Context: an optimization exercise on an open-source flow, tuned for small area. The choices shown serve that exercise and are no tape-out recipe.
The RTL was checked by simulation tests, not by an equivalence proof against the original design.
Not every run is shown, and edits may drop behaviour that the tests do not exercise.

**design/flow/constraint.sdc**
```tcl
create_clock -name core_clock -period 13.0 [get_ports {clock}]
set_input_delay 2.6000 -clock core_clock [delete_from_list [all_inputs] [get_ports {clock}]]
set_output_delay 2.6000 -clock core_clock [all_outputs]
set_load 0.01 [all_outputs]
```
**design/flow/design.v**
```verilog
`timescale 1ns/1ps
module profir(
	input 			clock,
	input 			reset,
	input signed  [15:0] 	datain,
	input			din_enable,
	output         [5:0] 	coeffaddress,
	input signed  [35:0]	coeff0,
	input signed  [35:0]	coeff1,
	input signed  [35:0]	coeff2,
	input signed  [35:0]	coeff3,
	input signed  [35:0]	coeff4,
	input signed  [35:0]	coeff5,
	input signed  [35:0]	coeff6,
	input signed  [35:0]	coeff7,
	output signed [15:0]  dataout0,
	output signed [15:0]  dataout1,
	output signed [15:0]  dataout2,
	output signed [15:0]  dataout3,
	output signed [15:0]  dataout4,
	output signed [15:0]  dataout5,
	output signed [15:0]  dataout6,
	output signed [15:0]  dataout7
);
reg [15:0] ring [0:127];
reg [15:0] newx;
reg [6:0] tapidx;
reg [7:0] nvalid;
reg [6:0] remain;
reg [31:0] acc0, acc1, acc2, acc3, acc4, acc5, acc6, acc7;
wire [6:0] j = tapidx + {6'd0, din_enable};
wire [7:0] nv = nvalid + {7'd0, din_enable};
wire jzero = (j == 7'd0);
wire [15:0] xnew = din_enable ? datain : newx;
wire [15:0] xm = jzero ? xnew : ring[127];
wire active = din_enable | (remain != 7'd0);
wire use_x = active & ({1'b0, j} < nv);
wire signed [15:0] x = use_x ? xm : 16'd0;
wire busy_next = din_enable | (remain > 7'd1);
wire [6:0] jm1 = j - 7'd1;
wire [6:0] jnext = busy_next ? jm1 : j;
assign coeffaddress = jnext[6:1];
wire hi = j[0];
wire signed [17:0] c0 = hi ? coeff0[35:18] : coeff0[17:0];
wire signed [17:0] c1 = hi ? coeff1[35:18] : coeff1[17:0];
wire signed [17:0] c2 = hi ? coeff2[35:18] : coeff2[17:0];
wire signed [17:0] c3 = hi ? coeff3[35:18] : coeff3[17:0];
wire signed [17:0] c4 = hi ? coeff4[35:18] : coeff4[17:0];
wire signed [17:0] c5 = hi ? coeff5[35:18] : coeff5[17:0];
wire signed [17:0] c6 = hi ? coeff6[35:18] : coeff6[17:0];
wire signed [17:0] c7 = hi ? coeff7[35:18] : coeff7[17:0];
wire signed [33:0] p0 = x * c0;
wire signed [33:0] p1 = x * c1;
wire signed [33:0] p2 = x * c2;
wire signed [33:0] p3 = x * c3;
wire signed [33:0] p4 = x * c4;
wire signed [33:0] p5 = x * c5;
wire signed [33:0] p6 = x * c6;
wire signed [33:0] p7 = x * c7;
wire keep = ~din_enable;
integer i;
always @(posedge clock)
begin
	for (i = 127; i > 0; i = i - 1)
		ring[i] <= ring[i-1];
	ring[0] <= xm;
	if (din_enable)
		newx <= datain;
	acc0 <= (keep ? acc0 : 32'd0) + p0[31:0];
	acc1 <= (keep ? acc1 : 32'd0) + p1[31:0];
	acc2 <= (keep ? acc2 : 32'd0) + p2[31:0];
	acc3 <= (keep ? acc3 : 32'd0) + p3[31:0];
	acc4 <= (keep ? acc4 : 32'd0) + p4[31:0];
	acc5 <= (keep ? acc5 : 32'd0) + p5[31:0];
	acc6 <= (keep ? acc6 : 32'd0) + p6[31:0];
	acc7 <= (keep ? acc7 : 32'd0) + p7[31:0];
	if (reset) begin
		tapidx <= 7'd64;
		nvalid <= 8'd0;
		remain <= 7'd0;
	end else begin
		tapidx <= jm1;
		if (din_enable) begin
			if (!nvalid[7])
				nvalid <= nvalid + 8'd1;
			remain <= 7'd127;
		end else if (remain != 7'd0)
			remain <= remain - 7'd1;
	end
end
assign dataout0 = acc0[31:16];
assign dataout1 = acc1[31:16];
assign dataout2 = acc2[31:16];
assign dataout3 = acc3[31:16];
assign dataout4 = acc4[31:16];
assign dataout5 = acc5[31:16];
assign dataout6 = acc6[31:16];
assign dataout7 = acc7[31:16];
endmodule
```
**design/flow/run.sh**
```bash
#!/bin/bash
# synth_recipe.tcl (not shown) runs the flow's synth.tcl, then flattens the netlist and writes it again
# the make line also repeats each setting of config.mk as NAME=value (left out here)
make -C /OpenROAD-flow-scripts/flow DESIGN_CONFIG=/design/flow/config.mk WORK_HOME=/design/flow/orfs CLKGATE_MAP_FILE= SYNTH_SCRIPT=/design/flow/synth_recipe.tcl finish
```
**design/flow/config.mk**
```make
export PLATFORM = sky130hd
export DESIGN_NAME = profir
export DESIGN_NICKNAME = profir
export VERILOG_FILES = /design/flow/design.v
export SDC_FILE = /design/flow/constraint.sdc
export NUM_CORES = 4
export LEC_CHECK = 0
export CAP_MARGIN = 20
export CORE_MARGIN = 2
export CORE_UTILIZATION = 40
export SLEW_MARGIN = 20
```
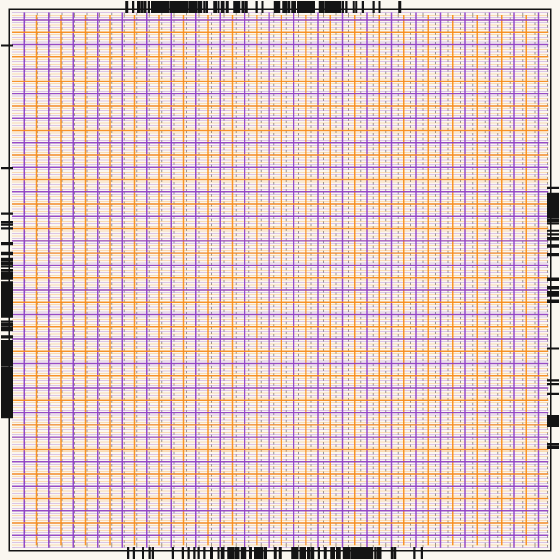
**Above:** run 1 (power grid).
Pins as bars on the die edge. Tap cells in grey.
VDD: in orange. VSS: in purple.
219 met1 rails follow the rows. 43 straps on met5. The core has 218 rows. 4730 tap cells.

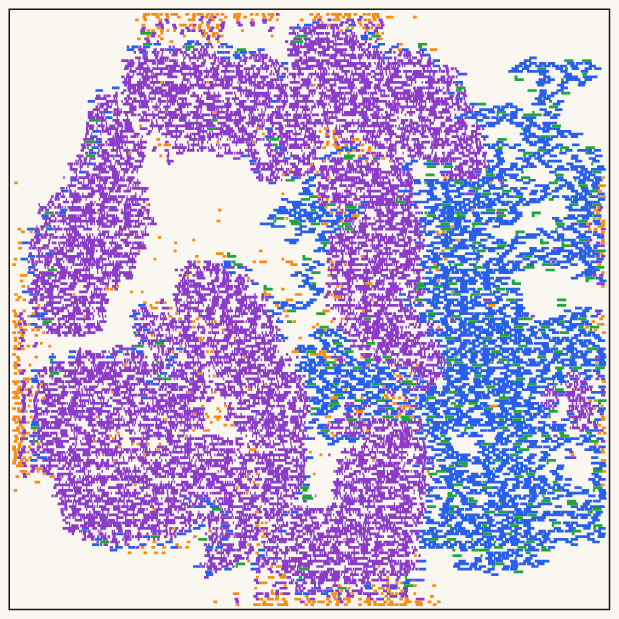
**Above:** run 1 (cells coloured by class).
Scale: 1 px per um.
registers: in blue, cells 2342, share of their area 30%. remaining buffers and delay cells: in orange, cells 721, share of their area 4.4%. clock drivers and dummy loads: in green, cells 421, share of their area 5.0%. remaining logic cells: in purple, cells 10312, share of their area 60%.

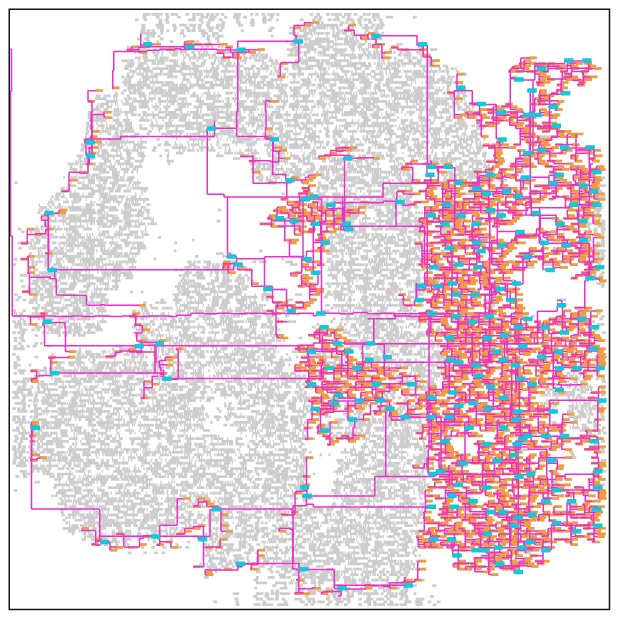
**Above:** run 1 (clock wires, drivers and flops).
Scale: 1 px per um.
clock wires: in magenta, length 28.7 mm. flip-flops: in orange, count 2342. clock-net drivers: in cyan, count 231.
There are 232 routed clock nets.

==> impl_metrics.py, run 1 <==
metrics = {
    "outcome": {
        "status": "finished clean",
    },
    "cells_and_area": {
        "nets": 17200,
        "fill_cells": 33100,
    },
    "setup_path": {
        "worstReg2RegStart": "tapidx[0]",
        "end_kind": "flop",
        "reg2reg_depth": 34,
        "path_class": "in2reg",
        "cp_max_fo": 44,
    },
    "cts": {
        "ctsResizeCount": 0,
        "numClockSinks": 2342,
        "cts_buffers": 231,
        "cts.clk_slew.worst_paths_ns": 0.06,
    },
    "global_routing": {
        "grt_max_degree": 106,
        "grtUsageTotal": 0.210,
        "antenna_found_initial": 56,
        "first_global_vias": 93600,
    },
    "floorplanning": {
        "die-area_mm2": 0.358,
        "initial_core_util": 0.401,
        "row_count": 218,
        "die_w_um": 599,
    },
    "synth": {
        "synth_enable_flop_cells": 0,
        "yosysTopAreaCellShare": 0.346,
        "yosys_warnings": 2,
        "syn_inst": 13100,
        "seq_area_frac_synth": 0.331,
        "synth_seq_cells": 2342,
        "ys_types": 72,
    },
    "worst_hold_path": {
        "worstHoldPathCells": 0,
        "min_path_type": "reg2reg",
        "min_from": "ring[49][15]",
    },
    "sta": {
        "fmax_ghz": 0.0882,
        "min_period_over_period": 0.872,
        "fin_setup_tns_ns": 0,
    },
    "detailed_routing": {
        "antenna_left": 0,
        "route.detailed.drc": 0,
        "num_vias": 87200,
    },
    "placed_design": {
        "dp_worst_setup_slack_ns": 0.796,
    },
}
-- run 1: sequential cells by signal (all words and copies together) (netlist names) --
| register | cells |
|---|---|
| ring | 2048 |
| acc0 | 32 |
| acc1 | 32 |
| acc2 | 32 |
| acc3 | 32 |
| acc4 | 32 |
| acc5 | 32 |
| acc6 | 32 |
| acc7 | 32 |
| newx | 16 |
| nvalid | 8 |
| remain | 7 |
| tapidx | 7 |
-- run 1: placed cells by master (no fill, tap or decap), types with 17 or more instances in the layout --
cell             synthesis  layout
buf_12                   0      23
mux2_2                 111     111
a21oi_1                182     182
mux2i_1                146     126
nand2b_1                54      54
o21a_1                  38      38
clkdlybuf4s50_1          0     439
nand2_1               1188    1172
xor2_1                  78      78
inv_6                    0      17
nand4_1                 19      19
clkbuf_1               250      43
o21ai_0                101     101
and3_1                  18      18
buf_4                  129     258
inv_1                 2795    2794
nor2_1                1320    1320
diode_2                  0      30
clkinvlp_4               0      20
clkbuf_16                0     232
clkinv_2                 0      33
mux2i_2                  0      20
mux2_1                  56      56
clkbuf_8                 0      42
dfxtp_1               2342    2342
nand3_1                 35      35
nor3_1                  34      34
nor2b_1                288     288
a21o_1                  92      92
o21bai_1                23      23
ha_1                   790     789
a211oi_1                18      18
xnor2_1                285     285
fa_1                  2448    2448
-- run 1: area by class of cell --
| class | count | share of cell area |
|---|---|---|
| Tap cell | 4730 | 0.0370 |
| Timing Repair Buffer | 721 | 0.0425 |
| Antenna cell | 30 | 0.000469 |
| Sequential cell | 2342 | 0.293 |
| Multi-Input combinational cell | 7517 | 0.513 |
| Inverter | 2795 | 0.0656 |
| Clock buffer | 317 | 0.0409 |
| Clock inverter | 104 | 0.00762 |
-- run 1: cells in the mapped netlist, drive strengths merged (5+ instances only) --
cell    instances
inv          2795
fa           2448
dfxtp        2342
nor2         1320
nand2        1188
ha            790
nor2b         288
xnor2         285
clkbuf        250
buf           215
a21oi         183
mux2          167
mux2i         146
o21ai         101
a21o           92
xor2           78
nand2b         54
nor3           42
o21a           38
nand3          35
o21bai         23
a211oi         19
and3           19
nand4          19
and2           16
a31oi          14
or3            14
a31o           12
o211ai         11
o31ai          11
or2            11
o31a            8
a21boi          7
a211o           6
nor4            6
o22ai           5
o41ai           5
-- run 1: routing by layer --
layer  global-route usage  wire length [um]
met2                0.340            168000
met3               0.0388             25400
met1                0.275            155000
met4               0.0915             19000
met5                    0               108
-- run 1: worst reg2reg max path, delay by kind of cell (launching register included) --
family                   cells  cell delay [ns]
AND/OR/NAND/NOR              5             1.04
buffers and inverters        7             1.24
adder cells (fa/ha/maj)     10             3.76
flip-flops                   1             0.35
AO/OA/AOI/OAI               10             3.05
XOR/XNOR                     2             0.32
-- run 1: how the worst max path moves through the flow --
stage	end	cells after the start
2_1_floorplan	acc5[30]	34
3_3_place_gp	acc6[31]	36
3_5_place_dp	acc6[31]	34
4_1_cts	acc0[30]	35
5_1_grt	acc0[30]	34
6_report	acc0[30]	35
-- run 1: cell families (layout without fill, tap and decap cells) --
family / count (synthesis) / after routing / share of synthesized area
adders and majority gates: 3238 / 3238 / 0.416
buffers and inverters: 3260 / 3937 / 0.0904
xor gates and xnor gates: 363 / 363 / 0.0225
other: 0 / 30 / 0
and+or+nand+nor: 3027 / 3027 / 0.0894
muxes: 313 / 313 / 0.0236
AOI/OAI and AO/OA: 576 / 576 / 0.0263
DFF: 2342 / 2342 / 0.331
--- run 2 (changed files replaced; the others as in run 1) ---
==> design/flow/design.v <==
`timescale 1ns/1ps
module profir(
	input 			clock,
	input 			reset,
	input signed  [15:0] 	datain,
	input			din_enable,
	output         [5:0] 	coeffaddress,
	input signed  [35:0]	coeff0,
	input signed  [35:0]	coeff1,
	input signed  [35:0]	coeff2,
	input signed  [35:0]	coeff3,
	input signed  [35:0]	coeff4,
	input signed  [35:0]	coeff5,
	input signed  [35:0]	coeff6,
	input signed  [35:0]	coeff7,
	output signed [15:0]  dataout0,
	output signed [15:0]  dataout1,
	output signed [15:0]  dataout2,
	output signed [15:0]  dataout3,
	output signed [15:0]  dataout4,
	output signed [15:0]  dataout5,
	output signed [15:0]  dataout6,
	output signed [15:0]  dataout7
);
reg [15:0] ring [0:127];
reg [15:0] newx;
reg [6:0] tapidx;
reg [7:0] nvalid;
reg [6:0] remain;
reg [31:0] acc0, acc1, acc2, acc3, acc4, acc5, acc6, acc7;
wire [6:0] j = tapidx + {6'd0, din_enable};
wire [7:0] nv = nvalid + {7'd0, din_enable};
wire jzero = (j == 7'd0);
wire [15:0] xnew = din_enable ? datain : newx;
wire [15:0] xm = jzero ? xnew : ring[127];
wire active = din_enable | (remain != 7'd0);
wire use_x = active & ({1'b0, j} < nv);
wire signed [15:0] x = use_x ? xm : 16'd0;
wire busy_next = din_enable | (remain > 7'd1);
wire [6:0] jm1 = j - 7'd1;
wire [6:0] jnext = busy_next ? jm1 : j;
assign coeffaddress = jnext[6:1];
wire hi = j[0];
wire [16:0] xe = {x, 1'b0};
wire [7:0] one, two, neg;
genvar g;
generate for (g = 0; g < 8; g = g + 1) begin : bd
	assign one[g] = xe[2*g+1] ^ xe[2*g];
	assign two[g] = (xe[2*g+2] & ~xe[2*g+1] & ~xe[2*g]) | (~xe[2*g+2] & xe[2*g+1] & xe[2*g]);
	assign neg[g] = xe[2*g+2];
end endgenerate
wire keep = ~din_enable;
wire [31:0] s0, s1, s2, s3, s4, s5, s6, s7;
profir_mac m0(.one(one), .two(two), .neg(neg), .c(hi ? coeff0[35:18] : coeff0[17:0]), .a(keep ? acc0 : 32'd0), .y(s0));
profir_mac m1(.one(one), .two(two), .neg(neg), .c(hi ? coeff1[35:18] : coeff1[17:0]), .a(keep ? acc1 : 32'd0), .y(s1));
profir_mac m2(.one(one), .two(two), .neg(neg), .c(hi ? coeff2[35:18] : coeff2[17:0]), .a(keep ? acc2 : 32'd0), .y(s2));
profir_mac m3(.one(one), .two(two), .neg(neg), .c(hi ? coeff3[35:18] : coeff3[17:0]), .a(keep ? acc3 : 32'd0), .y(s3));
profir_mac m4(.one(one), .two(two), .neg(neg), .c(hi ? coeff4[35:18] : coeff4[17:0]), .a(keep ? acc4 : 32'd0), .y(s4));
profir_mac m5(.one(one), .two(two), .neg(neg), .c(hi ? coeff5[35:18] : coeff5[17:0]), .a(keep ? acc5 : 32'd0), .y(s5));
profir_mac m6(.one(one), .two(two), .neg(neg), .c(hi ? coeff6[35:18] : coeff6[17:0]), .a(keep ? acc6 : 32'd0), .y(s6));
profir_mac m7(.one(one), .two(two), .neg(neg), .c(hi ? coeff7[35:18] : coeff7[17:0]), .a(keep ? acc7 : 32'd0), .y(s7));
integer i;
always @(posedge clock)
begin
	for (i = 127; i > 0; i = i - 1)
		ring[i] <= ring[i-1];
	ring[0] <= xm;
	if (din_enable)
		newx <= datain;
	acc0 <= s0;
	acc1 <= s1;
	acc2 <= s2;
	acc3 <= s3;
	acc4 <= s4;
	acc5 <= s5;
	acc6 <= s6;
	acc7 <= s7;
	if (reset) begin
		tapidx <= 7'd64;
		nvalid <= 8'd0;
		remain <= 7'd0;
	end else begin
		tapidx <= jm1;
		if (din_enable) begin
			if (!nvalid[7])
				nvalid <= nvalid + 8'd1;
			remain <= 7'd127;
		end else if (remain != 7'd0)
			remain <= remain - 7'd1;
	end
end
assign dataout0 = acc0[31:16];
assign dataout1 = acc1[31:16];
assign dataout2 = acc2[31:16];
assign dataout3 = acc3[31:16];
assign dataout4 = acc4[31:16];
assign dataout5 = acc5[31:16];
assign dataout6 = acc6[31:16];
assign dataout7 = acc7[31:16];
endmodule
module profir_mac(
	input  [7:0]  one,
	input  [7:0]  two,
	input  [7:0]  neg,
	input  [17:0] c,
	input  [31:0] a,
	output [31:0] y
);
	wire pp0_0 = ((one[0] & c[0]) | (two[0] & 1'b0)) ^ neg[0];
	wire pp0_1 = ((one[0] & c[1]) | (two[0] & c[0])) ^ neg[0];
	wire pp0_2 = ((one[0] & c[2]) | (two[0] & c[1])) ^ neg[0];
	wire pp0_3 = ((one[0] & c[3]) | (two[0] & c[2])) ^ neg[0];
	wire pp0_4 = ((one[0] & c[4]) | (two[0] & c[3])) ^ neg[0];
	wire pp0_5 = ((one[0] & c[5]) | (two[0] & c[4])) ^ neg[0];
	wire pp0_6 = ((one[0] & c[6]) | (two[0] & c[5])) ^ neg[0];
	wire pp0_7 = ((one[0] & c[7]) | (two[0] & c[6])) ^ neg[0];
	wire pp0_8 = ((one[0] & c[8]) | (two[0] & c[7])) ^ neg[0];
	wire pp0_9 = ((one[0] & c[9]) | (two[0] & c[8])) ^ neg[0];
	wire pp0_10 = ((one[0] & c[10]) | (two[0] & c[9])) ^ neg[0];
	wire pp0_11 = ((one[0] & c[11]) | (two[0] & c[10])) ^ neg[0];
	wire pp0_12 = ((one[0] & c[12]) | (two[0] & c[11])) ^ neg[0];
	wire pp0_13 = ((one[0] & c[13]) | (two[0] & c[12])) ^ neg[0];
	wire pp0_14 = ((one[0] & c[14]) | (two[0] & c[13])) ^ neg[0];
	wire pp0_15 = ((one[0] & c[15]) | (two[0] & c[14])) ^ neg[0];
	wire pp0_16 = ((one[0] & c[16]) | (two[0] & c[15])) ^ neg[0];
	wire pp0_17 = ((one[0] & c[17]) | (two[0] & c[16])) ^ neg[0];
	wire s0 = ((one[0] | two[0]) & c[17]) ^ neg[0];
	wire pp1_0 = ((one[1] & c[0]) | (two[1] & 1'b0)) ^ neg[1];
	wire pp1_1 = ((one[1] & c[1]) | (two[1] & c[0])) ^ neg[1];
	wire pp1_2 = ((one[1] & c[2]) | (two[1] & c[1])) ^ neg[1];
	wire pp1_3 = ((one[1] & c[3]) | (two[1] & c[2])) ^ neg[1];
	wire pp1_4 = ((one[1] & c[4]) | (two[1] & c[3])) ^ neg[1];
	wire pp1_5 = ((one[1] & c[5]) | (two[1] & c[4])) ^ neg[1];
	wire pp1_6 = ((one[1] & c[6]) | (two[1] & c[5])) ^ neg[1];
	wire pp1_7 = ((one[1] & c[7]) | (two[1] & c[6])) ^ neg[1];
	wire pp1_8 = ((one[1] & c[8]) | (two[1] & c[7])) ^ neg[1];
	wire pp1_9 = ((one[1] & c[9]) | (two[1] & c[8])) ^ neg[1];
	wire pp1_10 = ((one[1] & c[10]) | (two[1] & c[9])) ^ neg[1];
	wire pp1_11 = ((one[1] & c[11]) | (two[1] & c[10])) ^ neg[1];
	wire pp1_12 = ((one[1] & c[12]) | (two[1] & c[11])) ^ neg[1];
	wire pp1_13 = ((one[1] & c[13]) | (two[1] & c[12])) ^ neg[1];
	wire pp1_14 = ((one[1] & c[14]) | (two[1] & c[13])) ^ neg[1];
	wire pp1_15 = ((one[1] & c[15]) | (two[1] & c[14])) ^ neg[1];
	wire pp1_16 = ((one[1] & c[16]) | (two[1] & c[15])) ^ neg[1];
	wire pp1_17 = ((one[1] & c[17]) | (two[1] & c[16])) ^ neg[1];
	wire s1 = ((one[1] | two[1]) & c[17]) ^ neg[1];
	wire pp2_0 = ((one[2] & c[0]) | (two[2] & 1'b0)) ^ neg[2];
	wire pp2_1 = ((one[2] & c[1]) | (two[2] & c[0])) ^ neg[2];
	wire pp2_2 = ((one[2] & c[2]) | (two[2] & c[1])) ^ neg[2];
	wire pp2_3 = ((one[2] & c[3]) | (two[2] & c[2])) ^ neg[2];
	wire pp2_4 = ((one[2] & c[4]) | (two[2] & c[3])) ^ neg[2];
	wire pp2_5 = ((one[2] & c[5]) | (two[2] & c[4])) ^ neg[2];
	wire pp2_6 = ((one[2] & c[6]) | (two[2] & c[5])) ^ neg[2];
	wire pp2_7 = ((one[2] & c[7]) | (two[2] & c[6])) ^ neg[2];
	wire pp2_8 = ((one[2] & c[8]) | (two[2] & c[7])) ^ neg[2];
	wire pp2_9 = ((one[2] & c[9]) | (two[2] & c[8])) ^ neg[2];
	wire pp2_10 = ((one[2] & c[10]) | (two[2] & c[9])) ^ neg[2];
	wire pp2_11 = ((one[2] & c[11]) | (two[2] & c[10])) ^ neg[2];
	wire pp2_12 = ((one[2] & c[12]) | (two[2] & c[11])) ^ neg[2];
	wire pp2_13 = ((one[2] & c[13]) | (two[2] & c[12])) ^ neg[2];
	wire pp2_14 = ((one[2] & c[14]) | (two[2] & c[13])) ^ neg[2];
	wire pp2_15 = ((one[2] & c[15]) | (two[2] & c[14])) ^ neg[2];
	wire pp2_16 = ((one[2] & c[16]) | (two[2] & c[15])) ^ neg[2];
	wire pp2_17 = ((one[2] & c[17]) | (two[2] & c[16])) ^ neg[2];
	wire s2 = ((one[2] | two[2]) & c[17]) ^ neg[2];
	wire pp3_0 = ((one[3] & c[0]) | (two[3] & 1'b0)) ^ neg[3];
	wire pp3_1 = ((one[3] & c[1]) | (two[3] & c[0])) ^ neg[3];
	wire pp3_2 = ((one[3] & c[2]) | (two[3] & c[1])) ^ neg[3];
	wire pp3_3 = ((one[3] & c[3]) | (two[3] & c[2])) ^ neg[3];
	wire pp3_4 = ((one[3] & c[4]) | (two[3] & c[3])) ^ neg[3];
	wire pp3_5 = ((one[3] & c[5]) | (two[3] & c[4])) ^ neg[3];
	wire pp3_6 = ((one[3] & c[6]) | (two[3] & c[5])) ^ neg[3];
	wire pp3_7 = ((one[3] & c[7]) | (two[3] & c[6])) ^ neg[3];
	wire pp3_8 = ((one[3] & c[8]) | (two[3] & c[7])) ^ neg[3];
	wire pp3_9 = ((one[3] & c[9]) | (two[3] & c[8])) ^ neg[3];
	wire pp3_10 = ((one[3] & c[10]) | (two[3] & c[9])) ^ neg[3];
	wire pp3_11 = ((one[3] & c[11]) | (two[3] & c[10])) ^ neg[3];
	wire pp3_12 = ((one[3] & c[12]) | (two[3] & c[11])) ^ neg[3];
	wire pp3_13 = ((one[3] & c[13]) | (two[3] & c[12])) ^ neg[3];
	wire pp3_14 = ((one[3] & c[14]) | (two[3] & c[13])) ^ neg[3];
	wire pp3_15 = ((one[3] & c[15]) | (two[3] & c[14])) ^ neg[3];
	wire pp3_16 = ((one[3] & c[16]) | (two[3] & c[15])) ^ neg[3];
	wire pp3_17 = ((one[3] & c[17]) | (two[3] & c[16])) ^ neg[3];
	wire s3 = ((one[3] | two[3]) & c[17]) ^ neg[3];
	wire pp4_0 = ((one[4] & c[0]) | (two[4] & 1'b0)) ^ neg[4];
	wire pp4_1 = ((one[4] & c[1]) | (two[4] & c[0])) ^ neg[4];
	wire pp4_2 = ((one[4] & c[2]) | (two[4] & c[1])) ^ neg[4];
	wire pp4_3 = ((one[4] & c[3]) | (two[4] & c[2])) ^ neg[4];
	wire pp4_4 = ((one[4] & c[4]) | (two[4] & c[3])) ^ neg[4];
	wire pp4_5 = ((one[4] & c[5]) | (two[4] & c[4])) ^ neg[4];
	wire pp4_6 = ((one[4] & c[6]) | (two[4] & c[5])) ^ neg[4];
	wire pp4_7 = ((one[4] & c[7]) | (two[4] & c[6])) ^ neg[4];
	wire pp4_8 = ((one[4] & c[8]) | (two[4] & c[7])) ^ neg[4];
	wire pp4_9 = ((one[4] & c[9]) | (two[4] & c[8])) ^ neg[4];
	wire pp4_10 = ((one[4] & c[10]) | (two[4] & c[9])) ^ neg[4];
	wire pp4_11 = ((one[4] & c[11]) | (two[4] & c[10])) ^ neg[4];
	wire pp4_12 = ((one[4] & c[12]) | (two[4] & c[11])) ^ neg[4];
	wire pp4_13 = ((one[4] & c[13]) | (two[4] & c[12])) ^ neg[4];
	wire pp4_14 = ((one[4] & c[14]) | (two[4] & c[13])) ^ neg[4];
	wire pp4_15 = ((one[4] & c[15]) | (two[4] & c[14])) ^ neg[4];
	wire pp4_16 = ((one[4] & c[16]) | (two[4] & c[15])) ^ neg[4];
	wire pp4_17 = ((one[4] & c[17]) | (two[4] & c[16])) ^ neg[4];
	wire s4 = ((one[4] | two[4]) & c[17]) ^ neg[4];
	wire pp5_0 = ((one[5] & c[0]) | (two[5] & 1'b0)) ^ neg[5];
	wire pp5_1 = ((one[5] & c[1]) | (two[5] & c[0])) ^ neg[5];
	wire pp5_2 = ((one[5] & c[2]) | (two[5] & c[1])) ^ neg[5];
	wire pp5_3 = ((one[5] & c[3]) | (two[5] & c[2])) ^ neg[5];
	wire pp5_4 = ((one[5] & c[4]) | (two[5] & c[3])) ^ neg[5];
	wire pp5_5 = ((one[5] & c[5]) | (two[5] & c[4])) ^ neg[5];
	wire pp5_6 = ((one[5] & c[6]) | (two[5] & c[5])) ^ neg[5];
	wire pp5_7 = ((one[5] & c[7]) | (two[5] & c[6])) ^ neg[5];
	wire pp5_8 = ((one[5] & c[8]) | (two[5] & c[7])) ^ neg[5];
	wire pp5_9 = ((one[5] & c[9]) | (two[5] & c[8])) ^ neg[5];
	wire pp5_10 = ((one[5] & c[10]) | (two[5] & c[9])) ^ neg[5];
	wire pp5_11 = ((one[5] & c[11]) | (two[5] & c[10])) ^ neg[5];
	wire pp5_12 = ((one[5] & c[12]) | (two[5] & c[11])) ^ neg[5];
	wire pp5_13 = ((one[5] & c[13]) | (two[5] & c[12])) ^ neg[5];
	wire pp5_14 = ((one[5] & c[14]) | (two[5] & c[13])) ^ neg[5];
	wire pp5_15 = ((one[5] & c[15]) | (two[5] & c[14])) ^ neg[5];
	wire pp5_16 = ((one[5] & c[16]) | (two[5] & c[15])) ^ neg[5];
	wire pp5_17 = ((one[5] & c[17]) | (two[5] & c[16])) ^ neg[5];
	wire s5 = ((one[5] | two[5]) & c[17]) ^ neg[5];
	wire pp6_0 = ((one[6] & c[0]) | (two[6] & 1'b0)) ^ neg[6];
	wire pp6_1 = ((one[6] & c[1]) | (two[6] & c[0])) ^ neg[6];
	wire pp6_2 = ((one[6] & c[2]) | (two[6] & c[1])) ^ neg[6];
	wire pp6_3 = ((one[6] & c[3]) | (two[6] & c[2])) ^ neg[6];
	wire pp6_4 = ((one[6] & c[4]) | (two[6] & c[3])) ^ neg[6];
	wire pp6_5 = ((one[6] & c[5]) | (two[6] & c[4])) ^ neg[6];
	wire pp6_6 = ((one[6] & c[6]) | (two[6] & c[5])) ^ neg[6];
	wire pp6_7 = ((one[6] & c[7]) | (two[6] & c[6])) ^ neg[6];
	wire pp6_8 = ((one[6] & c[8]) | (two[6] & c[7])) ^ neg[6];
	wire pp6_9 = ((one[6] & c[9]) | (two[6] & c[8])) ^ neg[6];
	wire pp6_10 = ((one[6] & c[10]) | (two[6] & c[9])) ^ neg[6];
	wire pp6_11 = ((one[6] & c[11]) | (two[6] & c[10])) ^ neg[6];
	wire pp6_12 = ((one[6] & c[12]) | (two[6] & c[11])) ^ neg[6];
	wire pp6_13 = ((one[6] & c[13]) | (two[6] & c[12])) ^ neg[6];
	wire pp6_14 = ((one[6] & c[14]) | (two[6] & c[13])) ^ neg[6];
	wire pp6_15 = ((one[6] & c[15]) | (two[6] & c[14])) ^ neg[6];
	wire pp6_16 = ((one[6] & c[16]) | (two[6] & c[15])) ^ neg[6];
	wire pp6_17 = ((one[6] & c[17]) | (two[6] & c[16])) ^ neg[6];
	wire s6 = ((one[6] | two[6]) & c[17]) ^ neg[6];
	wire pp7_0 = ((one[7] & c[0]) | (two[7] & 1'b0)) ^ neg[7];
	wire pp7_1 = ((one[7] & c[1]) | (two[7] & c[0])) ^ neg[7];
	wire pp7_2 = ((one[7] & c[2]) | (two[7] & c[1])) ^ neg[7];
	wire pp7_3 = ((one[7] & c[3]) | (two[7] & c[2])) ^ neg[7];
	wire pp7_4 = ((one[7] & c[4]) | (two[7] & c[3])) ^ neg[7];
	wire pp7_5 = ((one[7] & c[5]) | (two[7] & c[4])) ^ neg[7];
	wire pp7_6 = ((one[7] & c[6]) | (two[7] & c[5])) ^ neg[7];
	wire pp7_7 = ((one[7] & c[7]) | (two[7] & c[6])) ^ neg[7];
	wire pp7_8 = ((one[7] & c[8]) | (two[7] & c[7])) ^ neg[7];
	wire pp7_9 = ((one[7] & c[9]) | (two[7] & c[8])) ^ neg[7];
	wire pp7_10 = ((one[7] & c[10]) | (two[7] & c[9])) ^ neg[7];
	wire pp7_11 = ((one[7] & c[11]) | (two[7] & c[10])) ^ neg[7];
	wire pp7_12 = ((one[7] & c[12]) | (two[7] & c[11])) ^ neg[7];
	wire pp7_13 = ((one[7] & c[13]) | (two[7] & c[12])) ^ neg[7];
	wire pp7_14 = ((one[7] & c[14]) | (two[7] & c[13])) ^ neg[7];
	wire pp7_15 = ((one[7] & c[15]) | (two[7] & c[14])) ^ neg[7];
	wire pp7_16 = ((one[7] & c[16]) | (two[7] & c[15])) ^ neg[7];
	wire pp7_17 = ((one[7] & c[17]) | (two[7] & c[16])) ^ neg[7];
	wire s7 = ((one[7] | two[7]) & c[17]) ^ neg[7];
	wire t1 = pp0_14 ^ pp1_12;
	wire t2 = pp0_14 & pp1_12;
	wire t3 = pp0_15 ^ pp1_13;
	wire t4 = pp0_15 & pp1_13;
	wire t5 = pp0_16 ^ pp1_14;
	wire t6 = pp0_16 & pp1_14;
	wire t7 = pp0_17 ^ pp1_15;
	wire t8 = pp0_17 & pp1_15;
	wire t9 = s0 ^ pp1_16;
	wire t10 = s0 & pp1_16;
	wire t11 = s0 ^ pp1_17;
	wire t12 = s0 & pp1_17;
	wire t13 = ~s0 ^ ~s1;
	wire t14 = ~s0 & ~s1;
	wire t15 = pp0_8 ^ pp1_6;
	wire t16 = pp0_8 & pp1_6;
	wire t17 = pp0_9 ^ pp1_7;
	wire t18 = pp0_9 & pp1_7;
	wire t19 = pp0_10 ^ pp1_8 ^ pp2_6;
	wire t20 = (pp0_10 & pp1_8) | (pp0_10 & pp2_6) | (pp1_8 & pp2_6);
	wire t21 = pp3_4 ^ pp4_2;
	wire t22 = pp3_4 & pp4_2;
	wire t23 = pp0_11 ^ pp1_9 ^ pp2_7;
	wire t24 = (pp0_11 & pp1_9) | (pp0_11 & pp2_7) | (pp1_9 & pp2_7);
	wire t25 = pp3_5 ^ pp4_3;
	wire t26 = pp3_5 & pp4_3;
	wire t27 = pp0_12 ^ pp1_10 ^ pp2_8;
	wire t28 = (pp0_12 & pp1_10) | (pp0_12 & pp2_8) | (pp1_10 & pp2_8);
	wire t29 = pp3_6 ^ pp4_4 ^ pp5_2;
	wire t30 = (pp3_6 & pp4_4) | (pp3_6 & pp5_2) | (pp4_4 & pp5_2);
	wire t31 = pp6_0 ^ neg[6];
	wire t32 = pp6_0 & neg[6];
	wire t33 = pp0_13 ^ pp1_11 ^ pp2_9;
	wire t34 = (pp0_13 & pp1_11) | (pp0_13 & pp2_9) | (pp1_11 & pp2_9);
	wire t35 = pp3_7 ^ pp4_5 ^ pp5_3;
	wire t36 = (pp3_7 & pp4_5) | (pp3_7 & pp5_3) | (pp4_5 & pp5_3);
	wire t37 = pp6_1 ^ a[13];
	wire t38 = pp6_1 & a[13];
	wire t39 = pp2_10 ^ pp3_8 ^ pp4_6;
	wire t40 = (pp2_10 & pp3_8) | (pp2_10 & pp4_6) | (pp3_8 & pp4_6);
	wire t41 = pp5_4 ^ pp6_2 ^ pp7_0;
	wire t42 = (pp5_4 & pp6_2) | (pp5_4 & pp7_0) | (pp6_2 & pp7_0);
	wire t43 = neg[7] ^ a[14] ^ t1;
	wire t44 = (neg[7] & a[14]) | (neg[7] & t1) | (a[14] & t1);
	wire t45 = pp2_11 ^ pp3_9 ^ pp4_7;
	wire t46 = (pp2_11 & pp3_9) | (pp2_11 & pp4_7) | (pp3_9 & pp4_7);
	wire t47 = pp5_5 ^ pp6_3 ^ pp7_1;
	wire t48 = (pp5_5 & pp6_3) | (pp5_5 & pp7_1) | (pp6_3 & pp7_1);
	wire t49 = a[15] ^ t3 ^ t2;
	wire t50 = (a[15] & t3) | (a[15] & t2) | (t3 & t2);
	wire t51 = pp2_12 ^ pp3_10 ^ pp4_8;
	wire t52 = (pp2_12 & pp3_10) | (pp2_12 & pp4_8) | (pp3_10 & pp4_8);
	wire t53 = pp5_6 ^ pp6_4 ^ pp7_2;
	wire t54 = (pp5_6 & pp6_4) | (pp5_6 & pp7_2) | (pp6_4 & pp7_2);
	wire t55 = a[16] ^ t5 ^ t4;
	wire t56 = (a[16] & t5) | (a[16] & t4) | (t5 & t4);
	wire t57 = pp2_13 ^ pp3_11 ^ pp4_9;
	wire t58 = (pp2_13 & pp3_11) | (pp2_13 & pp4_9) | (pp3_11 & pp4_9);
	wire t59 = pp5_7 ^ pp6_5 ^ pp7_3;
	wire t60 = (pp5_7 & pp6_5) | (pp5_7 & pp7_3) | (pp6_5 & pp7_3);
	wire t61 = a[17] ^ t7 ^ t6;
	wire t62 = (a[17] & t7) | (a[17] & t6) | (t7 & t6);
	wire t63 = pp2_14 ^ pp3_12 ^ pp4_10;
	wire t64 = (pp2_14 & pp3_12) | (pp2_14 & pp4_10) | (pp3_12 & pp4_10);
	wire t65 = pp5_8 ^ pp6_6 ^ pp7_4;
	wire t66 = (pp5_8 & pp6_6) | (pp5_8 & pp7_4) | (pp6_6 & pp7_4);
	wire t67 = a[18] ^ t9 ^ t8;
	wire t68 = (a[18] & t9) | (a[18] & t8) | (t9 & t8);
	wire t69 = pp2_15 ^ pp3_13 ^ pp4_11;
	wire t70 = (pp2_15 & pp3_13) | (pp2_15 & pp4_11) | (pp3_13 & pp4_11);
	wire t71 = pp5_9 ^ pp6_7 ^ pp7_5;
	wire t72 = (pp5_9 & pp6_7) | (pp5_9 & pp7_5) | (pp6_7 & pp7_5);
	wire t73 = a[19] ^ t11 ^ t10;
	wire t74 = (a[19] & t11) | (a[19] & t10) | (t11 & t10);
	wire t75 = pp2_16 ^ pp3_14 ^ pp4_12;
	wire t76 = (pp2_16 & pp3_14) | (pp2_16 & pp4_12) | (pp3_14 & pp4_12);
	wire t77 = pp5_10 ^ pp6_8 ^ pp7_6;
	wire t78 = (pp5_10 & pp6_8) | (pp5_10 & pp7_6) | (pp6_8 & pp7_6);
	wire t79 = a[20] ^ t13 ^ t12;
	wire t80 = (a[20] & t13) | (a[20] & t12) | (t13 & t12);
	wire t81 = 1'b1 ^ pp2_17 ^ pp3_15;
	wire t82 = (1'b1 & pp2_17) | (1'b1 & pp3_15) | (pp2_17 & pp3_15);
	wire t83 = pp4_13 ^ pp5_11 ^ pp6_9;
	wire t84 = (pp4_13 & pp5_11) | (pp4_13 & pp6_9) | (pp5_11 & pp6_9);
	wire t85 = pp7_7 ^ a[21] ^ t14;
	wire t86 = (pp7_7 & a[21]) | (pp7_7 & t14) | (a[21] & t14);
	wire t87 = ~s2 ^ pp3_16 ^ pp4_14;
	wire t88 = (~s2 & pp3_16) | (~s2 & pp4_14) | (pp3_16 & pp4_14);
	wire t89 = pp5_12 ^ pp6_10 ^ pp7_8;
	wire t90 = (pp5_12 & pp6_10) | (pp5_12 & pp7_8) | (pp6_10 & pp7_8);
	wire t91 = 1'b1 ^ pp3_17 ^ pp4_15;
	wire t92 = (1'b1 & pp3_17) | (1'b1 & pp4_15) | (pp3_17 & pp4_15);
	wire t93 = pp5_13 ^ pp6_11;
	wire t94 = pp5_13 & pp6_11;
	wire t95 = ~s3 ^ pp4_16 ^ pp5_14;
	wire t96 = (~s3 & pp4_16) | (~s3 & pp5_14) | (pp4_16 & pp5_14);
	wire t97 = 1'b1 ^ pp4_17;
	wire t98 = 1'b1 & pp4_17;
	wire t99 = pp0_4 ^ pp1_2;
	wire t100 = pp0_4 & pp1_2;
	wire t101 = pp0_5 ^ pp1_3;
	wire t102 = pp0_5 & pp1_3;
	wire t103 = pp0_6 ^ pp1_4 ^ pp2_2;
	wire t104 = (pp0_6 & pp1_4) | (pp0_6 & pp2_2) | (pp1_4 & pp2_2);
	wire t105 = pp3_0 ^ neg[3];
	wire t106 = pp3_0 & neg[3];
	wire t107 = pp0_7 ^ pp1_5 ^ pp2_3;
	wire t108 = (pp0_7 & pp1_5) | (pp0_7 & pp2_3) | (pp1_5 & pp2_3);
	wire t109 = pp3_1 ^ a[7];
	wire t110 = pp3_1 & a[7];
	wire t111 = pp2_4 ^ pp3_2 ^ pp4_0;
	wire t112 = (pp2_4 & pp3_2) | (pp2_4 & pp4_0) | (pp3_2 & pp4_0);
	wire t113 = neg[4] ^ a[8] ^ t15;
	wire t114 = (neg[4] & a[8]) | (neg[4] & t15) | (a[8] & t15);
	wire t115 = pp2_5 ^ pp3_3 ^ pp4_1;
	wire t116 = (pp2_5 & pp3_3) | (pp2_5 & pp4_1) | (pp3_3 & pp4_1);
	wire t117 = a[9] ^ t17 ^ t16;
	wire t118 = (a[9] & t17) | (a[9] & t16) | (t17 & t16);
	wire t119 = pp5_0 ^ neg[5] ^ a[10];
	wire t120 = (pp5_0 & neg[5]) | (pp5_0 & a[10]) | (neg[5] & a[10]);
	wire t121 = t19 ^ t21 ^ t18;
	wire t122 = (t19 & t21) | (t19 & t18) | (t21 & t18);
	wire t123 = pp5_1 ^ a[11] ^ t23;
	wire t124 = (pp5_1 & a[11]) | (pp5_1 & t23) | (a[11] & t23);
	wire t125 = t25 ^ t20 ^ t22;
	wire t126 = (t25 & t20) | (t25 & t22) | (t20 & t22);
	wire t127 = a[12] ^ t27 ^ t29;
	wire t128 = (a[12] & t27) | (a[12] & t29) | (t27 & t29);
	wire t129 = t31 ^ t24 ^ t26;
	wire t130 = (t31 & t24) | (t31 & t26) | (t24 & t26);
	wire t131 = t33 ^ t35 ^ t37;
	wire t132 = (t33 & t35) | (t33 & t37) | (t35 & t37);
	wire t133 = t28 ^ t30 ^ t32;
	wire t134 = (t28 & t30) | (t28 & t32) | (t30 & t32);
	wire t135 = t39 ^ t41 ^ t43;
	wire t136 = (t39 & t41) | (t39 & t43) | (t41 & t43);
	wire t137 = t34 ^ t36 ^ t38;
	wire t138 = (t34 & t36) | (t34 & t38) | (t36 & t38);
	wire t139 = t45 ^ t47 ^ t49;
	wire t140 = (t45 & t47) | (t45 & t49) | (t47 & t49);
	wire t141 = t40 ^ t42 ^ t44;
	wire t142 = (t40 & t42) | (t40 & t44) | (t42 & t44);
	wire t143 = t51 ^ t53 ^ t55;
	wire t144 = (t51 & t53) | (t51 & t55) | (t53 & t55);
	wire t145 = t46 ^ t48 ^ t50;
	wire t146 = (t46 & t48) | (t46 & t50) | (t48 & t50);
	wire t147 = t57 ^ t59 ^ t61;
	wire t148 = (t57 & t59) | (t57 & t61) | (t59 & t61);
	wire t149 = t52 ^ t54 ^ t56;
	wire t150 = (t52 & t54) | (t52 & t56) | (t54 & t56);
	wire t151 = t63 ^ t65 ^ t67;
	wire t152 = (t63 & t65) | (t63 & t67) | (t65 & t67);
	wire t153 = t58 ^ t60 ^ t62;
	wire t154 = (t58 & t60) | (t58 & t62) | (t60 & t62);
	wire t155 = t69 ^ t71 ^ t73;
	wire t156 = (t69 & t71) | (t69 & t73) | (t71 & t73);
	wire t157 = t64 ^ t66 ^ t68;
	wire t158 = (t64 & t66) | (t64 & t68) | (t66 & t68);
	wire t159 = t75 ^ t77 ^ t79;
	wire t160 = (t75 & t77) | (t75 & t79) | (t77 & t79);
	wire t161 = t70 ^ t72 ^ t74;
	wire t162 = (t70 & t72) | (t70 & t74) | (t72 & t74);
	wire t163 = t81 ^ t83 ^ t85;
	wire t164 = (t81 & t83) | (t81 & t85) | (t83 & t85);
	wire t165 = t76 ^ t78 ^ t80;
	wire t166 = (t76 & t78) | (t76 & t80) | (t78 & t80);
	wire t167 = a[22] ^ t87 ^ t89;
	wire t168 = (a[22] & t87) | (a[22] & t89) | (t87 & t89);
	wire t169 = t82 ^ t84 ^ t86;
	wire t170 = (t82 & t84) | (t82 & t86) | (t84 & t86);
	wire t171 = pp7_9 ^ a[23] ^ t91;
	wire t172 = (pp7_9 & a[23]) | (pp7_9 & t91) | (a[23] & t91);
	wire t173 = t93 ^ t88 ^ t90;
	wire t174 = (t93 & t88) | (t93 & t90) | (t88 & t90);
	wire t175 = pp6_12 ^ pp7_10 ^ a[24];
	wire t176 = (pp6_12 & pp7_10) | (pp6_12 & a[24]) | (pp7_10 & a[24]);
	wire t177 = t95 ^ t92 ^ t94;
	wire t178 = (t95 & t92) | (t95 & t94) | (t92 & t94);
	wire t179 = pp5_15 ^ pp6_13 ^ pp7_11;
	wire t180 = (pp5_15 & pp6_13) | (pp5_15 & pp7_11) | (pp6_13 & pp7_11);
	wire t181 = a[25] ^ t97 ^ t96;
	wire t182 = (a[25] & t97) | (a[25] & t96) | (t97 & t96);
	wire t183 = ~s4 ^ pp5_16 ^ pp6_14;
	wire t184 = (~s4 & pp5_16) | (~s4 & pp6_14) | (pp5_16 & pp6_14);
	wire t185 = pp7_12 ^ a[26] ^ t98;
	wire t186 = (pp7_12 & a[26]) | (pp7_12 & t98) | (a[26] & t98);
	wire t187 = 1'b1 ^ pp5_17 ^ pp6_15;
	wire t188 = (1'b1 & pp5_17) | (1'b1 & pp6_15) | (pp5_17 & pp6_15);
	wire t189 = pp7_13 ^ a[27];
	wire t190 = pp7_13 & a[27];
	wire t191 = ~s5 ^ pp6_16 ^ pp7_14;
	wire t192 = (~s5 & pp6_16) | (~s5 & pp7_14) | (pp6_16 & pp7_14);
	wire t193 = 1'b1 ^ pp6_17;
	wire t194 = 1'b1 & pp6_17;
	wire t195 = pp0_2 ^ pp1_0;
	wire t196 = pp0_2 & pp1_0;
	wire t197 = pp0_3 ^ pp1_1;
	wire t198 = pp0_3 & pp1_1;
	wire t199 = pp2_0 ^ neg[2] ^ a[4];
	wire t200 = (pp2_0 & neg[2]) | (pp2_0 & a[4]) | (neg[2] & a[4]);
	wire t201 = pp2_1 ^ a[5] ^ t101;
	wire t202 = (pp2_1 & a[5]) | (pp2_1 & t101) | (a[5] & t101);
	wire t203 = a[6] ^ t103 ^ t105;
	wire t204 = (a[6] & t103) | (a[6] & t105) | (t103 & t105);
	wire t205 = t107 ^ t109 ^ t104;
	wire t206 = (t107 & t109) | (t107 & t104) | (t109 & t104);
	wire t207 = t111 ^ t113 ^ t108;
	wire t208 = (t111 & t113) | (t111 & t108) | (t113 & t108);
	wire t209 = t115 ^ t117 ^ t112;
	wire t210 = (t115 & t117) | (t115 & t112) | (t117 & t112);
	wire t211 = t119 ^ t121 ^ t116;
	wire t212 = (t119 & t121) | (t119 & t116) | (t121 & t116);
	wire t213 = t123 ^ t125 ^ t120;
	wire t214 = (t123 & t125) | (t123 & t120) | (t125 & t120);
	wire t215 = t127 ^ t129 ^ t124;
	wire t216 = (t127 & t129) | (t127 & t124) | (t129 & t124);
	wire t217 = t131 ^ t133 ^ t128;
	wire t218 = (t131 & t133) | (t131 & t128) | (t133 & t128);
	wire t219 = t135 ^ t137 ^ t132;
	wire t220 = (t135 & t137) | (t135 & t132) | (t137 & t132);
	wire t221 = t139 ^ t141 ^ t136;
	wire t222 = (t139 & t141) | (t139 & t136) | (t141 & t136);
	wire t223 = t143 ^ t145 ^ t140;
	wire t224 = (t143 & t145) | (t143 & t140) | (t145 & t140);
	wire t225 = t147 ^ t149 ^ t144;
	wire t226 = (t147 & t149) | (t147 & t144) | (t149 & t144);
	wire t227 = t151 ^ t153 ^ t148;
	wire t228 = (t151 & t153) | (t151 & t148) | (t153 & t148);
	wire t229 = t155 ^ t157 ^ t152;
	wire t230 = (t155 & t157) | (t155 & t152) | (t157 & t152);
	wire t231 = t159 ^ t161 ^ t156;
	wire t232 = (t159 & t161) | (t159 & t156) | (t161 & t156);
	wire t233 = t163 ^ t165 ^ t160;
	wire t234 = (t163 & t165) | (t163 & t160) | (t165 & t160);
	wire t235 = t167 ^ t169 ^ t164;
	wire t236 = (t167 & t169) | (t167 & t164) | (t169 & t164);
	wire t237 = t171 ^ t173 ^ t168;
	wire t238 = (t171 & t173) | (t171 & t168) | (t173 & t168);
	wire t239 = t175 ^ t177 ^ t172;
	wire t240 = (t175 & t177) | (t175 & t172) | (t177 & t172);
	wire t241 = t179 ^ t181 ^ t176;
	wire t242 = (t179 & t181) | (t179 & t176) | (t181 & t176);
	wire t243 = t183 ^ t185 ^ t180;
	wire t244 = (t183 & t185) | (t183 & t180) | (t185 & t180);
	wire t245 = t187 ^ t189 ^ t184;
	wire t246 = (t187 & t189) | (t187 & t184) | (t189 & t184);
	wire t247 = a[28] ^ t191 ^ t188;
	wire t248 = (a[28] & t191) | (a[28] & t188) | (t191 & t188);
	wire t249 = pp7_15 ^ a[29] ^ t193;
	wire t250 = (pp7_15 & a[29]) | (pp7_15 & t193) | (a[29] & t193);
	wire t251 = ~s6 ^ pp7_16 ^ a[30];
	wire t252 = (~s6 & pp7_16) | (~s6 & a[30]) | (pp7_16 & a[30]);
	wire t253 = 1'b1 ^ pp7_17;
	wire t254 = 1'b1 & pp7_17;
	wire t255 = pp0_0 ^ neg[0];
	wire t256 = pp0_0 & neg[0];
	wire t257 = pp0_1 ^ a[1];
	wire t258 = pp0_1 & a[1];
	wire t259 = neg[1] ^ a[2] ^ t195;
	wire t260 = (neg[1] & a[2]) | (neg[1] & t195) | (a[2] & t195);
	wire t261 = a[3] ^ t197 ^ t196;
	wire t262 = (a[3] & t197) | (a[3] & t196) | (t197 & t196);
	wire t263 = t99 ^ t199 ^ t198;
	wire t264 = (t99 & t199) | (t99 & t198) | (t199 & t198);
	wire t265 = t100 ^ t201 ^ t200;
	wire t266 = (t100 & t201) | (t100 & t200) | (t201 & t200);
	wire t267 = t102 ^ t203 ^ t202;
	wire t268 = (t102 & t203) | (t102 & t202) | (t203 & t202);
	wire t269 = t106 ^ t205 ^ t204;
	wire t270 = (t106 & t205) | (t106 & t204) | (t205 & t204);
	wire t271 = t110 ^ t207 ^ t206;
	wire t272 = (t110 & t207) | (t110 & t206) | (t207 & t206);
	wire t273 = t114 ^ t209 ^ t208;
	wire t274 = (t114 & t209) | (t114 & t208) | (t209 & t208);
	wire t275 = t118 ^ t211 ^ t210;
	wire t276 = (t118 & t211) | (t118 & t210) | (t211 & t210);
	wire t277 = t122 ^ t213 ^ t212;
	wire t278 = (t122 & t213) | (t122 & t212) | (t213 & t212);
	wire t279 = t126 ^ t215 ^ t214;
	wire t280 = (t126 & t215) | (t126 & t214) | (t215 & t214);
	wire t281 = t130 ^ t217 ^ t216;
	wire t282 = (t130 & t217) | (t130 & t216) | (t217 & t216);
	wire t283 = t134 ^ t219 ^ t218;
	wire t284 = (t134 & t219) | (t134 & t218) | (t219 & t218);
	wire t285 = t138 ^ t221 ^ t220;
	wire t286 = (t138 & t221) | (t138 & t220) | (t221 & t220);
	wire t287 = t142 ^ t223 ^ t222;
	wire t288 = (t142 & t223) | (t142 & t222) | (t223 & t222);
	wire t289 = t146 ^ t225 ^ t224;
	wire t290 = (t146 & t225) | (t146 & t224) | (t225 & t224);
	wire t291 = t150 ^ t227 ^ t226;
	wire t292 = (t150 & t227) | (t150 & t226) | (t227 & t226);
	wire t293 = t154 ^ t229 ^ t228;
	wire t294 = (t154 & t229) | (t154 & t228) | (t229 & t228);
	wire t295 = t158 ^ t231 ^ t230;
	wire t296 = (t158 & t231) | (t158 & t230) | (t231 & t230);
	wire t297 = t162 ^ t233 ^ t232;
	wire t298 = (t162 & t233) | (t162 & t232) | (t233 & t232);
	wire t299 = t166 ^ t235 ^ t234;
	wire t300 = (t166 & t235) | (t166 & t234) | (t235 & t234);
	wire t301 = t170 ^ t237 ^ t236;
	wire t302 = (t170 & t237) | (t170 & t236) | (t237 & t236);
	wire t303 = t174 ^ t239 ^ t238;
	wire t304 = (t174 & t239) | (t174 & t238) | (t239 & t238);
	wire t305 = t178 ^ t241 ^ t240;
	wire t306 = (t178 & t241) | (t178 & t240) | (t241 & t240);
	wire t307 = t182 ^ t243 ^ t242;
	wire t308 = (t182 & t243) | (t182 & t242) | (t243 & t242);
	wire t309 = t186 ^ t245 ^ t244;
	wire t310 = (t186 & t245) | (t186 & t244) | (t245 & t244);
	wire t311 = t190 ^ t247 ^ t246;
	wire t312 = (t190 & t247) | (t190 & t246) | (t247 & t246);
	wire t313 = t192 ^ t249 ^ t248;
	wire t314 = (t192 & t249) | (t192 & t248) | (t249 & t248);
	wire t315 = t194 ^ t251 ^ t250;
	wire t316 = (t194 & t251) | (t194 & t250) | (t251 & t250);
	wire t317 = a[31] ^ t253 ^ t252;
	wire t318 = (a[31] & t253) | (a[31] & t252) | (t253 & t252);
	wire [31:0] ra = {t317, t315, t313, t311, t309, t307, t305, t303, t301, t299, t297, t295, t293, t291, t289, t287, t285, t283, t281, t279, t277, t275, t273, t271, t269, t267, t265, t263, t261, t259, t257, a[0]};
	wire [31:0] rb = {t316, t314, t312, t310, t308, t306, t304, t302, t300, t298, t296, t294, t292, t290, t288, t286, t284, t282, t280, t278, t276, t274, t272, t270, t268, t266, t264, t262, t260, t258, t256, t255};
	assign y = ra + rb;
endmodule
==> design/flow/config.mk <==
export PLATFORM = sky130hd
export DESIGN_NAME = profir
export DESIGN_NICKNAME = profir
export VERILOG_FILES = /design/flow/design.v
export SDC_FILE = /design/flow/constraint.sdc
export NUM_CORES = 4
export LEC_CHECK = 0
export CAP_MARGIN = 20
export CORE_MARGIN = 2
export CORE_UTILIZATION = 70
export CTS_BUF_LIST = sky130_fd_sc_hd__clkbuf_4 sky130_fd_sc_hd__clkbuf_8
export PLACE_DENSITY = 0.78
export SLEW_MARGIN = 20
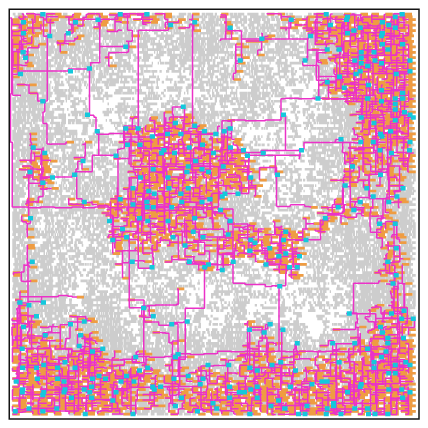
**Above:** run 2 (clock wires, drivers and flops).
Scale: 1 px per um.
clock wires: in magenta, length 28.6 mm. flip-flops: in orange, count 2342. clock-net drivers: in cyan, count 346.
Position of the flops: spread over the die. There are 347 routed clock nets.

==> impl_metrics.py, run 2 <==
metrics = {
    "synth": {
        "synth_enable_flop_cells": 0,
        "ys_types": 87,
        "synth_common_cells": "dfxtp_1 (2342), inv_1 (1182), fa_1 (1016), o22ai_1 (930), xnor2_1 (921)",
        "synth.most_common_cell": "dfxtp_1",
        "seq_area_frac_synth": 0.410,
        "synth_seq_cells": 2342,
    },
    "sta": {
        "fmax_ghz": 0.0819,
        "min_period_over_period": 0.939,
        "fin_setup_tns_ns": 0,
    },
    "floorplanning": {
        "die-area_mm2": 0.167,
        "die_w_um": 408,
        "row_count": 148,
    },
    "setup_path": {
        "reg2reg_depth": 29,
        "end_kind": "flop",
        "worstReg2RegStart": "tapidx[0]",
        "path_class": "in2reg",
    },
    "detailed_routing": {
        "route.detailed.drc": 0,
        "num_vias": 85800,
        "antenna_left": 0,
    },
    "worst_hold_path": {
        "min_path_type": "reg2reg",
        "worstHoldPathCells": 0,
    },
    "cells_and_area": {
        "largest_reg_flops": 2048,
        "final_common_cell": "dfxtp_1",
        "top_register": "ring",
    },
    "global_routing": {
        "grt_max_degree": 99,
        "grtUsageTotal": 0.458,
        "antenna_found_initial": 19,
        "first_global_vias": 91400,
    },
    "outcome": {
        "status": "finished clean",
    },
    "cts": {
        "numClockSinks": 2342,
        "ctsResizeCount": 0,
        "cts.clk_slew.worst_paths_ns": 0.07,
    },
}
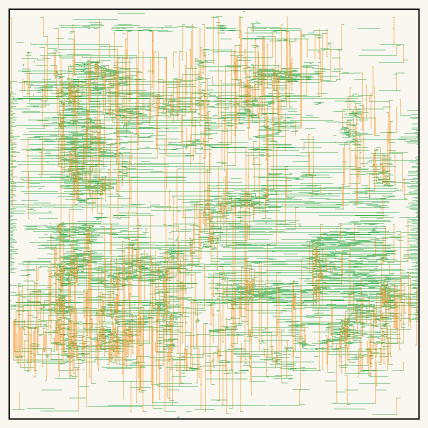
**Above:** run 2 (wiring by layer).
Scale: 1 px per um. Only two layers are drawn.
M3: in green, wire length 51.1 mm. M4: in orange, wire length 30.7 mm.

run 2: per-stage QoR:
step | worst slack [ns] | instance area, um^2 | hold WS (ns) | instances
4_1_cts | 1.16 | 128000 | 0.249 | 13400
2_1_floorplan | 1.43 | 114000 | 0.310 | 10700
3_3_place_gp | 0.996 | 121000 | 0.309 | 12800
5_1_grt | 0.720 | 128000 | 0.265 | 13400
6_report | 0.788 | 128000 | 0.257 | 13400
3_5_place_dp | 0.657 | 121000 | 0.312 | 12800
run 2: cells by family after synthesis:
| family | Yosys count | synth area share |
|---|---|---|
| compound gates | 1982 | 0.112 |
| xor+xnor | 1283 | 0.0983 |
| simple gates | 1351 | 0.0540 |
| buf+inv | 1931 | 0.0700 |
| fa+ha+maj | 1479 | 0.228 |
| flops | 2342 | 0.410 |
| mux | 286 | 0.0268 |
run 2: cell type report:
type                       instances  area (um^2)
inverter                        1192         4490
timing repair buffer             713         6730
tap                             2175         2720
sequential                      2342        46900
fill                            9353        34300
clock buffer                     517         6520
clock inverter                    81          957
multi-input combinational       6381        59800
antenna                           11         27.5
run 2: worst max path at each step:
stage	endpoint	cells after the start	slack, ns
6_report	acc5[30]	30	0.79
2_1_floorplan	acc6[30]	39	1.43
4_1_cts	acc5[30]	30	1.16
3_5_place_dp	acc5[30]	30	0.66
3_3_place_gp	acc5[30]	30	1.0
5_1_grt	acc5[30]	30	0.72
run 2: routing by layer:
layer	vias up	track usage	wire length [um]
met5	-	0	113
met4	18	0.304	30700
met3	2148	0.175	51100
met2	6726	0.694	167000
met1	41400	0.543	133000
li1	35600	-	-
run 2: worst max-delay path, delay by kind of cell:
family / cells / cell delay [ns]
XOR/XNOR: 2 / 0.32
adder cells (fa/ha/maj): 7 / 2.90
buffers and inverters: 6 / 1.22
AND/OR/NAND/NOR: 6 / 1.85
multiplexers: 1 / 0.91
AO/OA/AOI/OAI: 8 / 3.30
==> run 3, diff against run 2 <==
==> design/flow/config.mk (replaced) <==
export PLATFORM = sky130hd
export DESIGN_NAME = profir
export DESIGN_NICKNAME = profir
export VERILOG_FILES = /design/flow/design.v
export SDC_FILE = /design/flow/constraint.sdc
export NUM_CORES = 4
export LEC_CHECK = 0
export CAP_MARGIN = 20
export CORE_MARGIN = 2
export CORE_UTILIZATION = 40
export SLEW_MARGIN = 20
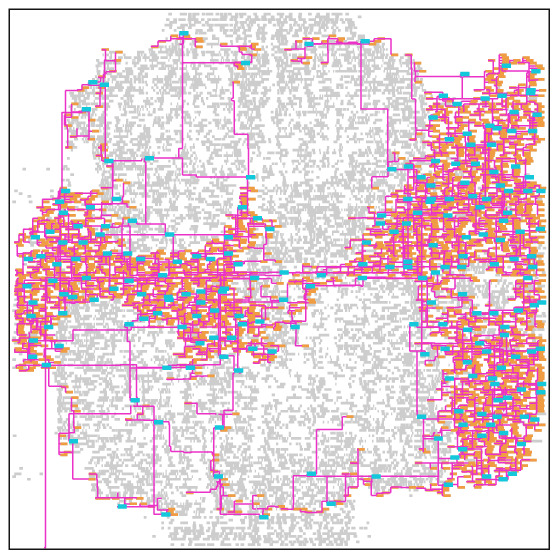
**Above:** run 3 (clock wires, drivers and flops).
Scale: 1 px per um.
flip-flops: in orange, count 2342. clock wires: in magenta, length 26.4 mm. clock-net drivers: in cyan, count 220.
There are 221 routed clock nets.

==> impl_metrics.py, run 3 <==
metrics = {
    "detailed_routing": {
        "route.detailed.drc": 0,
        "num_vias": 79000,
        "antenna_left": 0,
    },
    "cells_and_area": {
        "top_register": "ring",
        "fin_cells": 14800,
        "nets": 12700,
        "largest_reg_flops": 2048,
    },
    "cts": {
        "cts.clk_slew.worst_paths_ns": 0.07,
        "ctsResizeCount": 0,
        "numClockSinks": 2342,
        "cts_setup_buffers": 0,
    },
    "synth": {
        "ys_types": 87,
        "synth.most_common_cell": "dfxtp_1",
        "synth_enable_flop_cells": 0,
        "yosys_warnings": 2,
        "synth_top_family_by_area": "adder cells",
        "synthSimpleGateAreaFrac": 0.0540,
        "synth-compound-area-share": 0.112,
        "yosysTopAreaCellShare": 0.410,
        "synth-xor-area-share": 0.0983,
        "muxShareOfSynthArea": 0.0268,
        "synth_seq_cells": 2342,
        "synth_common_cells": "dfxtp_1 (2342), inv_1 (1182), fa_1 (1016), o22ai_1 (930), xnor2_1 (921)",
        "seq_area_frac_synth": 0.410,
    },
    "floorplanning": {
        "die-area_mm2": 0.290,
        "initial_core_util": 0.402,
        "die_w_um": 539,
    },
    "global_routing": {
        "first_global_vias": 82500,
        "grtUsageTotal": 0.252,
    },
    "outcome": {
        "status": "finished clean",
    },
    "setup_path": {
        "cp_max_fo": 29,
        "endpoint": "acc6[30]",
        "worstReg2RegStart": "tapidx[0]",
        "reg2reg_depth": 28,
        "path_class": "in2reg",
    },
    "sta": {
        "min_period_over_period": 0.851,
        "fmax_ghz": 0.0904,
    },
    "worst_hold_path": {
        "min_path_type": "reg2reg",
    },
    "placed_design": {
        "dp.cells": 14400,
    },
}
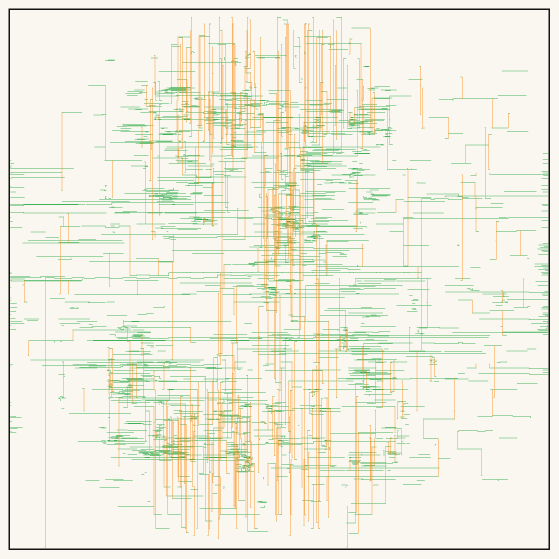
**Above:** run 3 (wiring by layer).
Scale: 1 px per um. Only two layers are drawn.
M3: in green, wire length 29.1 mm. M4: in orange, wire length 23.4 mm.

[run 3: changes by cell type in the layout (fill, tap and decap cells not counted), sizes merged]
cell | before | now
clkinvlp | 17 | 12
buf | 273 | 319
bufinv | 19 | 25
clkbuf | 518 | 290
diode | 11 | 8
inv | 1195 | 1209
clkinv | 42 | 57
[run 3: kinds of logic after synthesis]
family | Yosys count
compound gates | 1982
simple gates | 1351
xor+xnor | 1283
mux | 286
buf+inv | 1931
flops | 2342
fa+ha+maj | 1479
[run 3: cell type report]
type / instances / area, um^2
well taps: 3762 / 4710
inverters: 1192 / 4490
clock buffers: 290 / 6130
multi-input cells: 6381 / 59800
diodes: 8 / 20.0
flip-flops and latches: 2342 / 46900
repair buffers: 758 / 7300
clock inverters: 111 / 1480
fillers: 26100 / 154000
[run 3: critical path: cells and delay by family]
family / cells / cell delay [ns]
AO/OA/AOI/OAI: 7 / 2.17
AND/OR/NAND/NOR: 7 / 2.01
buffers and inverters: 6 / 1.30
adder cells (fa/ha/maj): 7 / 2.80
XOR/XNOR: 1 / 0.19
multiplexers: 1 / 0.67
[run 3: layer usage]
metal | wire, um | part of all wire | up-vias | track usage
met5 | 55 | 0.00015 | - | 0
met4 | 23400 | 0.063 | 8 | 0.141
met3 | 29100 | 0.079 | 923 | 0.0519
met2 | 159000 | 0.43 | 3516 | 0.381
met1 | 158000 | 0.43 | 39100 | 0.335
li1 | - | - | 35400 | -
[run 3: worst min path at each step]
stage                  start       endpoint  slack [ns]  depth (start not counted)
2_1_floorplan    ring[99][0]   ring[100][0]        0.31                          0
3_3_place_gp    ring[59][13]   ring[60][13]        0.31                          0
3_5_place_dp   ring[102][15]  ring[103][15]        0.31                          0
4_1_cts         ring[121][5]   ring[122][5]        0.28                          0
5_1_grt          ring[60][8]    ring[61][8]        0.28                          0
6_report        ring[121][5]   ring[122][5]        0.27                          0
[run 3: metrics by stage]
step	util	hold slack [ns]	area, um^2	setup slack [ns]
after floorplan	-	0.310	114000	1.43
after global placement	0.432	0.310	123000	1.36
after detailed placement	0.433	0.312	123000	1.21
after CTS	0.459	0.277	131000	2.09
after global routing	0.460	0.277	131000	1.55
final	0.460	0.274	131000	1.94
==> run 4: too many edits to list; what changed since run 3 <==
design/flow/design.v: 582 -> 876 lines; modules unchanged: 0
  profir: edited, 99 -> 94 lines
  profir_mac: edited, 482 -> 770 lines
  profir_fa: new, 4 lines
  profir_ha: new, 4 lines
  profir_pp: new, 3 lines
==> module profir_fa as of run 4 <==
module profir_fa(input a, input b, input c, output s, output co);
	assign s = a ^ b ^ c;
	assign co = (a & b) | (a & c) | (b & c);
endmodule
==> module profir_pp as of run 4 <==
module profir_pp(input e1, input e2, input e3, input a, input b, input c, output y);
	assign y = ~((e1 & a) | (e2 & b) | (e3 & c));
endmodule
==> module profir_ha as of run 4 <==
module profir_ha(input a, input b, output s, output co);
	assign s = a ^ b;
	assign co = a & b;
endmodule
==> module profir as of run 4 <==
module profir(
	input 			clock,
	input 			reset,
	input signed  [15:0] 	datain,
	input			din_enable,
	output         [5:0] 	coeffaddress,
	input signed  [35:0]	coeff0,
	input signed  [35:0]	coeff1,
	input signed  [35:0]	coeff2,
	input signed  [35:0]	coeff3,
	input signed  [35:0]	coeff4,
	input signed  [35:0]	coeff5,
	input signed  [35:0]	coeff6,
	input signed  [35:0]	coeff7,
	output signed [15:0]  dataout0,
	output signed [15:0]  dataout1,
	output signed [15:0]  dataout2,
	output signed [15:0]  dataout3,
	output signed [15:0]  dataout4,
	output signed [15:0]  dataout5,
	output signed [15:0]  dataout6,
	output signed [15:0]  dataout7
);
reg [15:0] ring [0:127];
reg [15:0] newx;
reg [6:0] tapidx;
reg [7:0] nvalid;
reg [6:0] remain;
reg [31:0] acc0, acc1, acc2, acc3, acc4, acc5, acc6, acc7;
wire [6:0] j = tapidx + {6'd0, din_enable};
wire [7:0] nv = nvalid + {7'd0, din_enable};
wire jzero = (j == 7'd0);
wire [15:0] xnew = din_enable ? datain : newx;
wire [15:0] xm = jzero ? xnew : ring[127];
wire active = din_enable | (remain != 7'd0);
wire use_x = active & ({1'b0, j} < nv);
wire [15:0] x = use_x ? xm : 16'd0;
wire busy_next = din_enable | (remain > 7'd1);
wire [6:0] jm1 = j - 7'd1;
wire [6:0] jnext = busy_next ? jm1 : j;
assign coeffaddress = jnext[6:1];
wire hi = j[0];
wire keep = ~din_enable;
wire [17:0] m1 = {{2{x[15]}}, x};
wire [17:0] m2 = {x[15], x, 1'b0};
wire [17:0] m3 = m1 + m2;
wire [31:0] s0, s1, s2, s3, s4, s5, s6, s7;
profir_mac mac0(.x(x), .m1(m1), .m2(m2), .m3(m3), .c(hi ? coeff0[35:18] : coeff0[17:0]), .a(keep ? acc0 : 32'hffffffff), .y(s0));
profir_mac mac1(.x(x), .m1(m1), .m2(m2), .m3(m3), .c(hi ? coeff1[35:18] : coeff1[17:0]), .a(keep ? acc1 : 32'hffffffff), .y(s1));
profir_mac mac2(.x(x), .m1(m1), .m2(m2), .m3(m3), .c(hi ? coeff2[35:18] : coeff2[17:0]), .a(keep ? acc2 : 32'hffffffff), .y(s2));
profir_mac mac3(.x(x), .m1(m1), .m2(m2), .m3(m3), .c(hi ? coeff3[35:18] : coeff3[17:0]), .a(keep ? acc3 : 32'hffffffff), .y(s3));
profir_mac mac4(.x(x), .m1(m1), .m2(m2), .m3(m3), .c(hi ? coeff4[35:18] : coeff4[17:0]), .a(keep ? acc4 : 32'hffffffff), .y(s4));
profir_mac mac5(.x(x), .m1(m1), .m2(m2), .m3(m3), .c(hi ? coeff5[35:18] : coeff5[17:0]), .a(keep ? acc5 : 32'hffffffff), .y(s5));
profir_mac mac6(.x(x), .m1(m1), .m2(m2), .m3(m3), .c(hi ? coeff6[35:18] : coeff6[17:0]), .a(keep ? acc6 : 32'hffffffff), .y(s6));
profir_mac mac7(.x(x), .m1(m1), .m2(m2), .m3(m3), .c(hi ? coeff7[35:18] : coeff7[17:0]), .a(keep ? acc7 : 32'hffffffff), .y(s7));
integer i;
always @(posedge clock)
begin
	for (i = 127; i > 0; i = i - 1)
		ring[i] <= ring[i-1];
	ring[0] <= xm;
	if (din_enable)
		newx <= datain;
	acc0 <= s0;
	acc1 <= s1;
	acc2 <= s2;
	acc3 <= s3;
	acc4 <= s4;
	acc5 <= s5;
	acc6 <= s6;
	acc7 <= s7;
	if (reset) begin
		tapidx <= 7'd64;
		nvalid <= 8'd0;
		remain <= 7'd0;
	end else begin
		tapidx <= jm1;
		if (din_enable) begin
			if (!nvalid[7])
				nvalid <= nvalid + 8'd1;
			remain <= 7'd127;
		end else if (remain != 7'd0)
			remain <= remain - 7'd1;
	end
end
assign dataout0 = ~acc0[31:16];
assign dataout1 = ~acc1[31:16];
assign dataout2 = ~acc2[31:16];
assign dataout3 = ~acc3[31:16];
assign dataout4 = ~acc4[31:16];
assign dataout5 = ~acc5[31:16];
assign dataout6 = ~acc6[31:16];
assign dataout7 = ~acc7[31:16];
endmodule
--- a/design/flow/config.mk
+++ b/design/flow/config.mk
@@ -9,3 +9,8 @@
 export CORE_MARGIN = 2
 export CORE_UTILIZATION = 40
+export CTS_BUF_LIST = sky130_fd_sc_hd__clkbuf_8 sky130_fd_sc_hd__clkbuf_16
+export CTS_CLUSTER_DIAMETER = 80
+export CTS_CLUSTER_SIZE = 30
 export SLEW_MARGIN = 20
+export SYNTH_HIERARCHICAL = 1
+export SYNTH_MINIMUM_KEEP_SIZE = 0
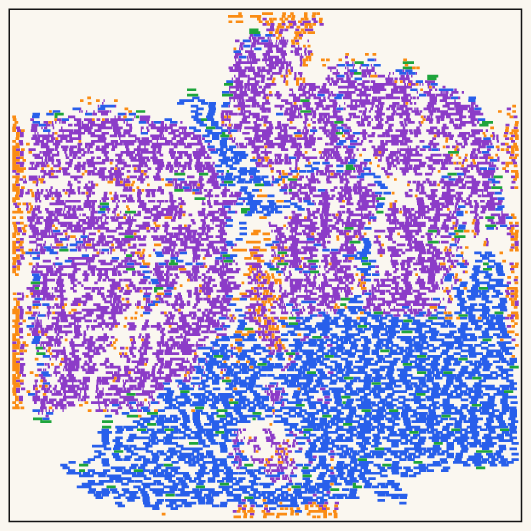
**Above:** run 4 (cells coloured by class).
Scale: 1 px per um.
remaining logic cells: in purple, cells 4837, share of their area 49%. remaining buffers and delay cells: in orange, cells 920, share of their area 7.3%. registers: in blue, cells 2342, share of their area 41%. clock drivers and dummy loads: in green, cells 170, share of their area 3.5%.

==> impl_metrics.py, run 4 <==
metrics = {
    "detailed_routing": {
        "antenna_left": 0,
        "num_vias": 68300,
        "route.detailed.drc": 0,
    },
    "cells_and_area": {
        "final_common_cell": "dfxtp_1",
        "nets": 10200,
        "mostFrequentLayoutCells": "dfxtp_1 (2342), fa_1 (1272), a222oi_1 (1152), buf_4 (442), clkdlybuf4s50_1 (439)",
        "fin_cells": 11700,
        "top_register": "ring",
        "drive_above_1_share": 0.146,
        "final_util": 0.468,
        "largest_reg_flops": 2048,
    },
    "setup_path": {
        "path_class": "in2reg",
        "cp_max_fo": 8,
        "worstReg2RegStart": "tapidx[3]",
        "reg2reg_depth": 42,
        "cp.arrival_ns": 13.20,
        "end_kind": "flop",
    },
    "cts": {
        "cts.clk_slew.worst_paths_ns": 0.11,
        "numClockSinks": 2342,
        "cts_setup_buffers": 0,
        "cts_tree": "built",
        "ctsResizeCount": 0,
        "cts_buffers": 117,
    },
    "synth": {
        "yosysTopAreaCellShare": 0.456,
        "avgSynthCellArea_um2": 14.3,
        "yosys_warnings": 8,
        "synth.most_common_cell": "dfxtp_1",
        "synth_common_cells": "dfxtp_1 (2342), fa_1 (1369), a222oi_1 (1152), ha_1 (277), nor2b_1 (266)",
        "muxShareOfSynthArea": 0.0197,
        "synthSimpleGateAreaFrac": 0.0496,
        "ys_types": 55,
        "synth_top_family_by_area": "adder cells",
        "synth-xor-area-share": 0.0187,
        "seq_area_frac_synth": 0.456,
        "syn_inst": 7187,
        "synth_enable_flop_cells": 0,
        "synth-compound-area-share": 0.136,
        "synthAdderAreaFrac": 0.300,
        "synth_seq_cells": 2342,
    },
    "sta": {
        "min_period_over_period": 0.963,
        "hold_violations": 0,
        "fin_skew_ns": 0.107,
        "fmax_ghz": 0.0799,
    },
    "placed_design": {
        "dp.cells": 11500,
    },
    "floorplanning": {
        "row_count": 186,
        "initial_core_util": 0.401,
        "die-area_mm2": 0.261,
        "die_w_um": 511,
    },
    "worst_hold_path": {
        "min_path_type": "reg2reg",
        "worstHoldPathCells": 0,
        "min_from": "ring[74][1]",
        "hold_end": "ring[75][1]",
    },
    "global_routing": {
        "antenna_found_initial": 3,
        "first_global_vias": 72800,
        "grt_max_degree": 201,
        "grtUsageTotal": 0.225,
    },
    "outcome": {
        "status": "finished clean",
    },
}
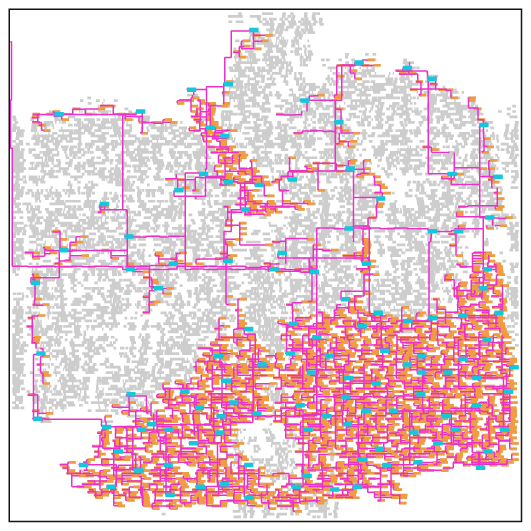
**Above:** run 4 (clock wires, drivers and flops).
Scale: 1 px per um.
clock wires: in magenta, length 22.5 mm. flip-flops: in orange, count 2342. clock-net drivers: in cyan, count 117.
There are 118 routed clock nets.

==> run 4: changes by cell type after synthesis, sizes merged, moves of 250 or more <==
cell,previous run,this run
fa,1016,1369
a222oi,0,1152
nor2,386,70
nand2,494,216
xnor2,921,106
inv,1190,238
o22ai,960,0
xor2,362,112
clkbuf,392,90
a21oi,270,17
==> run 4: final cells by class <==
cell class / instances / area (um^2)
fill: 22500 / 136000
multi-input combinational: 4599 / 55400
sequential: 2342 / 46900
timing repair buffer: 920 / 8490
tap: 3384 / 4230
clock buffer: 117 / 2930
clock inverter: 53 / 1130
inverter: 238 / 898
antenna: 3 / 7.51
==> run 4: modules after synthesis, one instance, submodules excluded <==
module | cells | copies in the design | flops+latches
profir_mac | 154 | 8 | 0
profir | 3211 | 1 | 2342
profir_pp | 1 | 1152 | 0
profir_fa | 1 | 1368 | 0
profir_ha | 1 | 224 | 0
==> run 4: worst max-delay path by stage <==
stage,to,start,slack [ns]
floorplan,acc0[25],din_enable,-3.32
global placement,acc6[30],din_enable,-0.24
finish,acc5[31],din_enable,0.48
detailed placement,acc5[31],din_enable,-0.37
CTS,acc5[31],din_enable,0.42
global route,acc5[31],din_enable,-0.00002
==> run 4: worst max-delay path: cells and delay by family <==
family / cells / cell delay (ns)
compound gates: 8 / 1.81
fa+ha+maj: 17 / 6.40
buf+inv: 9 / 1.47
simple gates: 6 / 0.63
xor+xnor: 2 / 0.27
==> run 4: per-stage QoR <==
stage                     hold slack, ns  setup TNS (ns)  worst slack [ns]  instance area, um^2
final                              0.274               0             0.485               120000
after CTS                          0.280               0             0.420               120000
after global placement             0.310           -8.72            -0.240               116000
after floorplan                    0.310         -316.26             -3.32               104000
after global routing               0.281      -0.0000231        -0.0000231               120000
after detailed placement           0.312          -12.07            -0.369               116000
==> run 4: metal layers <==
metal | routed length, um | track usage
met2 | 133000 | 0.349
met5 | 14 | 0
met4 | 12700 | 0.0892
met3 | 37400 | 0.0668
met1 | 114000 | 0.296
==> run 4: cells by family (layout without fill, tap and decap cells) <==
group                    Yosys count  after routing
flip-flops                      2342           2342
adder cells (fa/ha/maj)         1646           1646
AO/OA/AOI/OAI                   1467           1467
AND/OR/NAND/NOR                  899            899
buffers and inverters            429           1328
XOR/XNOR                         218            218
multiplexers                     177            177
other                              9            195
==> run 5, diff against run 4 <==
--- a/design/flow/design.v
+++ b/design/flow/design.v
@@ -46,14 +46,14 @@
 wire [17:0] m2 = {x[15], x, 1'b0};
 wire [17:0] m3 = m1 + m2;
 wire [31:0] s0, s1, s2, s3, s4, s5, s6, s7;
-profir_mac mac0(.x(x), .m1(m1), .m2(m2), .m3(m3), .c(hi ? coeff0[35:18] : coeff0[17:0]), .a(keep ? acc0 : 32'hffffffff), .y(s0));
-profir_mac mac1(.x(x), .m1(m1), .m2(m2), .m3(m3), .c(hi ? coeff1[35:18] : coeff1[17:0]), .a(keep ? acc1 : 32'hffffffff), .y(s1));
-profir_mac mac2(.x(x), .m1(m1), .m2(m2), .m3(m3), .c(hi ? coeff2[35:18] : coeff2[17:0]), .a(keep ? acc2 : 32'hffffffff), .y(s2));
-profir_mac mac3(.x(x), .m1(m1), .m2(m2), .m3(m3), .c(hi ? coeff3[35:18] : coeff3[17:0]), .a(keep ? acc3 : 32'hffffffff), .y(s3));
-profir_mac mac4(.x(x), .m1(m1), .m2(m2), .m3(m3), .c(hi ? coeff4[35:18] : coeff4[17:0]), .a(keep ? acc4 : 32'hffffffff), .y(s4));
-profir_mac mac5(.x(x), .m1(m1), .m2(m2), .m3(m3), .c(hi ? coeff5[35:18] : coeff5[17:0]), .a(keep ? acc5 : 32'hffffffff), .y(s5));
-profir_mac mac6(.x(x), .m1(m1), .m2(m2), .m3(m3), .c(hi ? coeff6[35:18] : coeff6[17:0]), .a(keep ? acc6 : 32'hffffffff), .y(s6));
-profir_mac mac7(.x(x), .m1(m1), .m2(m2), .m3(m3), .c(hi ? coeff7[35:18] : coeff7[17:0]), .a(keep ? acc7 : 32'hffffffff), .y(s7));
+profir_mac mac0(.x(x), .m1(m1), .m2(m2), .m3(m3), .c(hi ? coeff0[35:18] : coeff0[17:0]), .a({~(acc0[31:8] & {24{keep}}), acc0[7:0] | {8{~keep}}}), .y(s0));
+profir_mac mac1(.x(x), .m1(m1), .m2(m2), .m3(m3), .c(hi ? coeff1[35:18] : coeff1[17:0]), .a({~(acc1[31:8] & {24{keep}}), acc1[7:0] | {8{~keep}}}), .y(s1));
+profir_mac mac2(.x(x), .m1(m1), .m2(m2), .m3(m3), .c(hi ? coeff2[35:18] : coeff2[17:0]), .a({~(acc2[31:8] & {24{keep}}), acc2[7:0] | {8{~keep}}}), .y(s2));
+profir_mac mac3(.x(x), .m1(m1), .m2(m2), .m3(m3), .c(hi ? coeff3[35:18] : coeff3[17:0]), .a({~(acc3[31:8] & {24{keep}}), acc3[7:0] | {8{~keep}}}), .y(s3));
+profir_mac mac4(.x(x), .m1(m1), .m2(m2), .m3(m3), .c(hi ? coeff4[35:18] : coeff4[17:0]), .a({~(acc4[31:8] & {24{keep}}), acc4[7:0] | {8{~keep}}}), .y(s4));
+profir_mac mac5(.x(x), .m1(m1), .m2(m2), .m3(m3), .c(hi ? coeff5[35:18] : coeff5[17:0]), .a({~(acc5[31:8] & {24{keep}}), acc5[7:0] | {8{~keep}}}), .y(s5));
+profir_mac mac6(.x(x), .m1(m1), .m2(m2), .m3(m3), .c(hi ? coeff6[35:18] : coeff6[17:0]), .a({~(acc6[31:8] & {24{keep}}), acc6[7:0] | {8{~keep}}}), .y(s6));
+profir_mac mac7(.x(x), .m1(m1), .m2(m2), .m3(m3), .c(hi ? coeff7[35:18] : coeff7[17:0]), .a({~(acc7[31:8] & {24{keep}}), acc7[7:0] | {8{~keep}}}), .y(s7));
 integer i;
 always @(posedge clock)
 begin
@@ -84,14 +84,14 @@
 			remain <= remain - 7'd1;
 	end
 end
-assign dataout0 = ~acc0[31:16];
-assign dataout1 = ~acc1[31:16];
-assign dataout2 = ~acc2[31:16];
-assign dataout3 = ~acc3[31:16];
-assign dataout4 = ~acc4[31:16];
-assign dataout5 = ~acc5[31:16];
-assign dataout6 = ~acc6[31:16];
-assign dataout7 = ~acc7[31:16];
+assign dataout0 = acc0[31:16];
+assign dataout1 = acc1[31:16];
+assign dataout2 = acc2[31:16];
+assign dataout3 = acc3[31:16];
+assign dataout4 = acc4[31:16];
+assign dataout5 = acc5[31:16];
+assign dataout6 = acc6[31:16];
+assign dataout7 = acc7[31:16];
 endmodule
 module profir_mac(
 	input  [15:0] x,
@@ -790,21 +790,21 @@
 	wire [16:8] pa1;
 	assign pa1[8] = 1'b1;
 	assign pa1[9] = pa1[8] & s0[8];
-	assign y[8] = s0[8] ^ (bc0 & pa1[8]);
+	assign y[8] = ~(s0[8] ^ (bc0 & pa1[8]));
 	assign pa1[10] = pa1[9] & s0[9];
-	assign y[9] = s0[9] ^ (bc0 & pa1[9]);
+	assign y[9] = ~(s0[9] ^ (bc0 & pa1[9]));
 	assign pa1[11] = pa1[10] & s0[10];
-	assign y[10] = s0[10] ^ (bc0 & pa1[10]);
+	assign y[10] = ~(s0[10] ^ (bc0 & pa1[10]));
 	assign pa1[12] = pa1[11] & s0[11];
-	assign y[11] = s0[11] ^ (bc0 & pa1[11]);
+	assign y[11] = ~(s0[11] ^ (bc0 & pa1[11]));
 	assign pa1[13] = pa1[12] & s0[12];
-	assign y[12] = s0[12] ^ (bc0 & pa1[12]);
+	assign y[12] = ~(s0[12] ^ (bc0 & pa1[12]));
 	assign pa1[14] = pa1[13] & s0[13];
-	assign y[13] = s0[13] ^ (bc0 & pa1[13]);
+	assign y[13] = ~(s0[13] ^ (bc0 & pa1[13]));
 	assign pa1[15] = pa1[14] & s0[14];
-	assign y[14] = s0[14] ^ (bc0 & pa1[14]);
+	assign y[14] = ~(s0[14] ^ (bc0 & pa1[14]));
 	assign pa1[16] = pa1[15] & s0[15];
-	assign y[15] = s0[15] ^ (bc0 & pa1[15]);
+	assign y[15] = ~(s0[15] ^ (bc0 & pa1[15]));
 	wire bc1 = rc1[16] | (bc0 & pa1[16]);
 	wire [24:16] rc2;
 	profir_ha cpa16(.a(ra[16]), .b(rb[16]), .s(s0[16]), .co(rc2[17]));
@@ -818,21 +818,21 @@
 	wire [24:16] pa2;
 	assign pa2[16] = 1'b1;
 	assign pa2[17] = pa2[16] & s0[16];
-	assign y[16] = s0[16] ^ (bc1 & pa2[16]);
+	assign y[16] = ~(s0[16] ^ (bc1 & pa2[16]));
 	assign pa2[18] = pa2[17] & s0[17];
-	assign y[17] = s0[17] ^ (bc1 & pa2[17]);
+	assign y[17] = ~(s0[17] ^ (bc1 & pa2[17]));
 	assign pa2[19] = pa2[18] & s0[18];
-	assign y[18] = s0[18] ^ (bc1 & pa2[18]);
+	assign y[18] = ~(s0[18] ^ (bc1 & pa2[18]));
 	assign pa2[20] = pa2[19] & s0[19];
-	assign y[19] = s0[19] ^ (bc1 & pa2[19]);
+	assign y[19] = ~(s0[19] ^ (bc1 & pa2[19]));
 	assign pa2[21] = pa2[20] & s0[20];
-	assign y[20] = s0[20] ^ (bc1 & pa2[20]);
+	assign y[20] = ~(s0[20] ^ (bc1 & pa2[20]));
 	assign pa2[22] = pa2[21] & s0[21];
-	assign y[21] = s0[21] ^ (bc1 & pa2[21]);
+	assign y[21] = ~(s0[21] ^ (bc1 & pa2[21]));
 	assign pa2[23] = pa2[22] & s0[22];
-	assign y[22] = s0[22] ^ (bc1 & pa2[22]);
+	assign y[22] = ~(s0[22] ^ (bc1 & pa2[22]));
 	assign pa2[24] = pa2[23] & s0[23];
-	assign y[23] = s0[23] ^ (bc1 & pa2[23]);
+	assign y[23] = ~(s0[23] ^ (bc1 & pa2[23]));
 	wire bc2 = rc2[24] | (bc1 & pa2[24]);
 	wire [32:24] rc3;
 	profir_ha cpa24(.a(ra[24]), .b(rb[24]), .s(s0[24]), .co(rc3[25]));
@@ -846,21 +846,21 @@
 	wire [32:24] pa3;
 	assign pa3[24] = 1'b1;
 	assign pa3[25] = pa3[24] & s0[24];
-	assign y[24] = s0[24] ^ (bc2 & pa3[24]);
+	assign y[24] = ~(s0[24] ^ (bc2 & pa3[24]));
 	assign pa3[26] = pa3[25] & s0[25];
-	assign y[25] = s0[25] ^ (bc2 & pa3[25]);
+	assign y[25] = ~(s0[25] ^ (bc2 & pa3[25]));
 	assign pa3[27] = pa3[26] & s0[26];
-	assign y[26] = s0[26] ^ (bc2 & pa3[26]);
+	assign y[26] = ~(s0[26] ^ (bc2 & pa3[26]));
 	assign pa3[28] = pa3[27] & s0[27];
-	assign y[27] = s0[27] ^ (bc2 & pa3[27]);
+	assign y[27] = ~(s0[27] ^ (bc2 & pa3[27]));
 	assign pa3[29] = pa3[28] & s0[28];
-	assign y[28] = s0[28] ^ (bc2 & pa3[28]);
+	assign y[28] = ~(s0[28] ^ (bc2 & pa3[28]));
 	assign pa3[30] = pa3[29] & s0[29];
-	assign y[29] = s0[29] ^ (bc2 & pa3[29]);
+	assign y[29] = ~(s0[29] ^ (bc2 & pa3[29]));
 	assign pa3[31] = pa3[30] & s0[30];
-	assign y[30] = s0[30] ^ (bc2 & pa3[30]);
+	assign y[30] = ~(s0[30] ^ (bc2 & pa3[30]));
 	assign pa3[32] = pa3[31] & s0[31];
-	assign y[31] = s0[31] ^ (bc2 & pa3[31]);
+	assign y[31] = ~(s0[31] ^ (bc2 & pa3[31]));
 	wire bc3 = rc3[32] | (bc2 & pa3[32]);
 endmodule
 module profir_fa(input a, input b, input c, output s, output co);
--- a/design/flow/config.mk
+++ b/design/flow/config.mk
@@ -6,11 +6,14 @@
 export NUM_CORES = 4
 export LEC_CHECK = 0
 export CAP_MARGIN = 20
+export CELL_PAD_IN_SITES_DETAIL_PLACEMENT = 1
+export CELL_PAD_IN_SITES_GLOBAL_PLACEMENT = 1
 export CORE_MARGIN = 2
 export CORE_UTILIZATION = 40
 export CTS_BUF_LIST = sky130_fd_sc_hd__clkbuf_8 sky130_fd_sc_hd__clkbuf_16
 export CTS_CLUSTER_DIAMETER = 80
 export CTS_CLUSTER_SIZE = 30
+export PLACE_DENSITY = 0.5
 export SLEW_MARGIN = 20
 export SYNTH_HIERARCHICAL = 1
 export SYNTH_MINIMUM_KEEP_SIZE = 0
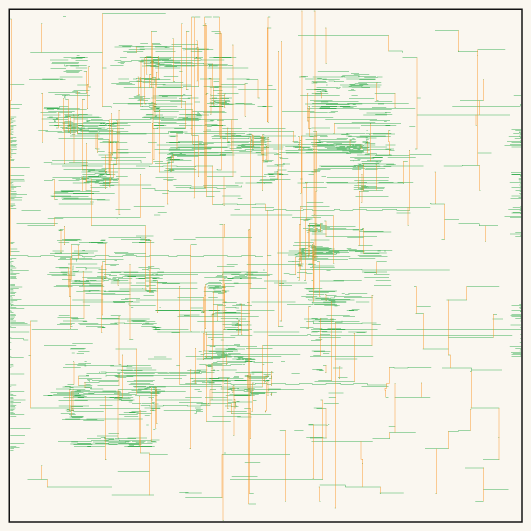
**Above:** run 5 (wiring by layer).
Scale: 1 px per um. Only two layers are drawn.
M4: in orange, wire length 12000 um. M3: in green, wire length 30.4 mm.

==> impl_metrics.py, run 5 <==
metrics = {
    "sta": {
        "fmax_ghz": 0.0791,
        "hold_violations": 0,
        "fin_setup_tns_ns": 0,
        "min_period_over_period": 0.973,
        "max_slew_margin": 0.228,
        "fin_skew_ns": 0.107,
    },
    "synth": {
        "synth.most_common_cell": "dfxtp_1",
        "avgSynthCellArea_um2": 14.2,
        "synth_common_cells": "dfxtp_1 (2342), fa_1 (1369), a222oi_1 (1152), nand2_1 (296), ha_1 (277)",
        "yosysTopAreaCellShare": 0.456,
        "yosys_warnings": 8,
        "synth_seq_cells": 2342,
        "ys_types": 54,
        "synth_enable_flop_cells": 0,
        "syn_inst": 7226,
    },
    "global_routing": {
        "grtUsageTotal": 0.252,
        "first_global_vias": 75200,
        "grt_max_degree": 155,
    },
    "cts": {
        "cts_buffers": 115,
        "numClockSinks": 2342,
        "cts.clk_slew.worst_paths_ns": 0.10,
        "cts_hold_buf": 0,
    },
    "detailed_routing": {
        "wl_met3_mm": 30.4,
        "wl_met2_mm": 153,
        "num_vias": 69000,
        "highest_layer": "met5",
        "met1_length_mm": 137,
        "antenna_left": 0,
        "wire_per_inst_um": 28.7,
        "route.detailed.drc": 0,
    },
    "setup_path": {
        "cp_max_fo": 6,
        "worstReg2RegStart": "tapidx[4]",
        "path_class": "in2reg",
        "end_kind": "flop",
        "reg2reg_depth": 38,
        "cp.arrival_ns": 13.39,
    },
    "cells_and_area": {
        "fill_cells": 25500,
        "top_register": "ring",
        "drive_above_1_share": 0.142,
        "mostFrequentLayoutCells": "dfxtp_1 (2342), fa_1 (1272), a222oi_1 (1152), buf_4 (447), clkdlybuf4s50_1 (439)",
        "ff_latch_area_mm2": 0.0469,
        "largest_reg_flops": 2048,
        "nets": 10100,
        "multiInputGateArea_mm2": 0.0555,
    },
    "outcome": {
        "status": "finished clean",
    },
    "worst_hold_path": {
        "hold_end": "ring[95][1]",
        "worstHoldPathCells": 0,
        "min_path_type": "reg2reg",
    },
    "flow_run": {
        "max_cap_violations": 0,
    },
    "floorplanning": {
        "row_count": 186,
        "initial_core_util": 0.401,
        "die_w_um": 511,
        "die-area_mm2": 0.261,
    },
}
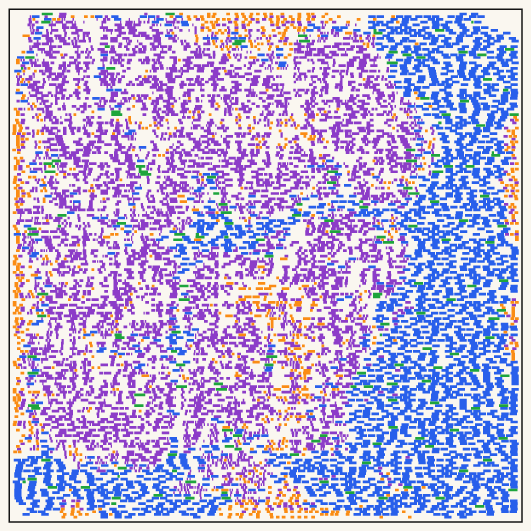
**Above:** run 5 (cells coloured by class).
Scale: 1 px per um.
registers: in blue, cells 2342, share of their area 41%. remaining buffers and delay cells: in orange, cells 938, share of their area 7.6%. remaining logic cells: in purple, cells 4749, share of their area 48%. clock drivers and dummy loads: in green, cells 170, share of their area 3.5%.

==> run 5: changes by cell type after synthesis, sizes merged, moves of 16 or more <==
cell   delta
nand2    +80
nand4    +16
nor2     -32
xnor2    +24
inv     -128
xor2     -24
a21oi    +32
or2      -72
nand3    +32
nor3b    -24
buf     +125
==> run 5: final cells by class <==
| class | instances | area share |
|---|---|---|
| multi-input cells | 4639 | 0.463 |
| inverters | 110 | 0.00351 |
| well taps | 3384 | 0.0353 |
| repair buffers | 938 | 0.0733 |
| flip-flops and latches | 2342 | 0.391 |
| clock inverters | 51 | 0.00923 |
| diodes | 8 | 0.000167 |
| clock buffers | 119 | 0.0245 |
==> run 5: what timing repair did <==
item,CTS,global route
gates resized for setup,0,1
endpoints found under the setup margin,0,5
setup buffers,0,0
==> run 5: worst max-delay path by stage <==
| stage | from | to | slack [ns] |
|---|---|---|---|
| 2_1_floorplan | din_enable | acc0[30] | -3.24 |
| 3_3_place_gp | din_enable | acc1[29] | -0.46 |
| 3_5_place_dp | din_enable | acc1[31] | -0.51 |
| 4_1_cts | din_enable | acc1[28] | 0.38 |
| 5_1_grt | din_enable | acc4[25] | 0.02 |
| 6_report | din_enable | acc1[28] | 0.36 |
==> run 5: kinds of logic after synthesis <==
family | Yosys count | synth area share
multiplexers | 177 | 0.0197
other | 9 | 0.000328
AND/OR/NAND/NOR | 891 | 0.0463
AO/OA/AOI/OAI | 1515 | 0.136
buffers and inverters | 428 | 0.0233
flip-flops | 2342 | 0.456
XOR/XNOR | 218 | 0.0187
adder cells (fa/ha/maj) | 1646 | 0.300
==> run 5: layer usage <==
layer	vias up	GRT usage
met5	-	0.000183
met4	2	0.0906
met3	603	0.0472
met2	3781	0.400
met1	35600	0.342
li1	29000	-
==> run 5: metrics by stage <==
| step | hold slack (ns) | instance area [um^2] | worst slack, ns | cells | util |
|---|---|---|---|---|---|
| 2_1_floorplan | 0.310 | 105000 | -3.24 | 7409 | - |
| 6_report | 0.265 | 120000 | 0.356 | 11600 | 0.467 |
| 5_1_grt | 0.262 | 120000 | 0.0160 | 11600 | 0.467 |
| 4_1_cts | 0.248 | 120000 | 0.384 | 11600 | 0.467 |
| 3_3_place_gp | 0.310 | 116000 | -0.465 | 11400 | 0.451 |
| 3_5_place_dp | 0.313 | 116000 | -0.512 | 11400 | 0.451 |
==> run 5: per-module statistics from Yosys (local to each module, per instance) <==
module      cells inside  flip-flops and latches  copies in the design
profir              3210                    2342                     1
profir_fa              1                       0                  1368
profir_mac           159                       0                     8
profir_pp              1                       0                  1152
profir_ha              1                       0                   224
==> run 5: critical path, delay by kind of cell <==
family | cells | cell delay, ns
fa+ha+maj | 16 | 6.09
xor+xnor | 2 | 0.32
compound gates | 11 | 3.07
simple gates | 5 | 0.43
buf+inv | 6 | 0.85
==> run 6, diff against run 5 <==
--- a/design/flow/design.v
+++ b/design/flow/design.v
@@ -29,12 +29,13 @@
 reg [6:0] remain;
 reg [31:0] acc0, acc1, acc2, acc3, acc4, acc5, acc6, acc7;
 wire [6:0] j = tapidx + {6'd0, din_enable};
-wire [7:0] nv = nvalid + {7'd0, din_enable};
-wire jzero = (j == 7'd0);
+wire t127 = (tapidx == 7'd127);
+wire t0 = (tapidx == 7'd0);
+wire jzero = din_enable ? t127 : t0;
 wire [15:0] xnew = din_enable ? datain : newx;
 wire [15:0] xm = jzero ? xnew : ring[127];
-wire active = din_enable | (remain != 7'd0);
-wire use_x = active & ({1'b0, j} < nv);
+wire older = ({1'b0, tapidx} < nvalid);
+wire use_x = din_enable ? (older | t127) : (older & (remain != 7'd0));
 wire [15:0] x = use_x ? xm : 16'd0;
 wire busy_next = din_enable | (remain > 7'd1);
 wire [6:0] jm1 = j - 7'd1;
==> design/flow/flow/run.sh (new file) <==
#!/bin/bash
# The standard layout (standard.sh, which runs the standard synthesis and
# ORFS to the final layout) with two changes to how it is built:
#  - the port buffers that placement inserts are the smallest buffer cell;
#  - clock tree synthesis clusters more registers per leaf buffer and inserts no
#    dummy loads.
# ORFS writes each step's full log under orfs/logs; make's own output goes to
# flow_make.log here.
set -euo pipefail
cd "$(dirname "$0")/.."
export BUFFER_PORTS_ARGS="-buffer_cell sky130_fd_sc_hd__buf_1"
export CTS_ARGS="-sink_clustering_enable -repair_clock_nets -dont_use_dummy_load -sink_clustering_size 30 -sink_clustering_max_diameter 80 -buf_list {sky130_fd_sc_hd__clkbuf_8 sky130_fd_sc_hd__clkbuf_16}"
bash standard.sh > flow_make.log 2>&1
==> design/flow/standard.sh (new file) <==
#!/bin/bash
# synth_recipe.tcl (not shown) runs the flow's synth.tcl, then flattens the netlist and writes it again
# the make line also repeats each setting of config.mk as NAME=value (left out here)
make -C /OpenROAD-flow-scripts/flow DESIGN_CONFIG=/design/flow/config.mk WORK_HOME=/design/flow/orfs CLKGATE_MAP_FILE= SYNTH_SCRIPT=/design/flow/synth_recipe.tcl "${@:-finish}"
--- a/design/flow/config.mk
+++ b/design/flow/config.mk
@@ -10,9 +10,6 @@
 export CELL_PAD_IN_SITES_GLOBAL_PLACEMENT = 1
 export CORE_MARGIN = 2
 export CORE_UTILIZATION = 40
-export CTS_BUF_LIST = sky130_fd_sc_hd__clkbuf_8 sky130_fd_sc_hd__clkbuf_16
-export CTS_CLUSTER_DIAMETER = 80
-export CTS_CLUSTER_SIZE = 30
 export PLACE_DENSITY = 0.5
 export SLEW_MARGIN = 20
 export SYNTH_HIERARCHICAL = 1
removed: design/flow/run.sh
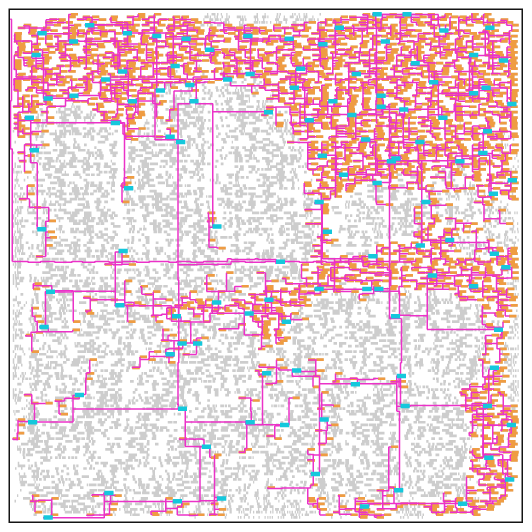
**Above:** run 6 (clock wires, drivers and flops).
Scale: 1 px per um.
clock-net drivers: in cyan, count 119. flip-flops: in orange, count 2342. clock wires: in magenta, length 24.0 mm.
There are 120 routed clock nets.

==> impl_metrics.py, run 6 <==
metrics = {
    "placed_design": {
        "postPlaceCellArea_mm2": 0.112,
        "dp.cells": 11200,
        "dp_worst_setup_slack_ns": -0.0605,
    },
    "detailed_routing": {
        "num_vias": 67800,
        "wire_per_inst_um": 28.8,
        "wl_met3_mm": 32.2,
        "antenna_left": 0,
        "wl_met2_mm": 146,
        "met1_length_mm": 141,
        "highest_layer": "met5",
    },
    "synth": {
        "avgSynthCellArea_um2": 14.2,
        "yosys_warnings": 8,
        "ys_types": 66,
        "seq_area_frac_synth": 0.455,
        "syn_inst": 7233,
        "yosysTopAreaCellShare": 0.455,
        "synth.most_common_cell": "dfxtp_1",
        "synth_enable_flop_cells": 0,
        "synth_seq_cells": 2342,
    },
    "floorplanning": {
        "initial_core_util": 0.402,
        "die-area_mm2": 0.262,
        "die_w_um": 512,
        "row_count": 186,
    },
    "global_routing": {
        "grtUsageTotal": 0.249,
        "first_global_vias": 73800,
        "grt_max_degree": 190,
    },
    "worst_hold_path": {
        "worstHoldPathCells": 0,
        "min_path_type": "reg2reg",
        "min_from": "ring[3][10]",
    },
    "cts": {
        "cts.clk_slew.worst_paths_ns": 0.10,
        "cts_setup_buffers": 0,
        "cts_tree": "built",
        "numClockSinks": 2342,
        "cts_buffers": 119,
    },
    "cells_and_area": {
        "largest_reg_flops": 2048,
        "nets": 9934,
        "drive_above_1_share": 0.116,
        "top_register": "ring",
        "final_util": 0.447,
        "fin_cells": 11400,
        "stdcell_area_mm2": 0.115,
        "mostFrequentLayoutCells": "dfxtp_1 (2342), fa_1 (1280), a222oi_1 (1152), buf_1 (439), buf_4 (294)",
    },
    "setup_path": {
        "end_kind": "flop",
        "worstReg2RegStart": "tapidx[1]",
    },
    "outcome": {
        "status": "finished clean",
    },
    "sta": {
        "fin_ws_ns": 0.706,
        "min_period_over_period": 0.946,
        "whs_ns": 0.231,
        "fin_skew_ns": 0.162,
        "max_slew_margin": 0.308,
        "fmax_ghz": 0.0813,
        "hold_violations": 0,
    },
    "flow_run": {
        "max_cap_violations": 0,
    },
}
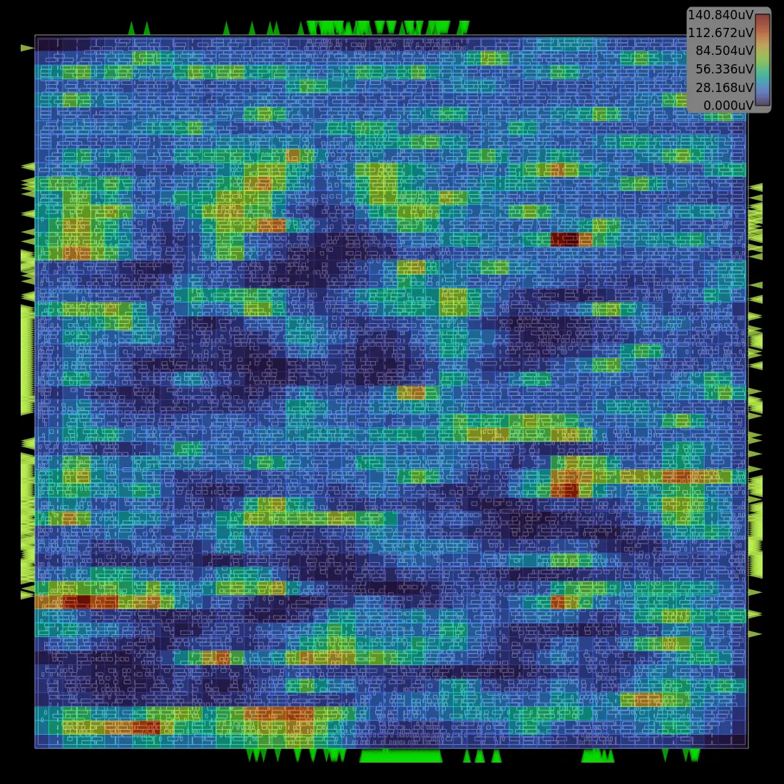
**Above:** run 6 (static IR drop).

-- run 6: cell count changes after synthesis, sizes merged, moves of 4 or more --
cell,before,now
nor2b,266,253
o21ai,8,12
nand3,69,60
xor2,88,81
buf,226,230
a21boi,10,29
nor4,0,4
-- run 6: worst max path at each step --
stage,from,end,slack (ns),cells past startpoint
after floorplan,din_enable,acc0[27],-2.96,27
after global placement,din_enable,acc2[27],0.1,33
after detailed placement,din_enable,acc0[31],-0.06,34
after CTS,din_enable,acc2[29],0.74,35
after global routing,din_enable,acc2[27],0.33,35
final,din_enable,acc2[29],0.71,35
-- run 6: cell families after synthesis --
group | synth area share
AOI/OAI and AO/OA | 0.138
xor gates and xnor gates | 0.0178
adders and majority gates | 0.299
buffers and inverters | 0.0237
DFF | 0.455
muxes | 0.0198
other | 0.000328
and+or+nand+nor | 0.0459
-- run 6: modules after synthesis, one instance, submodules excluded --
module,times used,cells,flops+latches,cell area (um^2)
profir_mac,8,159,0,1030
profir_ha,224,1,0,12.5
profir,1,3217,2342,53100
profir_fa,1368,1,0,20.0
profir_pp,1152,1,0,10.0
-- run 6: per-stage QoR --
stage	TNS (ns)
final	0
after global routing	0
after CTS	0
after detailed placement	-0.439
after global placement	0
after floorplan	-271.08
-- run 6: worst max-delay path, delay by kind of cell --
kind | cells | cell delay [ns]
xor+xnor | 2 | 0.88
buf+inv | 6 | 1.20
fa+ha+maj | 14 | 5.54
compound gates | 6 | 1.25
simple gates | 6 | 1.18
mux | 1 | 0.25
-- run 6: area by class of cell --
class | instances | area (um^2)
fillers | 25900 | 142000
multi-input cells | 4641 | 55500
flip-flops and latches | 2342 | 46900
repair buffers | 767 | 4530
well taps | 3384 | 4230
clock buffers | 119 | 2980
inverters | 112 | 428
diodes | 8 | 20.0
-- run 6: metal layers --
| metal | up-vias | global-route usage |
|---|---|---|
| li1 | 28600 | - |
| met1 | 35000 | 0.352 |
| met2 | 3675 | 0.384 |
| met3 | 483 | 0.0526 |
| met4 | 4 | 0.0714 |
| met5 | - | 0.000548 |
==> run 7, diff against run 6 <==
--- a/design/flow/flow/run.sh
+++ b/design/flow/flow/run.sh
@@ -9,5 +9,5 @@
 set -euo pipefail
 cd "$(dirname "$0")/.."
 export BUFFER_PORTS_ARGS="-buffer_cell sky130_fd_sc_hd__buf_1"
-export CTS_ARGS="-sink_clustering_enable -repair_clock_nets -dont_use_dummy_load -sink_clustering_size 30 -sink_clustering_max_diameter 80 -buf_list {sky130_fd_sc_hd__clkbuf_8 sky130_fd_sc_hd__clkbuf_16}"
+export CTS_ARGS="-sink_clustering_enable -repair_clock_nets -dont_use_dummy_load -sink_clustering_size 20 -sink_clustering_max_diameter 60 -buf_list {sky130_fd_sc_hd__clkbuf_8}"
 bash standard.sh > flow_make.log 2>&1
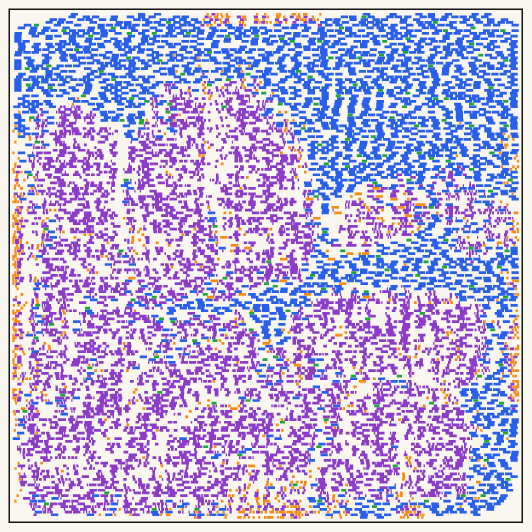
**Above:** run 7 (cells coloured by class).
Scale: 1 px per um.
remaining buffers and delay cells: in orange, cells 767, share of their area 4.1%. registers: in blue, cells 2342, share of their area 43%. remaining logic cells: in purple, cells 4753, share of their area 51%. clock-net drivers: in green, cells 178, share of their area 2.2%.

==> impl_metrics.py, run 7 <==
metrics = {
    "detailed_routing": {
        "route.detailed.drc": 0,
        "num_vias": 68200,
        "highest_layer": "met5",
        "wl_met3_mm": 32.9,
        "wl_met2_mm": 146,
        "wire_per_inst_um": 28.7,
        "antenna_left": 0,
    },
    "cts": {
        "cts.clk_slew.worst_paths_ns": 0.11,
        "numClockSinks": 2342,
        "cts_buffers": 178,
        "cts_hold_buf": 0,
        "ctsResizeCount": 0,
    },
    "floorplanning": {
        "die_w_um": 512,
        "initial_core_util": 0.402,
        "coreArea_mm2": 0.256,
        "die-area_mm2": 0.262,
    },
    "cells_and_area": {
        "largest_reg_flops": 2048,
        "stdcell_area_mm2": 0.114,
        "fill_cells": 26000,
        "top_register": "ring",
        "mostFrequentLayoutCells": "dfxtp_1 (2342), fa_1 (1280), a222oi_1 (1152), buf_1 (439), buf_4 (294)",
    },
    "setup_path": {
        "cp_max_fo": 22,
        "end_kind": "flop",
        "path_class": "in2reg",
        "cp.arrival_ns": 12.93,
        "reg2reg_depth": 34,
    },
    "synth": {
        "synth_seq_cells": 2342,
        "synth_enable_flop_cells": 0,
        "yosysTopAreaCellShare": 0.455,
        "syn_inst": 7233,
        "synth.most_common_cell": "dfxtp_1",
        "synth_common_cells": "dfxtp_1 (2342), fa_1 (1369), a222oi_1 (1152), nand2_1 (295), ha_1 (275)",
        "ys_types": 66,
        "seq_area_frac_synth": 0.455,
        "avgSynthCellArea_um2": 14.2,
    },
    "outcome": {
        "status": "finished clean",
    },
    "sta": {
        "fin_skew_ns": 0.141,
        "max_slew_margin": 0.301,
        "whs_ns": 0.222,
        "rsz0062_at_grt": "false",
        "fmax_ghz": 0.0826,
        "min_period_over_period": 0.931,
    },
    "placed_design": {
        "dp.cells": 11200,
        "postPlaceCellArea_mm2": 0.112,
    },
    "worst_hold_path": {
        "worstHoldPathCells": 0,
        "min_path_type": "reg2reg",
    },
    "global_routing": {
        "grt_max_degree": 190,
        "grtUsageTotal": 0.250,
        "first_global_vias": 74400,
    },
    "flow_run": {
        "max_cap_violations": 0,
    },
}
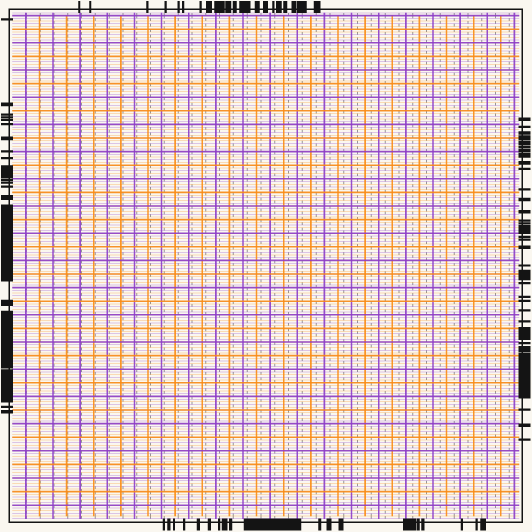
**Above:** run 7 (power grid).
Scale: 1 px per um. Pins as bars on the die edge. Tap cells in grey.
VDD: in orange. VSS: in purple.
3384 tap cells. The core has 186 rows. 187 met1 rails follow the rows.

run 7: cell counts after synthesis:
Identical to the previous run, type by type.
run 7: worst paths after layout:
path | from | endpoint | slack, ns
max reg2reg | tapidx[1] | acc2[29] | 1.74
min | ring[61][3] | ring[62][3] | 0.22
max | din_enable | acc2[29] | 0.90
min reg2reg | ring[61][3] | ring[62][3] | 0.22
run 7: kinds of logic (layout without fill, tap and decap cells):
| family | count (synthesis) | in the layout | share of synthesized area |
|---|---|---|---|
| AOI/OAI and AO/OA | 1541 | 1541 | 0.138 |
| xor gates and xnor gates | 210 | 210 | 0.0178 |
| adders and majority gates | 1644 | 1644 | 0.299 |
| buffers and inverters | 433 | 1057 | 0.0237 |
| DFF | 2342 | 2342 | 0.455 |
| muxes | 178 | 178 | 0.0198 |
| other | 9 | 204 | 0.000328 |
| and+or+nand+nor | 876 | 876 | 0.0459 |
run 7: final cells by class:
type / count / area, um^2 / area share
inverter: 112 / 428 / 0.00375
antenna: 12 / 30.0 / 0.000263
multi-input combinational: 4641 / 55500 / 0.486
timing repair buffer: 767 / 4530 / 0.0397
clock buffer: 178 / 2450 / 0.0215
sequential: 2342 / 46900 / 0.411
tap: 3384 / 4230 / 0.0371
run 7: modules after synthesis (local to each module, per instance):
module	times used	flip-flops and latches	cell area [um^2]
profir_pp	1152	0	10.0
profir_mac	8	0	1030
profir_fa	1368	0	20.0
profir	1	2342	53100
profir_ha	224	0	12.5
run 7: per-stage QoR:
step	TNS (ns)	worst slack [ns]	utilization
after global placement	0	0.0984	0.435
final	0	0.900	0.445
after global routing	0	0.561	0.445
after floorplan	-271.08	-2.96	-
after detailed placement	-0.439	-0.0605	0.435
after CTS	0	0.956	0.444
run 7: critical path, delay by kind of cell:
family,cells,cell delay (ns)
adder cells (fa/ha/maj),14,5.55
AO/OA/AOI/OAI,6,1.25
buffers and inverters,6,1.20
AND/OR/NAND/NOR,6,1.17
XOR/XNOR,2,0.87
multiplexers,1,0.25
run 7: routing by layer:
| layer | GRT usage | vias up |
|---|---|---|
| met5 | 0.000548 | - |
| met1 | 0.351 | 35200 |
| met2 | 0.383 | 3774 |
| met3 | 0.0584 | 517 |
| li1 | - | 28700 |
| met4 | 0.0746 | 4 |
--- run 8: outline of the changes from run 7 ---
design/flow/design.v: 877 -> 893 lines; modules unchanged: 4
  profir_mac: edited, 770 -> 786 lines
--- a/design/flow/flow/run.sh
+++ b/design/flow/flow/run.sh
@@ -10,4 +10,4 @@
 cd "$(dirname "$0")/.."
 export BUFFER_PORTS_ARGS="-buffer_cell sky130_fd_sc_hd__buf_1"
-export CTS_ARGS="-sink_clustering_enable -repair_clock_nets -dont_use_dummy_load -sink_clustering_size 20 -sink_clustering_max_diameter 60 -buf_list {sky130_fd_sc_hd__clkbuf_8}"
+export CTS_ARGS="-sink_clustering_enable -repair_clock_nets -dont_use_dummy_load -sink_clustering_size 30 -sink_clustering_max_diameter 80 -buf_list {sky130_fd_sc_hd__clkbuf_8 sky130_fd_sc_hd__clkbuf_16}"
 bash standard.sh > flow_make.log 2>&1
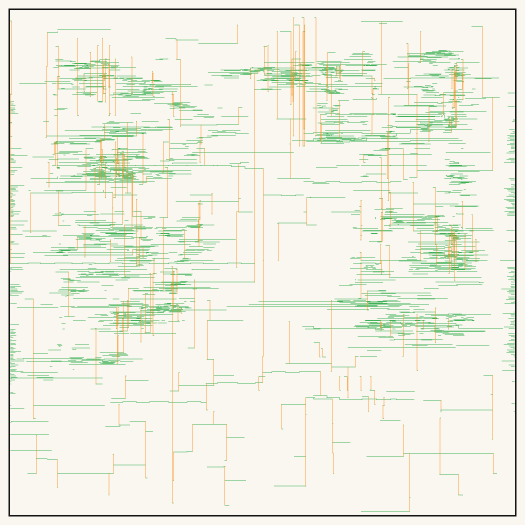
**Above:** run 8 (wiring by layer).
Scale: 1 px per um. Only two layers are drawn.
M3: in green, wire length 27.1 mm. M4: in orange, wire length 9020 um.

==> impl_metrics.py, run 8 <==
metrics = {
    "sta": {
        "fmax_ghz": 0.0785,
        "min_period_over_period": 0.979,
        "rsz0062_at_grt": "false",
        "fin_skew_ns": 0.113,
        "max_slew_margin": 0.280,
        "fin_ws_ns": 0.269,
    },
    "setup_path": {
        "cp.arrival_ns": 13.42,
        "cp_max_fo": 93,
        "reg2reg_slack_ns": 1.40,
        "endpoint": "acc1[31]",
        "worstReg2RegStart": "tapidx[2]",
        "path_class": "in2reg",
        "crit_start": "din_enable",
        "r2r_end": "acc5[31]",
        "end_kind": "flop",
        "reg2reg_depth": 41,
    },
    "cells_and_area": {
        "drive_above_1_share": 0.142,
        "largest_reg_flops": 2048,
        "final_util": 0.456,
        "top_register": "ring",
        "final_common_cell": "dfxtp_1",
        "fin_cells": 11600,
        "fill_cells": 25500,
        "mostFrequentLayoutCells": "dfxtp_1 (2342), a222oi_1 (1152), fa_1 (1120), inv_1 (714), buf_4 (528)",
    },
    "cts": {
        "cts_tree": "built",
        "cts_hold_buf": 0,
        "cts.clk_slew.worst_paths_ns": 0.10,
        "numClockSinks": 2342,
        "cts_buffers": 132,
    },
    "synth": {
        "synth_seq_cells": 2342,
        "seq_area_frac_synth": 0.467,
        "syn_inst": 7381,
        "synth_common_cells": "dfxtp_1 (2342), fa_1 (1257), a222oi_1 (1152), inv_1 (718), nand2_1 (252)",
        "yosysTopAreaCellShare": 0.467,
        "ys_types": 66,
        "avgSynthCellArea_um2": 13.6,
        "synth.most_common_cell": "dfxtp_1",
        "synth_enable_flop_cells": 0,
    },
    "detailed_routing": {
        "num_vias": 66900,
        "route.detailed.drc": 0,
        "antenna_left": 0,
    },
    "worst_hold_path": {
        "min_path_type": "reg2reg",
        "worstHoldPathCells": 0,
    },
    "placed_design": {
        "dp.cells": 11500,
        "dp_worst_setup_slack_ns": -0.551,
    },
    "floorplanning": {
        "die-area_mm2": 0.255,
        "coreArea_mm2": 0.249,
        "row_count": 183,
        "initial_core_util": 0.403,
    },
    "global_routing": {
        "antenna_found_initial": 17,
        "grt_max_degree": 141,
        "first_global_vias": 72500,
    },
    "outcome": {
        "status": "finished clean",
    },
}
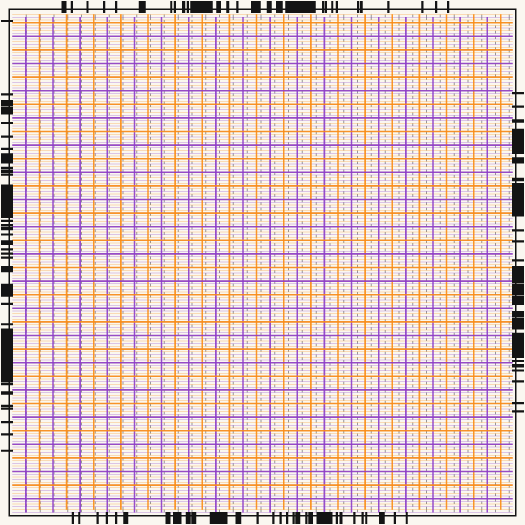
**Above:** run 8 (power grid).
Scale: 1 px per um. Pins as bars on the die edge. Tap cells in grey.
VSS: in purple. VDD: in orange.
3330 tap cells. 36 straps on met4. 441 signal pins sit on the boundary. 36 straps on met5.

## run 8: cell count changes in the layout (fill, tap and decap cells not counted), moves of 34 or more
cell / before / now
ha_1: 257 / 187
xnor2_1: 121 / 43
conb_1: 192 / 64
buf_4: 294 / 528
clkbuf_16: 0 / 132
fa_2: 89 / 137
nand2_1: 285 / 251
fa_1: 1280 / 1120
nor2b_1: 249 / 211
clkbuf_8: 178 / 0
inv_1: 110 / 714
## run 8: stage by stage
step / hold slack (ns) / area [um^2] / TNS [ns]
floorplan: 0.310 / 102000 / -261.11
global placement: 0.309 / 110000 / -17.77
detailed placement: 0.313 / 110000 / -27.63
CTS: 0.220 / 114000 / 0
global route: 0.215 / 114000 / 0
finish: 0.218 / 114000 / 0
## run 8: what timing repair did
action | 4_1_cts | 5_1_grt
setup buffers | 0 | 1
gates resized for setup | 0 | 4
endpoints found under the setup margin | 0 | 10
## run 8: how the worst min path moves through the flow
stage	start	to	slack, ns
after detailed placement	ring[108][9]	ring[109][9]	0.31
after CTS	ring[76][9]	ring[77][9]	0.22
after global routing	ring[76][9]	ring[77][9]	0.22
after global placement	ring[107][3]	ring[108][3]	0.31
final	ring[76][9]	ring[77][9]	0.22
after floorplan	ring[99][0]	ring[100][0]	0.31
## run 8: critical path, delay by kind of cell
family          cells  cell delay, ns
xor+xnor            1            0.15
fa+ha+maj          23            7.55
buf+inv             7            0.98
compound gates      1            0.93
simple gates        3            0.54
mux                 2            0.62
## run 8: logic make-up (layout without fill, tap and decap cells)
| group | after synthesis | in the layout | synth area share |
|---|---|---|---|
| buffers and inverters | 1035 | 1870 | 0.0485 |
| xor gates and xnor gates | 105 | 105 | 0.00916 |
| other | 1 | 66 | 0.0000374 |
| AOI/OAI and AO/OA | 1450 | 1450 | 0.135 |
| and+or+nand+nor | 792 | 792 | 0.0423 |
| muxes | 176 | 176 | 0.0199 |
| DFF | 2342 | 2342 | 0.467 |
| adders and majority gates | 1480 | 1480 | 0.278 |
## run 8: final cells by class
cell class | count | area (um^2) | share of cell area
clock buffer | 132 | 3300 | 0.0291
inverter | 729 | 2760 | 0.0243
sequential | 2342 | 46900 | 0.413
tap | 3330 | 4170 | 0.0367
timing repair buffer | 1009 | 6440 | 0.0567
antenna | 2 | 5.00 | 0.0000441
multi-input combinational | 4067 | 50000 | 0.440
## run 8: per-layer routing
layer	track usage	up-vias	share of wire
met5	0	-	0.00012
met4	0.0722	6	0.029
met3	0.0469	542	0.087
met2	0.400	3462	0.48
met1	0.322	34300	0.41
li1	-	28600	-
## run 8: per-module statistics from Yosys (local to each module, per instance)
module | flops+latches | area, um^2 | times used
profir_pp | 0 | 10.0 | 1152
profir | 2342 | 53100 | 1
profir_ha | 0 | 12.5 | 64
profir_fa | 0 | 20.0 | 1256
profir_mac | 0 | 1220 | 8
==> run 9, diff against run 8 <==
--- a/design/flow/design.v
+++ b/design/flow/design.v
@@ -106,8 +106,7 @@
 	wire e1_0 = ~c[1] & c[0];
 	wire e2_0 = c[1] & ~c[0];
 	wire e3_0 = c[1] & c[0];
-	wire pn0_0;
-	profir_pp pp0_0(.e1(e1_0), .e2(e2_0), .e3(e3_0), .a(m1[0]), .b(m2[0]), .c(m3[0]), .y(pn0_0));
+	wire pn0_0 = ~(c[0] & m1[0]);
 	wire pn0_1;
 	profir_pp pp0_1(.e1(e1_0), .e2(e2_0), .e3(e3_0), .a(m1[1]), .b(m2[1]), .c(m3[1]), .y(pn0_1));
 	wire pn0_2;
@@ -145,8 +144,7 @@
 	wire e1_1 = ~c[3] & c[2];
 	wire e2_1 = c[3] & ~c[2];
 	wire e3_1 = c[3] & c[2];
-	wire pn1_0;
-	profir_pp pp1_0(.e1(e1_1), .e2(e2_1), .e3(e3_1), .a(m1[0]), .b(m2[0]), .c(m3[0]), .y(pn1_0));
+	wire pn1_0 = ~(c[2] & m1[0]);
 	wire pn1_1;
 	profir_pp pp1_1(.e1(e1_1), .e2(e2_1), .e3(e3_1), .a(m1[1]), .b(m2[1]), .c(m3[1]), .y(pn1_1));
 	wire pn1_2;
@@ -184,8 +182,7 @@
 	wire e1_2 = ~c[5] & c[4];
 	wire e2_2 = c[5] & ~c[4];
 	wire e3_2 = c[5] & c[4];
-	wire pn2_0;
-	profir_pp pp2_0(.e1(e1_2), .e2(e2_2), .e3(e3_2), .a(m1[0]), .b(m2[0]), .c(m3[0]), .y(pn2_0));
+	wire pn2_0 = ~(c[4] & m1[0]);
 	wire pn2_1;
 	profir_pp pp2_1(.e1(e1_2), .e2(e2_2), .e3(e3_2), .a(m1[1]), .b(m2[1]), .c(m3[1]), .y(pn2_1));
 	wire pn2_2;
@@ -223,8 +220,7 @@
 	wire e1_3 = ~c[7] & c[6];
 	wire e2_3 = c[7] & ~c[6];
 	wire e3_3 = c[7] & c[6];
-	wire pn3_0;
-	profir_pp pp3_0(.e1(e1_3), .e2(e2_3), .e3(e3_3), .a(m1[0]), .b(m2[0]), .c(m3[0]), .y(pn3_0));
+	wire pn3_0 = ~(c[6] & m1[0]);
 	wire pn3_1;
 	profir_pp pp3_1(.e1(e1_3), .e2(e2_3), .e3(e3_3), .a(m1[1]), .b(m2[1]), .c(m3[1]), .y(pn3_1));
 	wire pn3_2;
@@ -262,8 +258,7 @@
 	wire e1_4 = ~c[9] & c[8];
 	wire e2_4 = c[9] & ~c[8];
 	wire e3_4 = c[9] & c[8];
-	wire pn4_0;
-	profir_pp pp4_0(.e1(e1_4), .e2(e2_4), .e3(e3_4), .a(m1[0]), .b(m2[0]), .c(m3[0]), .y(pn4_0));
+	wire pn4_0 = ~(c[8] & m1[0]);
 	wire pn4_1;
 	profir_pp pp4_1(.e1(e1_4), .e2(e2_4), .e3(e3_4), .a(m1[1]), .b(m2[1]), .c(m3[1]), .y(pn4_1));
 	wire pn4_2;
@@ -301,8 +296,7 @@
 	wire e1_5 = ~c[11] & c[10];
 	wire e2_5 = c[11] & ~c[10];
 	wire e3_5 = c[11] & c[10];
-	wire pn5_0;
-	profir_pp pp5_0(.e1(e1_5), .e2(e2_5), .e3(e3_5), .a(m1[0]), .b(m2[0]), .c(m3[0]), .y(pn5_0));
+	wire pn5_0 = ~(c[10] & m1[0]);
 	wire pn5_1;
 	profir_pp pp5_1(.e1(e1_5), .e2(e2_5), .e3(e3_5), .a(m1[1]), .b(m2[1]), .c(m3[1]), .y(pn5_1));
 	wire pn5_2;
@@ -340,8 +334,7 @@
 	wire e1_6 = ~c[13] & c[12];
 	wire e2_6 = c[13] & ~c[12];
 	wire e3_6 = c[13] & c[12];
-	wire pn6_0;
-	profir_pp pp6_0(.e1(e1_6), .e2(e2_6), .e3(e3_6), .a(m1[0]), .b(m2[0]), .c(m3[0]), .y(pn6_0));
+	wire pn6_0 = ~(c[12] & m1[0]);
 	wire pn6_1;
 	profir_pp pp6_1(.e1(e1_6), .e2(e2_6), .e3(e3_6), .a(m1[1]), .b(m2[1]), .c(m3[1]), .y(pn6_1));
 	wire pn6_2;
@@ -379,8 +372,7 @@
 	wire e1_7 = ~c[15] & c[14];
 	wire e2_7 = c[15] & ~c[14];
 	wire e3_7 = c[15] & c[14];
-	wire pn7_0;
-	profir_pp pp7_0(.e1(e1_7), .e2(e2_7), .e3(e3_7), .a(m1[0]), .b(m2[0]), .c(m3[0]), .y(pn7_0));
+	wire pn7_0 = ~(c[14] & m1[0]);
 	wire pn7_1;
 	profir_pp pp7_1(.e1(e1_7), .e2(e2_7), .e3(e3_7), .a(m1[1]), .b(m2[1]), .c(m3[1]), .y(pn7_1));
 	wire pn7_2;
--- a/design/flow/flow/run.sh
+++ b/design/flow/flow/run.sh
@@ -9,5 +9,5 @@
 set -euo pipefail
 cd "$(dirname "$0")/.."
 export BUFFER_PORTS_ARGS="-buffer_cell sky130_fd_sc_hd__buf_1"
-export CTS_ARGS="-sink_clustering_enable -repair_clock_nets -dont_use_dummy_load -sink_clustering_size 30 -sink_clustering_max_diameter 80 -buf_list {sky130_fd_sc_hd__clkbuf_8 sky130_fd_sc_hd__clkbuf_16}"
+export CTS_ARGS="-sink_clustering_enable -repair_clock_nets -dont_use_dummy_load -sink_clustering_size 20 -sink_clustering_max_diameter 60 -buf_list {sky130_fd_sc_hd__clkbuf_8}"
 bash standard.sh > flow_make.log 2>&1
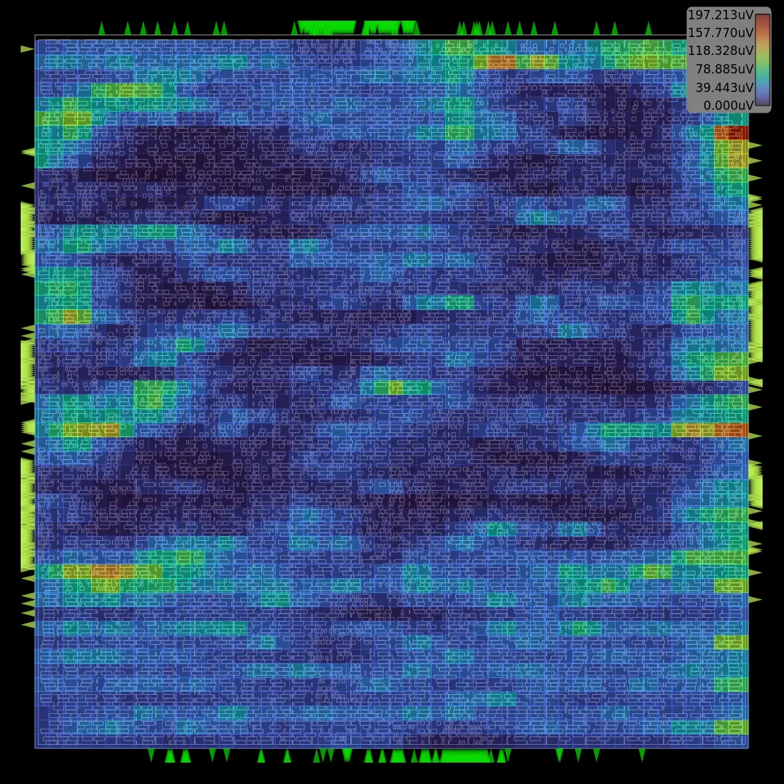
**Above:** run 9 (static IR drop).

==> impl_metrics.py, run 9 <==
metrics = {
    "outcome": {
        "status": "finished clean",
    },
    "cts": {
        "numClockSinks": 2342,
        "cts_hold_buf": 0,
        "cts_tree": "built",
        "cts.clk_slew.worst_paths_ns": 0.11,
        "cts_buffers": 173,
        "cts_setup_buffers": 0,
        "ctsResizeCount": 0,
    },
    "placed_design": {
        "dp.cells": 11400,
        "postPlaceCellArea_mm2": 0.109,
    },
    "sta": {
        "fin_skew_ns": 0.126,
        "min_period_over_period": 0.977,
        "max_slew_margin": 0.322,
        "hold_violations": 0,
        "rsz0062_at_grt": "false",
        "fmax_ghz": 0.0787,
    },
    "cells_and_area": {
        "final_common_cell": "dfxtp_1",
        "fin_cells": 11500,
        "stdcell_area_mm2": 0.112,
        "largest_reg_flops": 2048,
        "nets": 9993,
    },
    "synth": {
        "syn_inst": 7356,
        "yosys_warnings": 8,
    },
    "detailed_routing": {
        "num_vias": 66100,
        "route.detailed.drc": 0,
        "wire_per_inst_um": 26.9,
    },
    "setup_path": {
        "cp.arrival_ns": 13.54,
        "path_class": "in2reg",
        "worstReg2RegStart": "tapidx[2]",
        "r2r_end": "acc5[30]",
        "crit_buf_inv": 7,
        "reg2reg_slack_ns": 1.13,
    },
    "floorplanning": {
        "row_count": 183,
        "die-area_mm2": 0.254,
        "coreArea_mm2": 0.249,
        "die_w_um": 504,
    },
    "worst_hold_path": {
        "min_path_type": "reg2reg",
    },
    "global_routing": {
        "grtUsageTotal": 0.243,
        "antenna_found_initial": 10,
        "first_global_vias": 71200,
        "grt_max_degree": 154,
    },
}
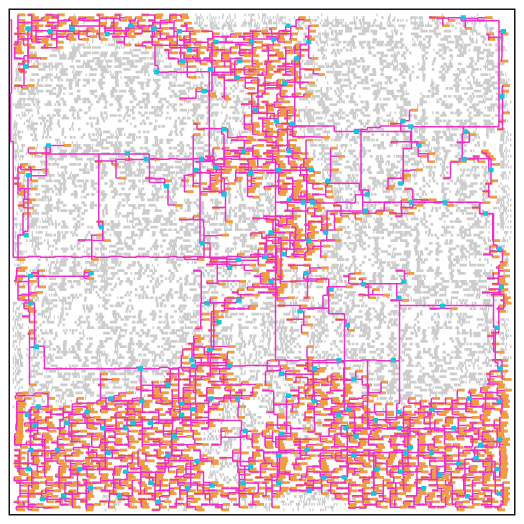
**Above:** run 9 (clock wires, drivers and flops).
Scale: 1 px per um.
clock wires: in magenta, length 25.1 mm. clock-net drivers: in cyan, count 173. flip-flops: in orange, count 2342.
Position of the flops: spread over the die.

run 9: how the worst min path moves through the flow:
stage	slack, ns	end	depth (start not counted)
detailed placement	0.31	ring[102][9]	0
CTS	0.24	ring[86][1]	0
floorplan	0.31	ring[100][0]	0
finish	0.25	ring[86][1]	0
global route	0.24	ring[100][2]	0
global placement	0.31	ring[62][13]	0
run 9: cell type report:
class,instances,area (um^2)
diodes,8,20.0
clock buffers,173,2380
fillers,25500,137000
inverters,705,2670
multi-input cells,4003,49400
flip-flops and latches,2342,46900
well taps,3330,4170
repair buffers,982,6220
run 9: stage by stage:
step / setup slack (ns) / TNS [ns] / utilization / hold slack [ns]
after CTS: 0.263 / 0 / 0.449 / 0.238
after global routing: 0.00371 / 0 / 0.449 / 0.235
after detailed placement: -0.761 / -36.83 / 0.440 / 0.313
after global placement: -0.642 / -29.33 / 0.440 / 0.309
final: 0.296 / 0 / 0.449 / 0.248
after floorplan: -2.28 / -204.64 / - / 0.310
run 9: worst register-to-register path, delay by kind of cell, from the launching register on:
family                     cells  cell delay (ns)
AOI/OAI and AO/OA              5             0.98
and+or+nand+nor                3             0.61
DFF                            1             0.53
xor gates and xnor gates       1             0.15
adders and majority gates     26             8.64
buffers and inverters          7             0.88
run 9: per-layer routing:
layer / wire length (um) / part of all wire / track usage
met1: 131000 / 0.42 / 0.335
met2: 143000 / 0.46 / 0.384
met3: 27100 / 0.087 / 0.0459
met4: 10200 / 0.033 / 0.0809
met5: 16 / 0.000051 / 0

## port drivers added, routing unchanged
Ports are ideal in the flow. The routed layouts listed here were re-timed in OpenROAD. Step 1 (the two cells are an assumption about what drives the block):
set clk [get_ports {clock}]
set_driving_cell -lib_cell sky130_fd_sc_hd__clkbuf_16 $clk
set_driving_cell -lib_cell sky130_fd_sc_hd__buf_2 [delete_from_list [all_inputs] $clk]
Step 2 also shifts input and output timing later by t, the mid clock arrival at the registers, as if the neighbouring blocks saw the same clock. Three values: ideal ports, drivers, drivers and shift; two values: the first two.
| run | shift t [ns] | setup slack, ns | worst setup path after step 2 | cell pins on the clock port's net |
|---|---|---|---|---|
| run 1 | 1.000 | 1.660 / 1.712 / 0.712 | input to register | 1 |
| run 2 | 1.135 | 0.788 / 0.842 / -0.293 | input to register | 1 |
| run 3 | 0.973 | 1.942 / 2.006 / 1.034 | input to register | 1 |
| run 4 | 0.895 | 0.485 / 0.562 / -0.333 | input to register | 1 |
| run 5 | 0.915 | 0.356 / 0.422 / -0.494 | input to register | 1 |
| run 6 | 0.879 | 0.706 / 0.759 / -0.120 | input to register | 1 |
| run 7 | 1.038 | 0.900 / 0.946 / -0.092 | input to register | 1 |
| run 8 | 0.837 | 0.269 / 0.252 / -0.585 | input to register | 1 |
| run 9 | 1.025 | 0.296 / 0.327 / -0.698 | input to register | 1 |
With both steps, setup timing fails in 7 of these runs, where it was met with ideal ports. For run 2, which loses most, drivers alone change the setup slack by +0.054 ns; drivers and shift together by -1.081 ns.
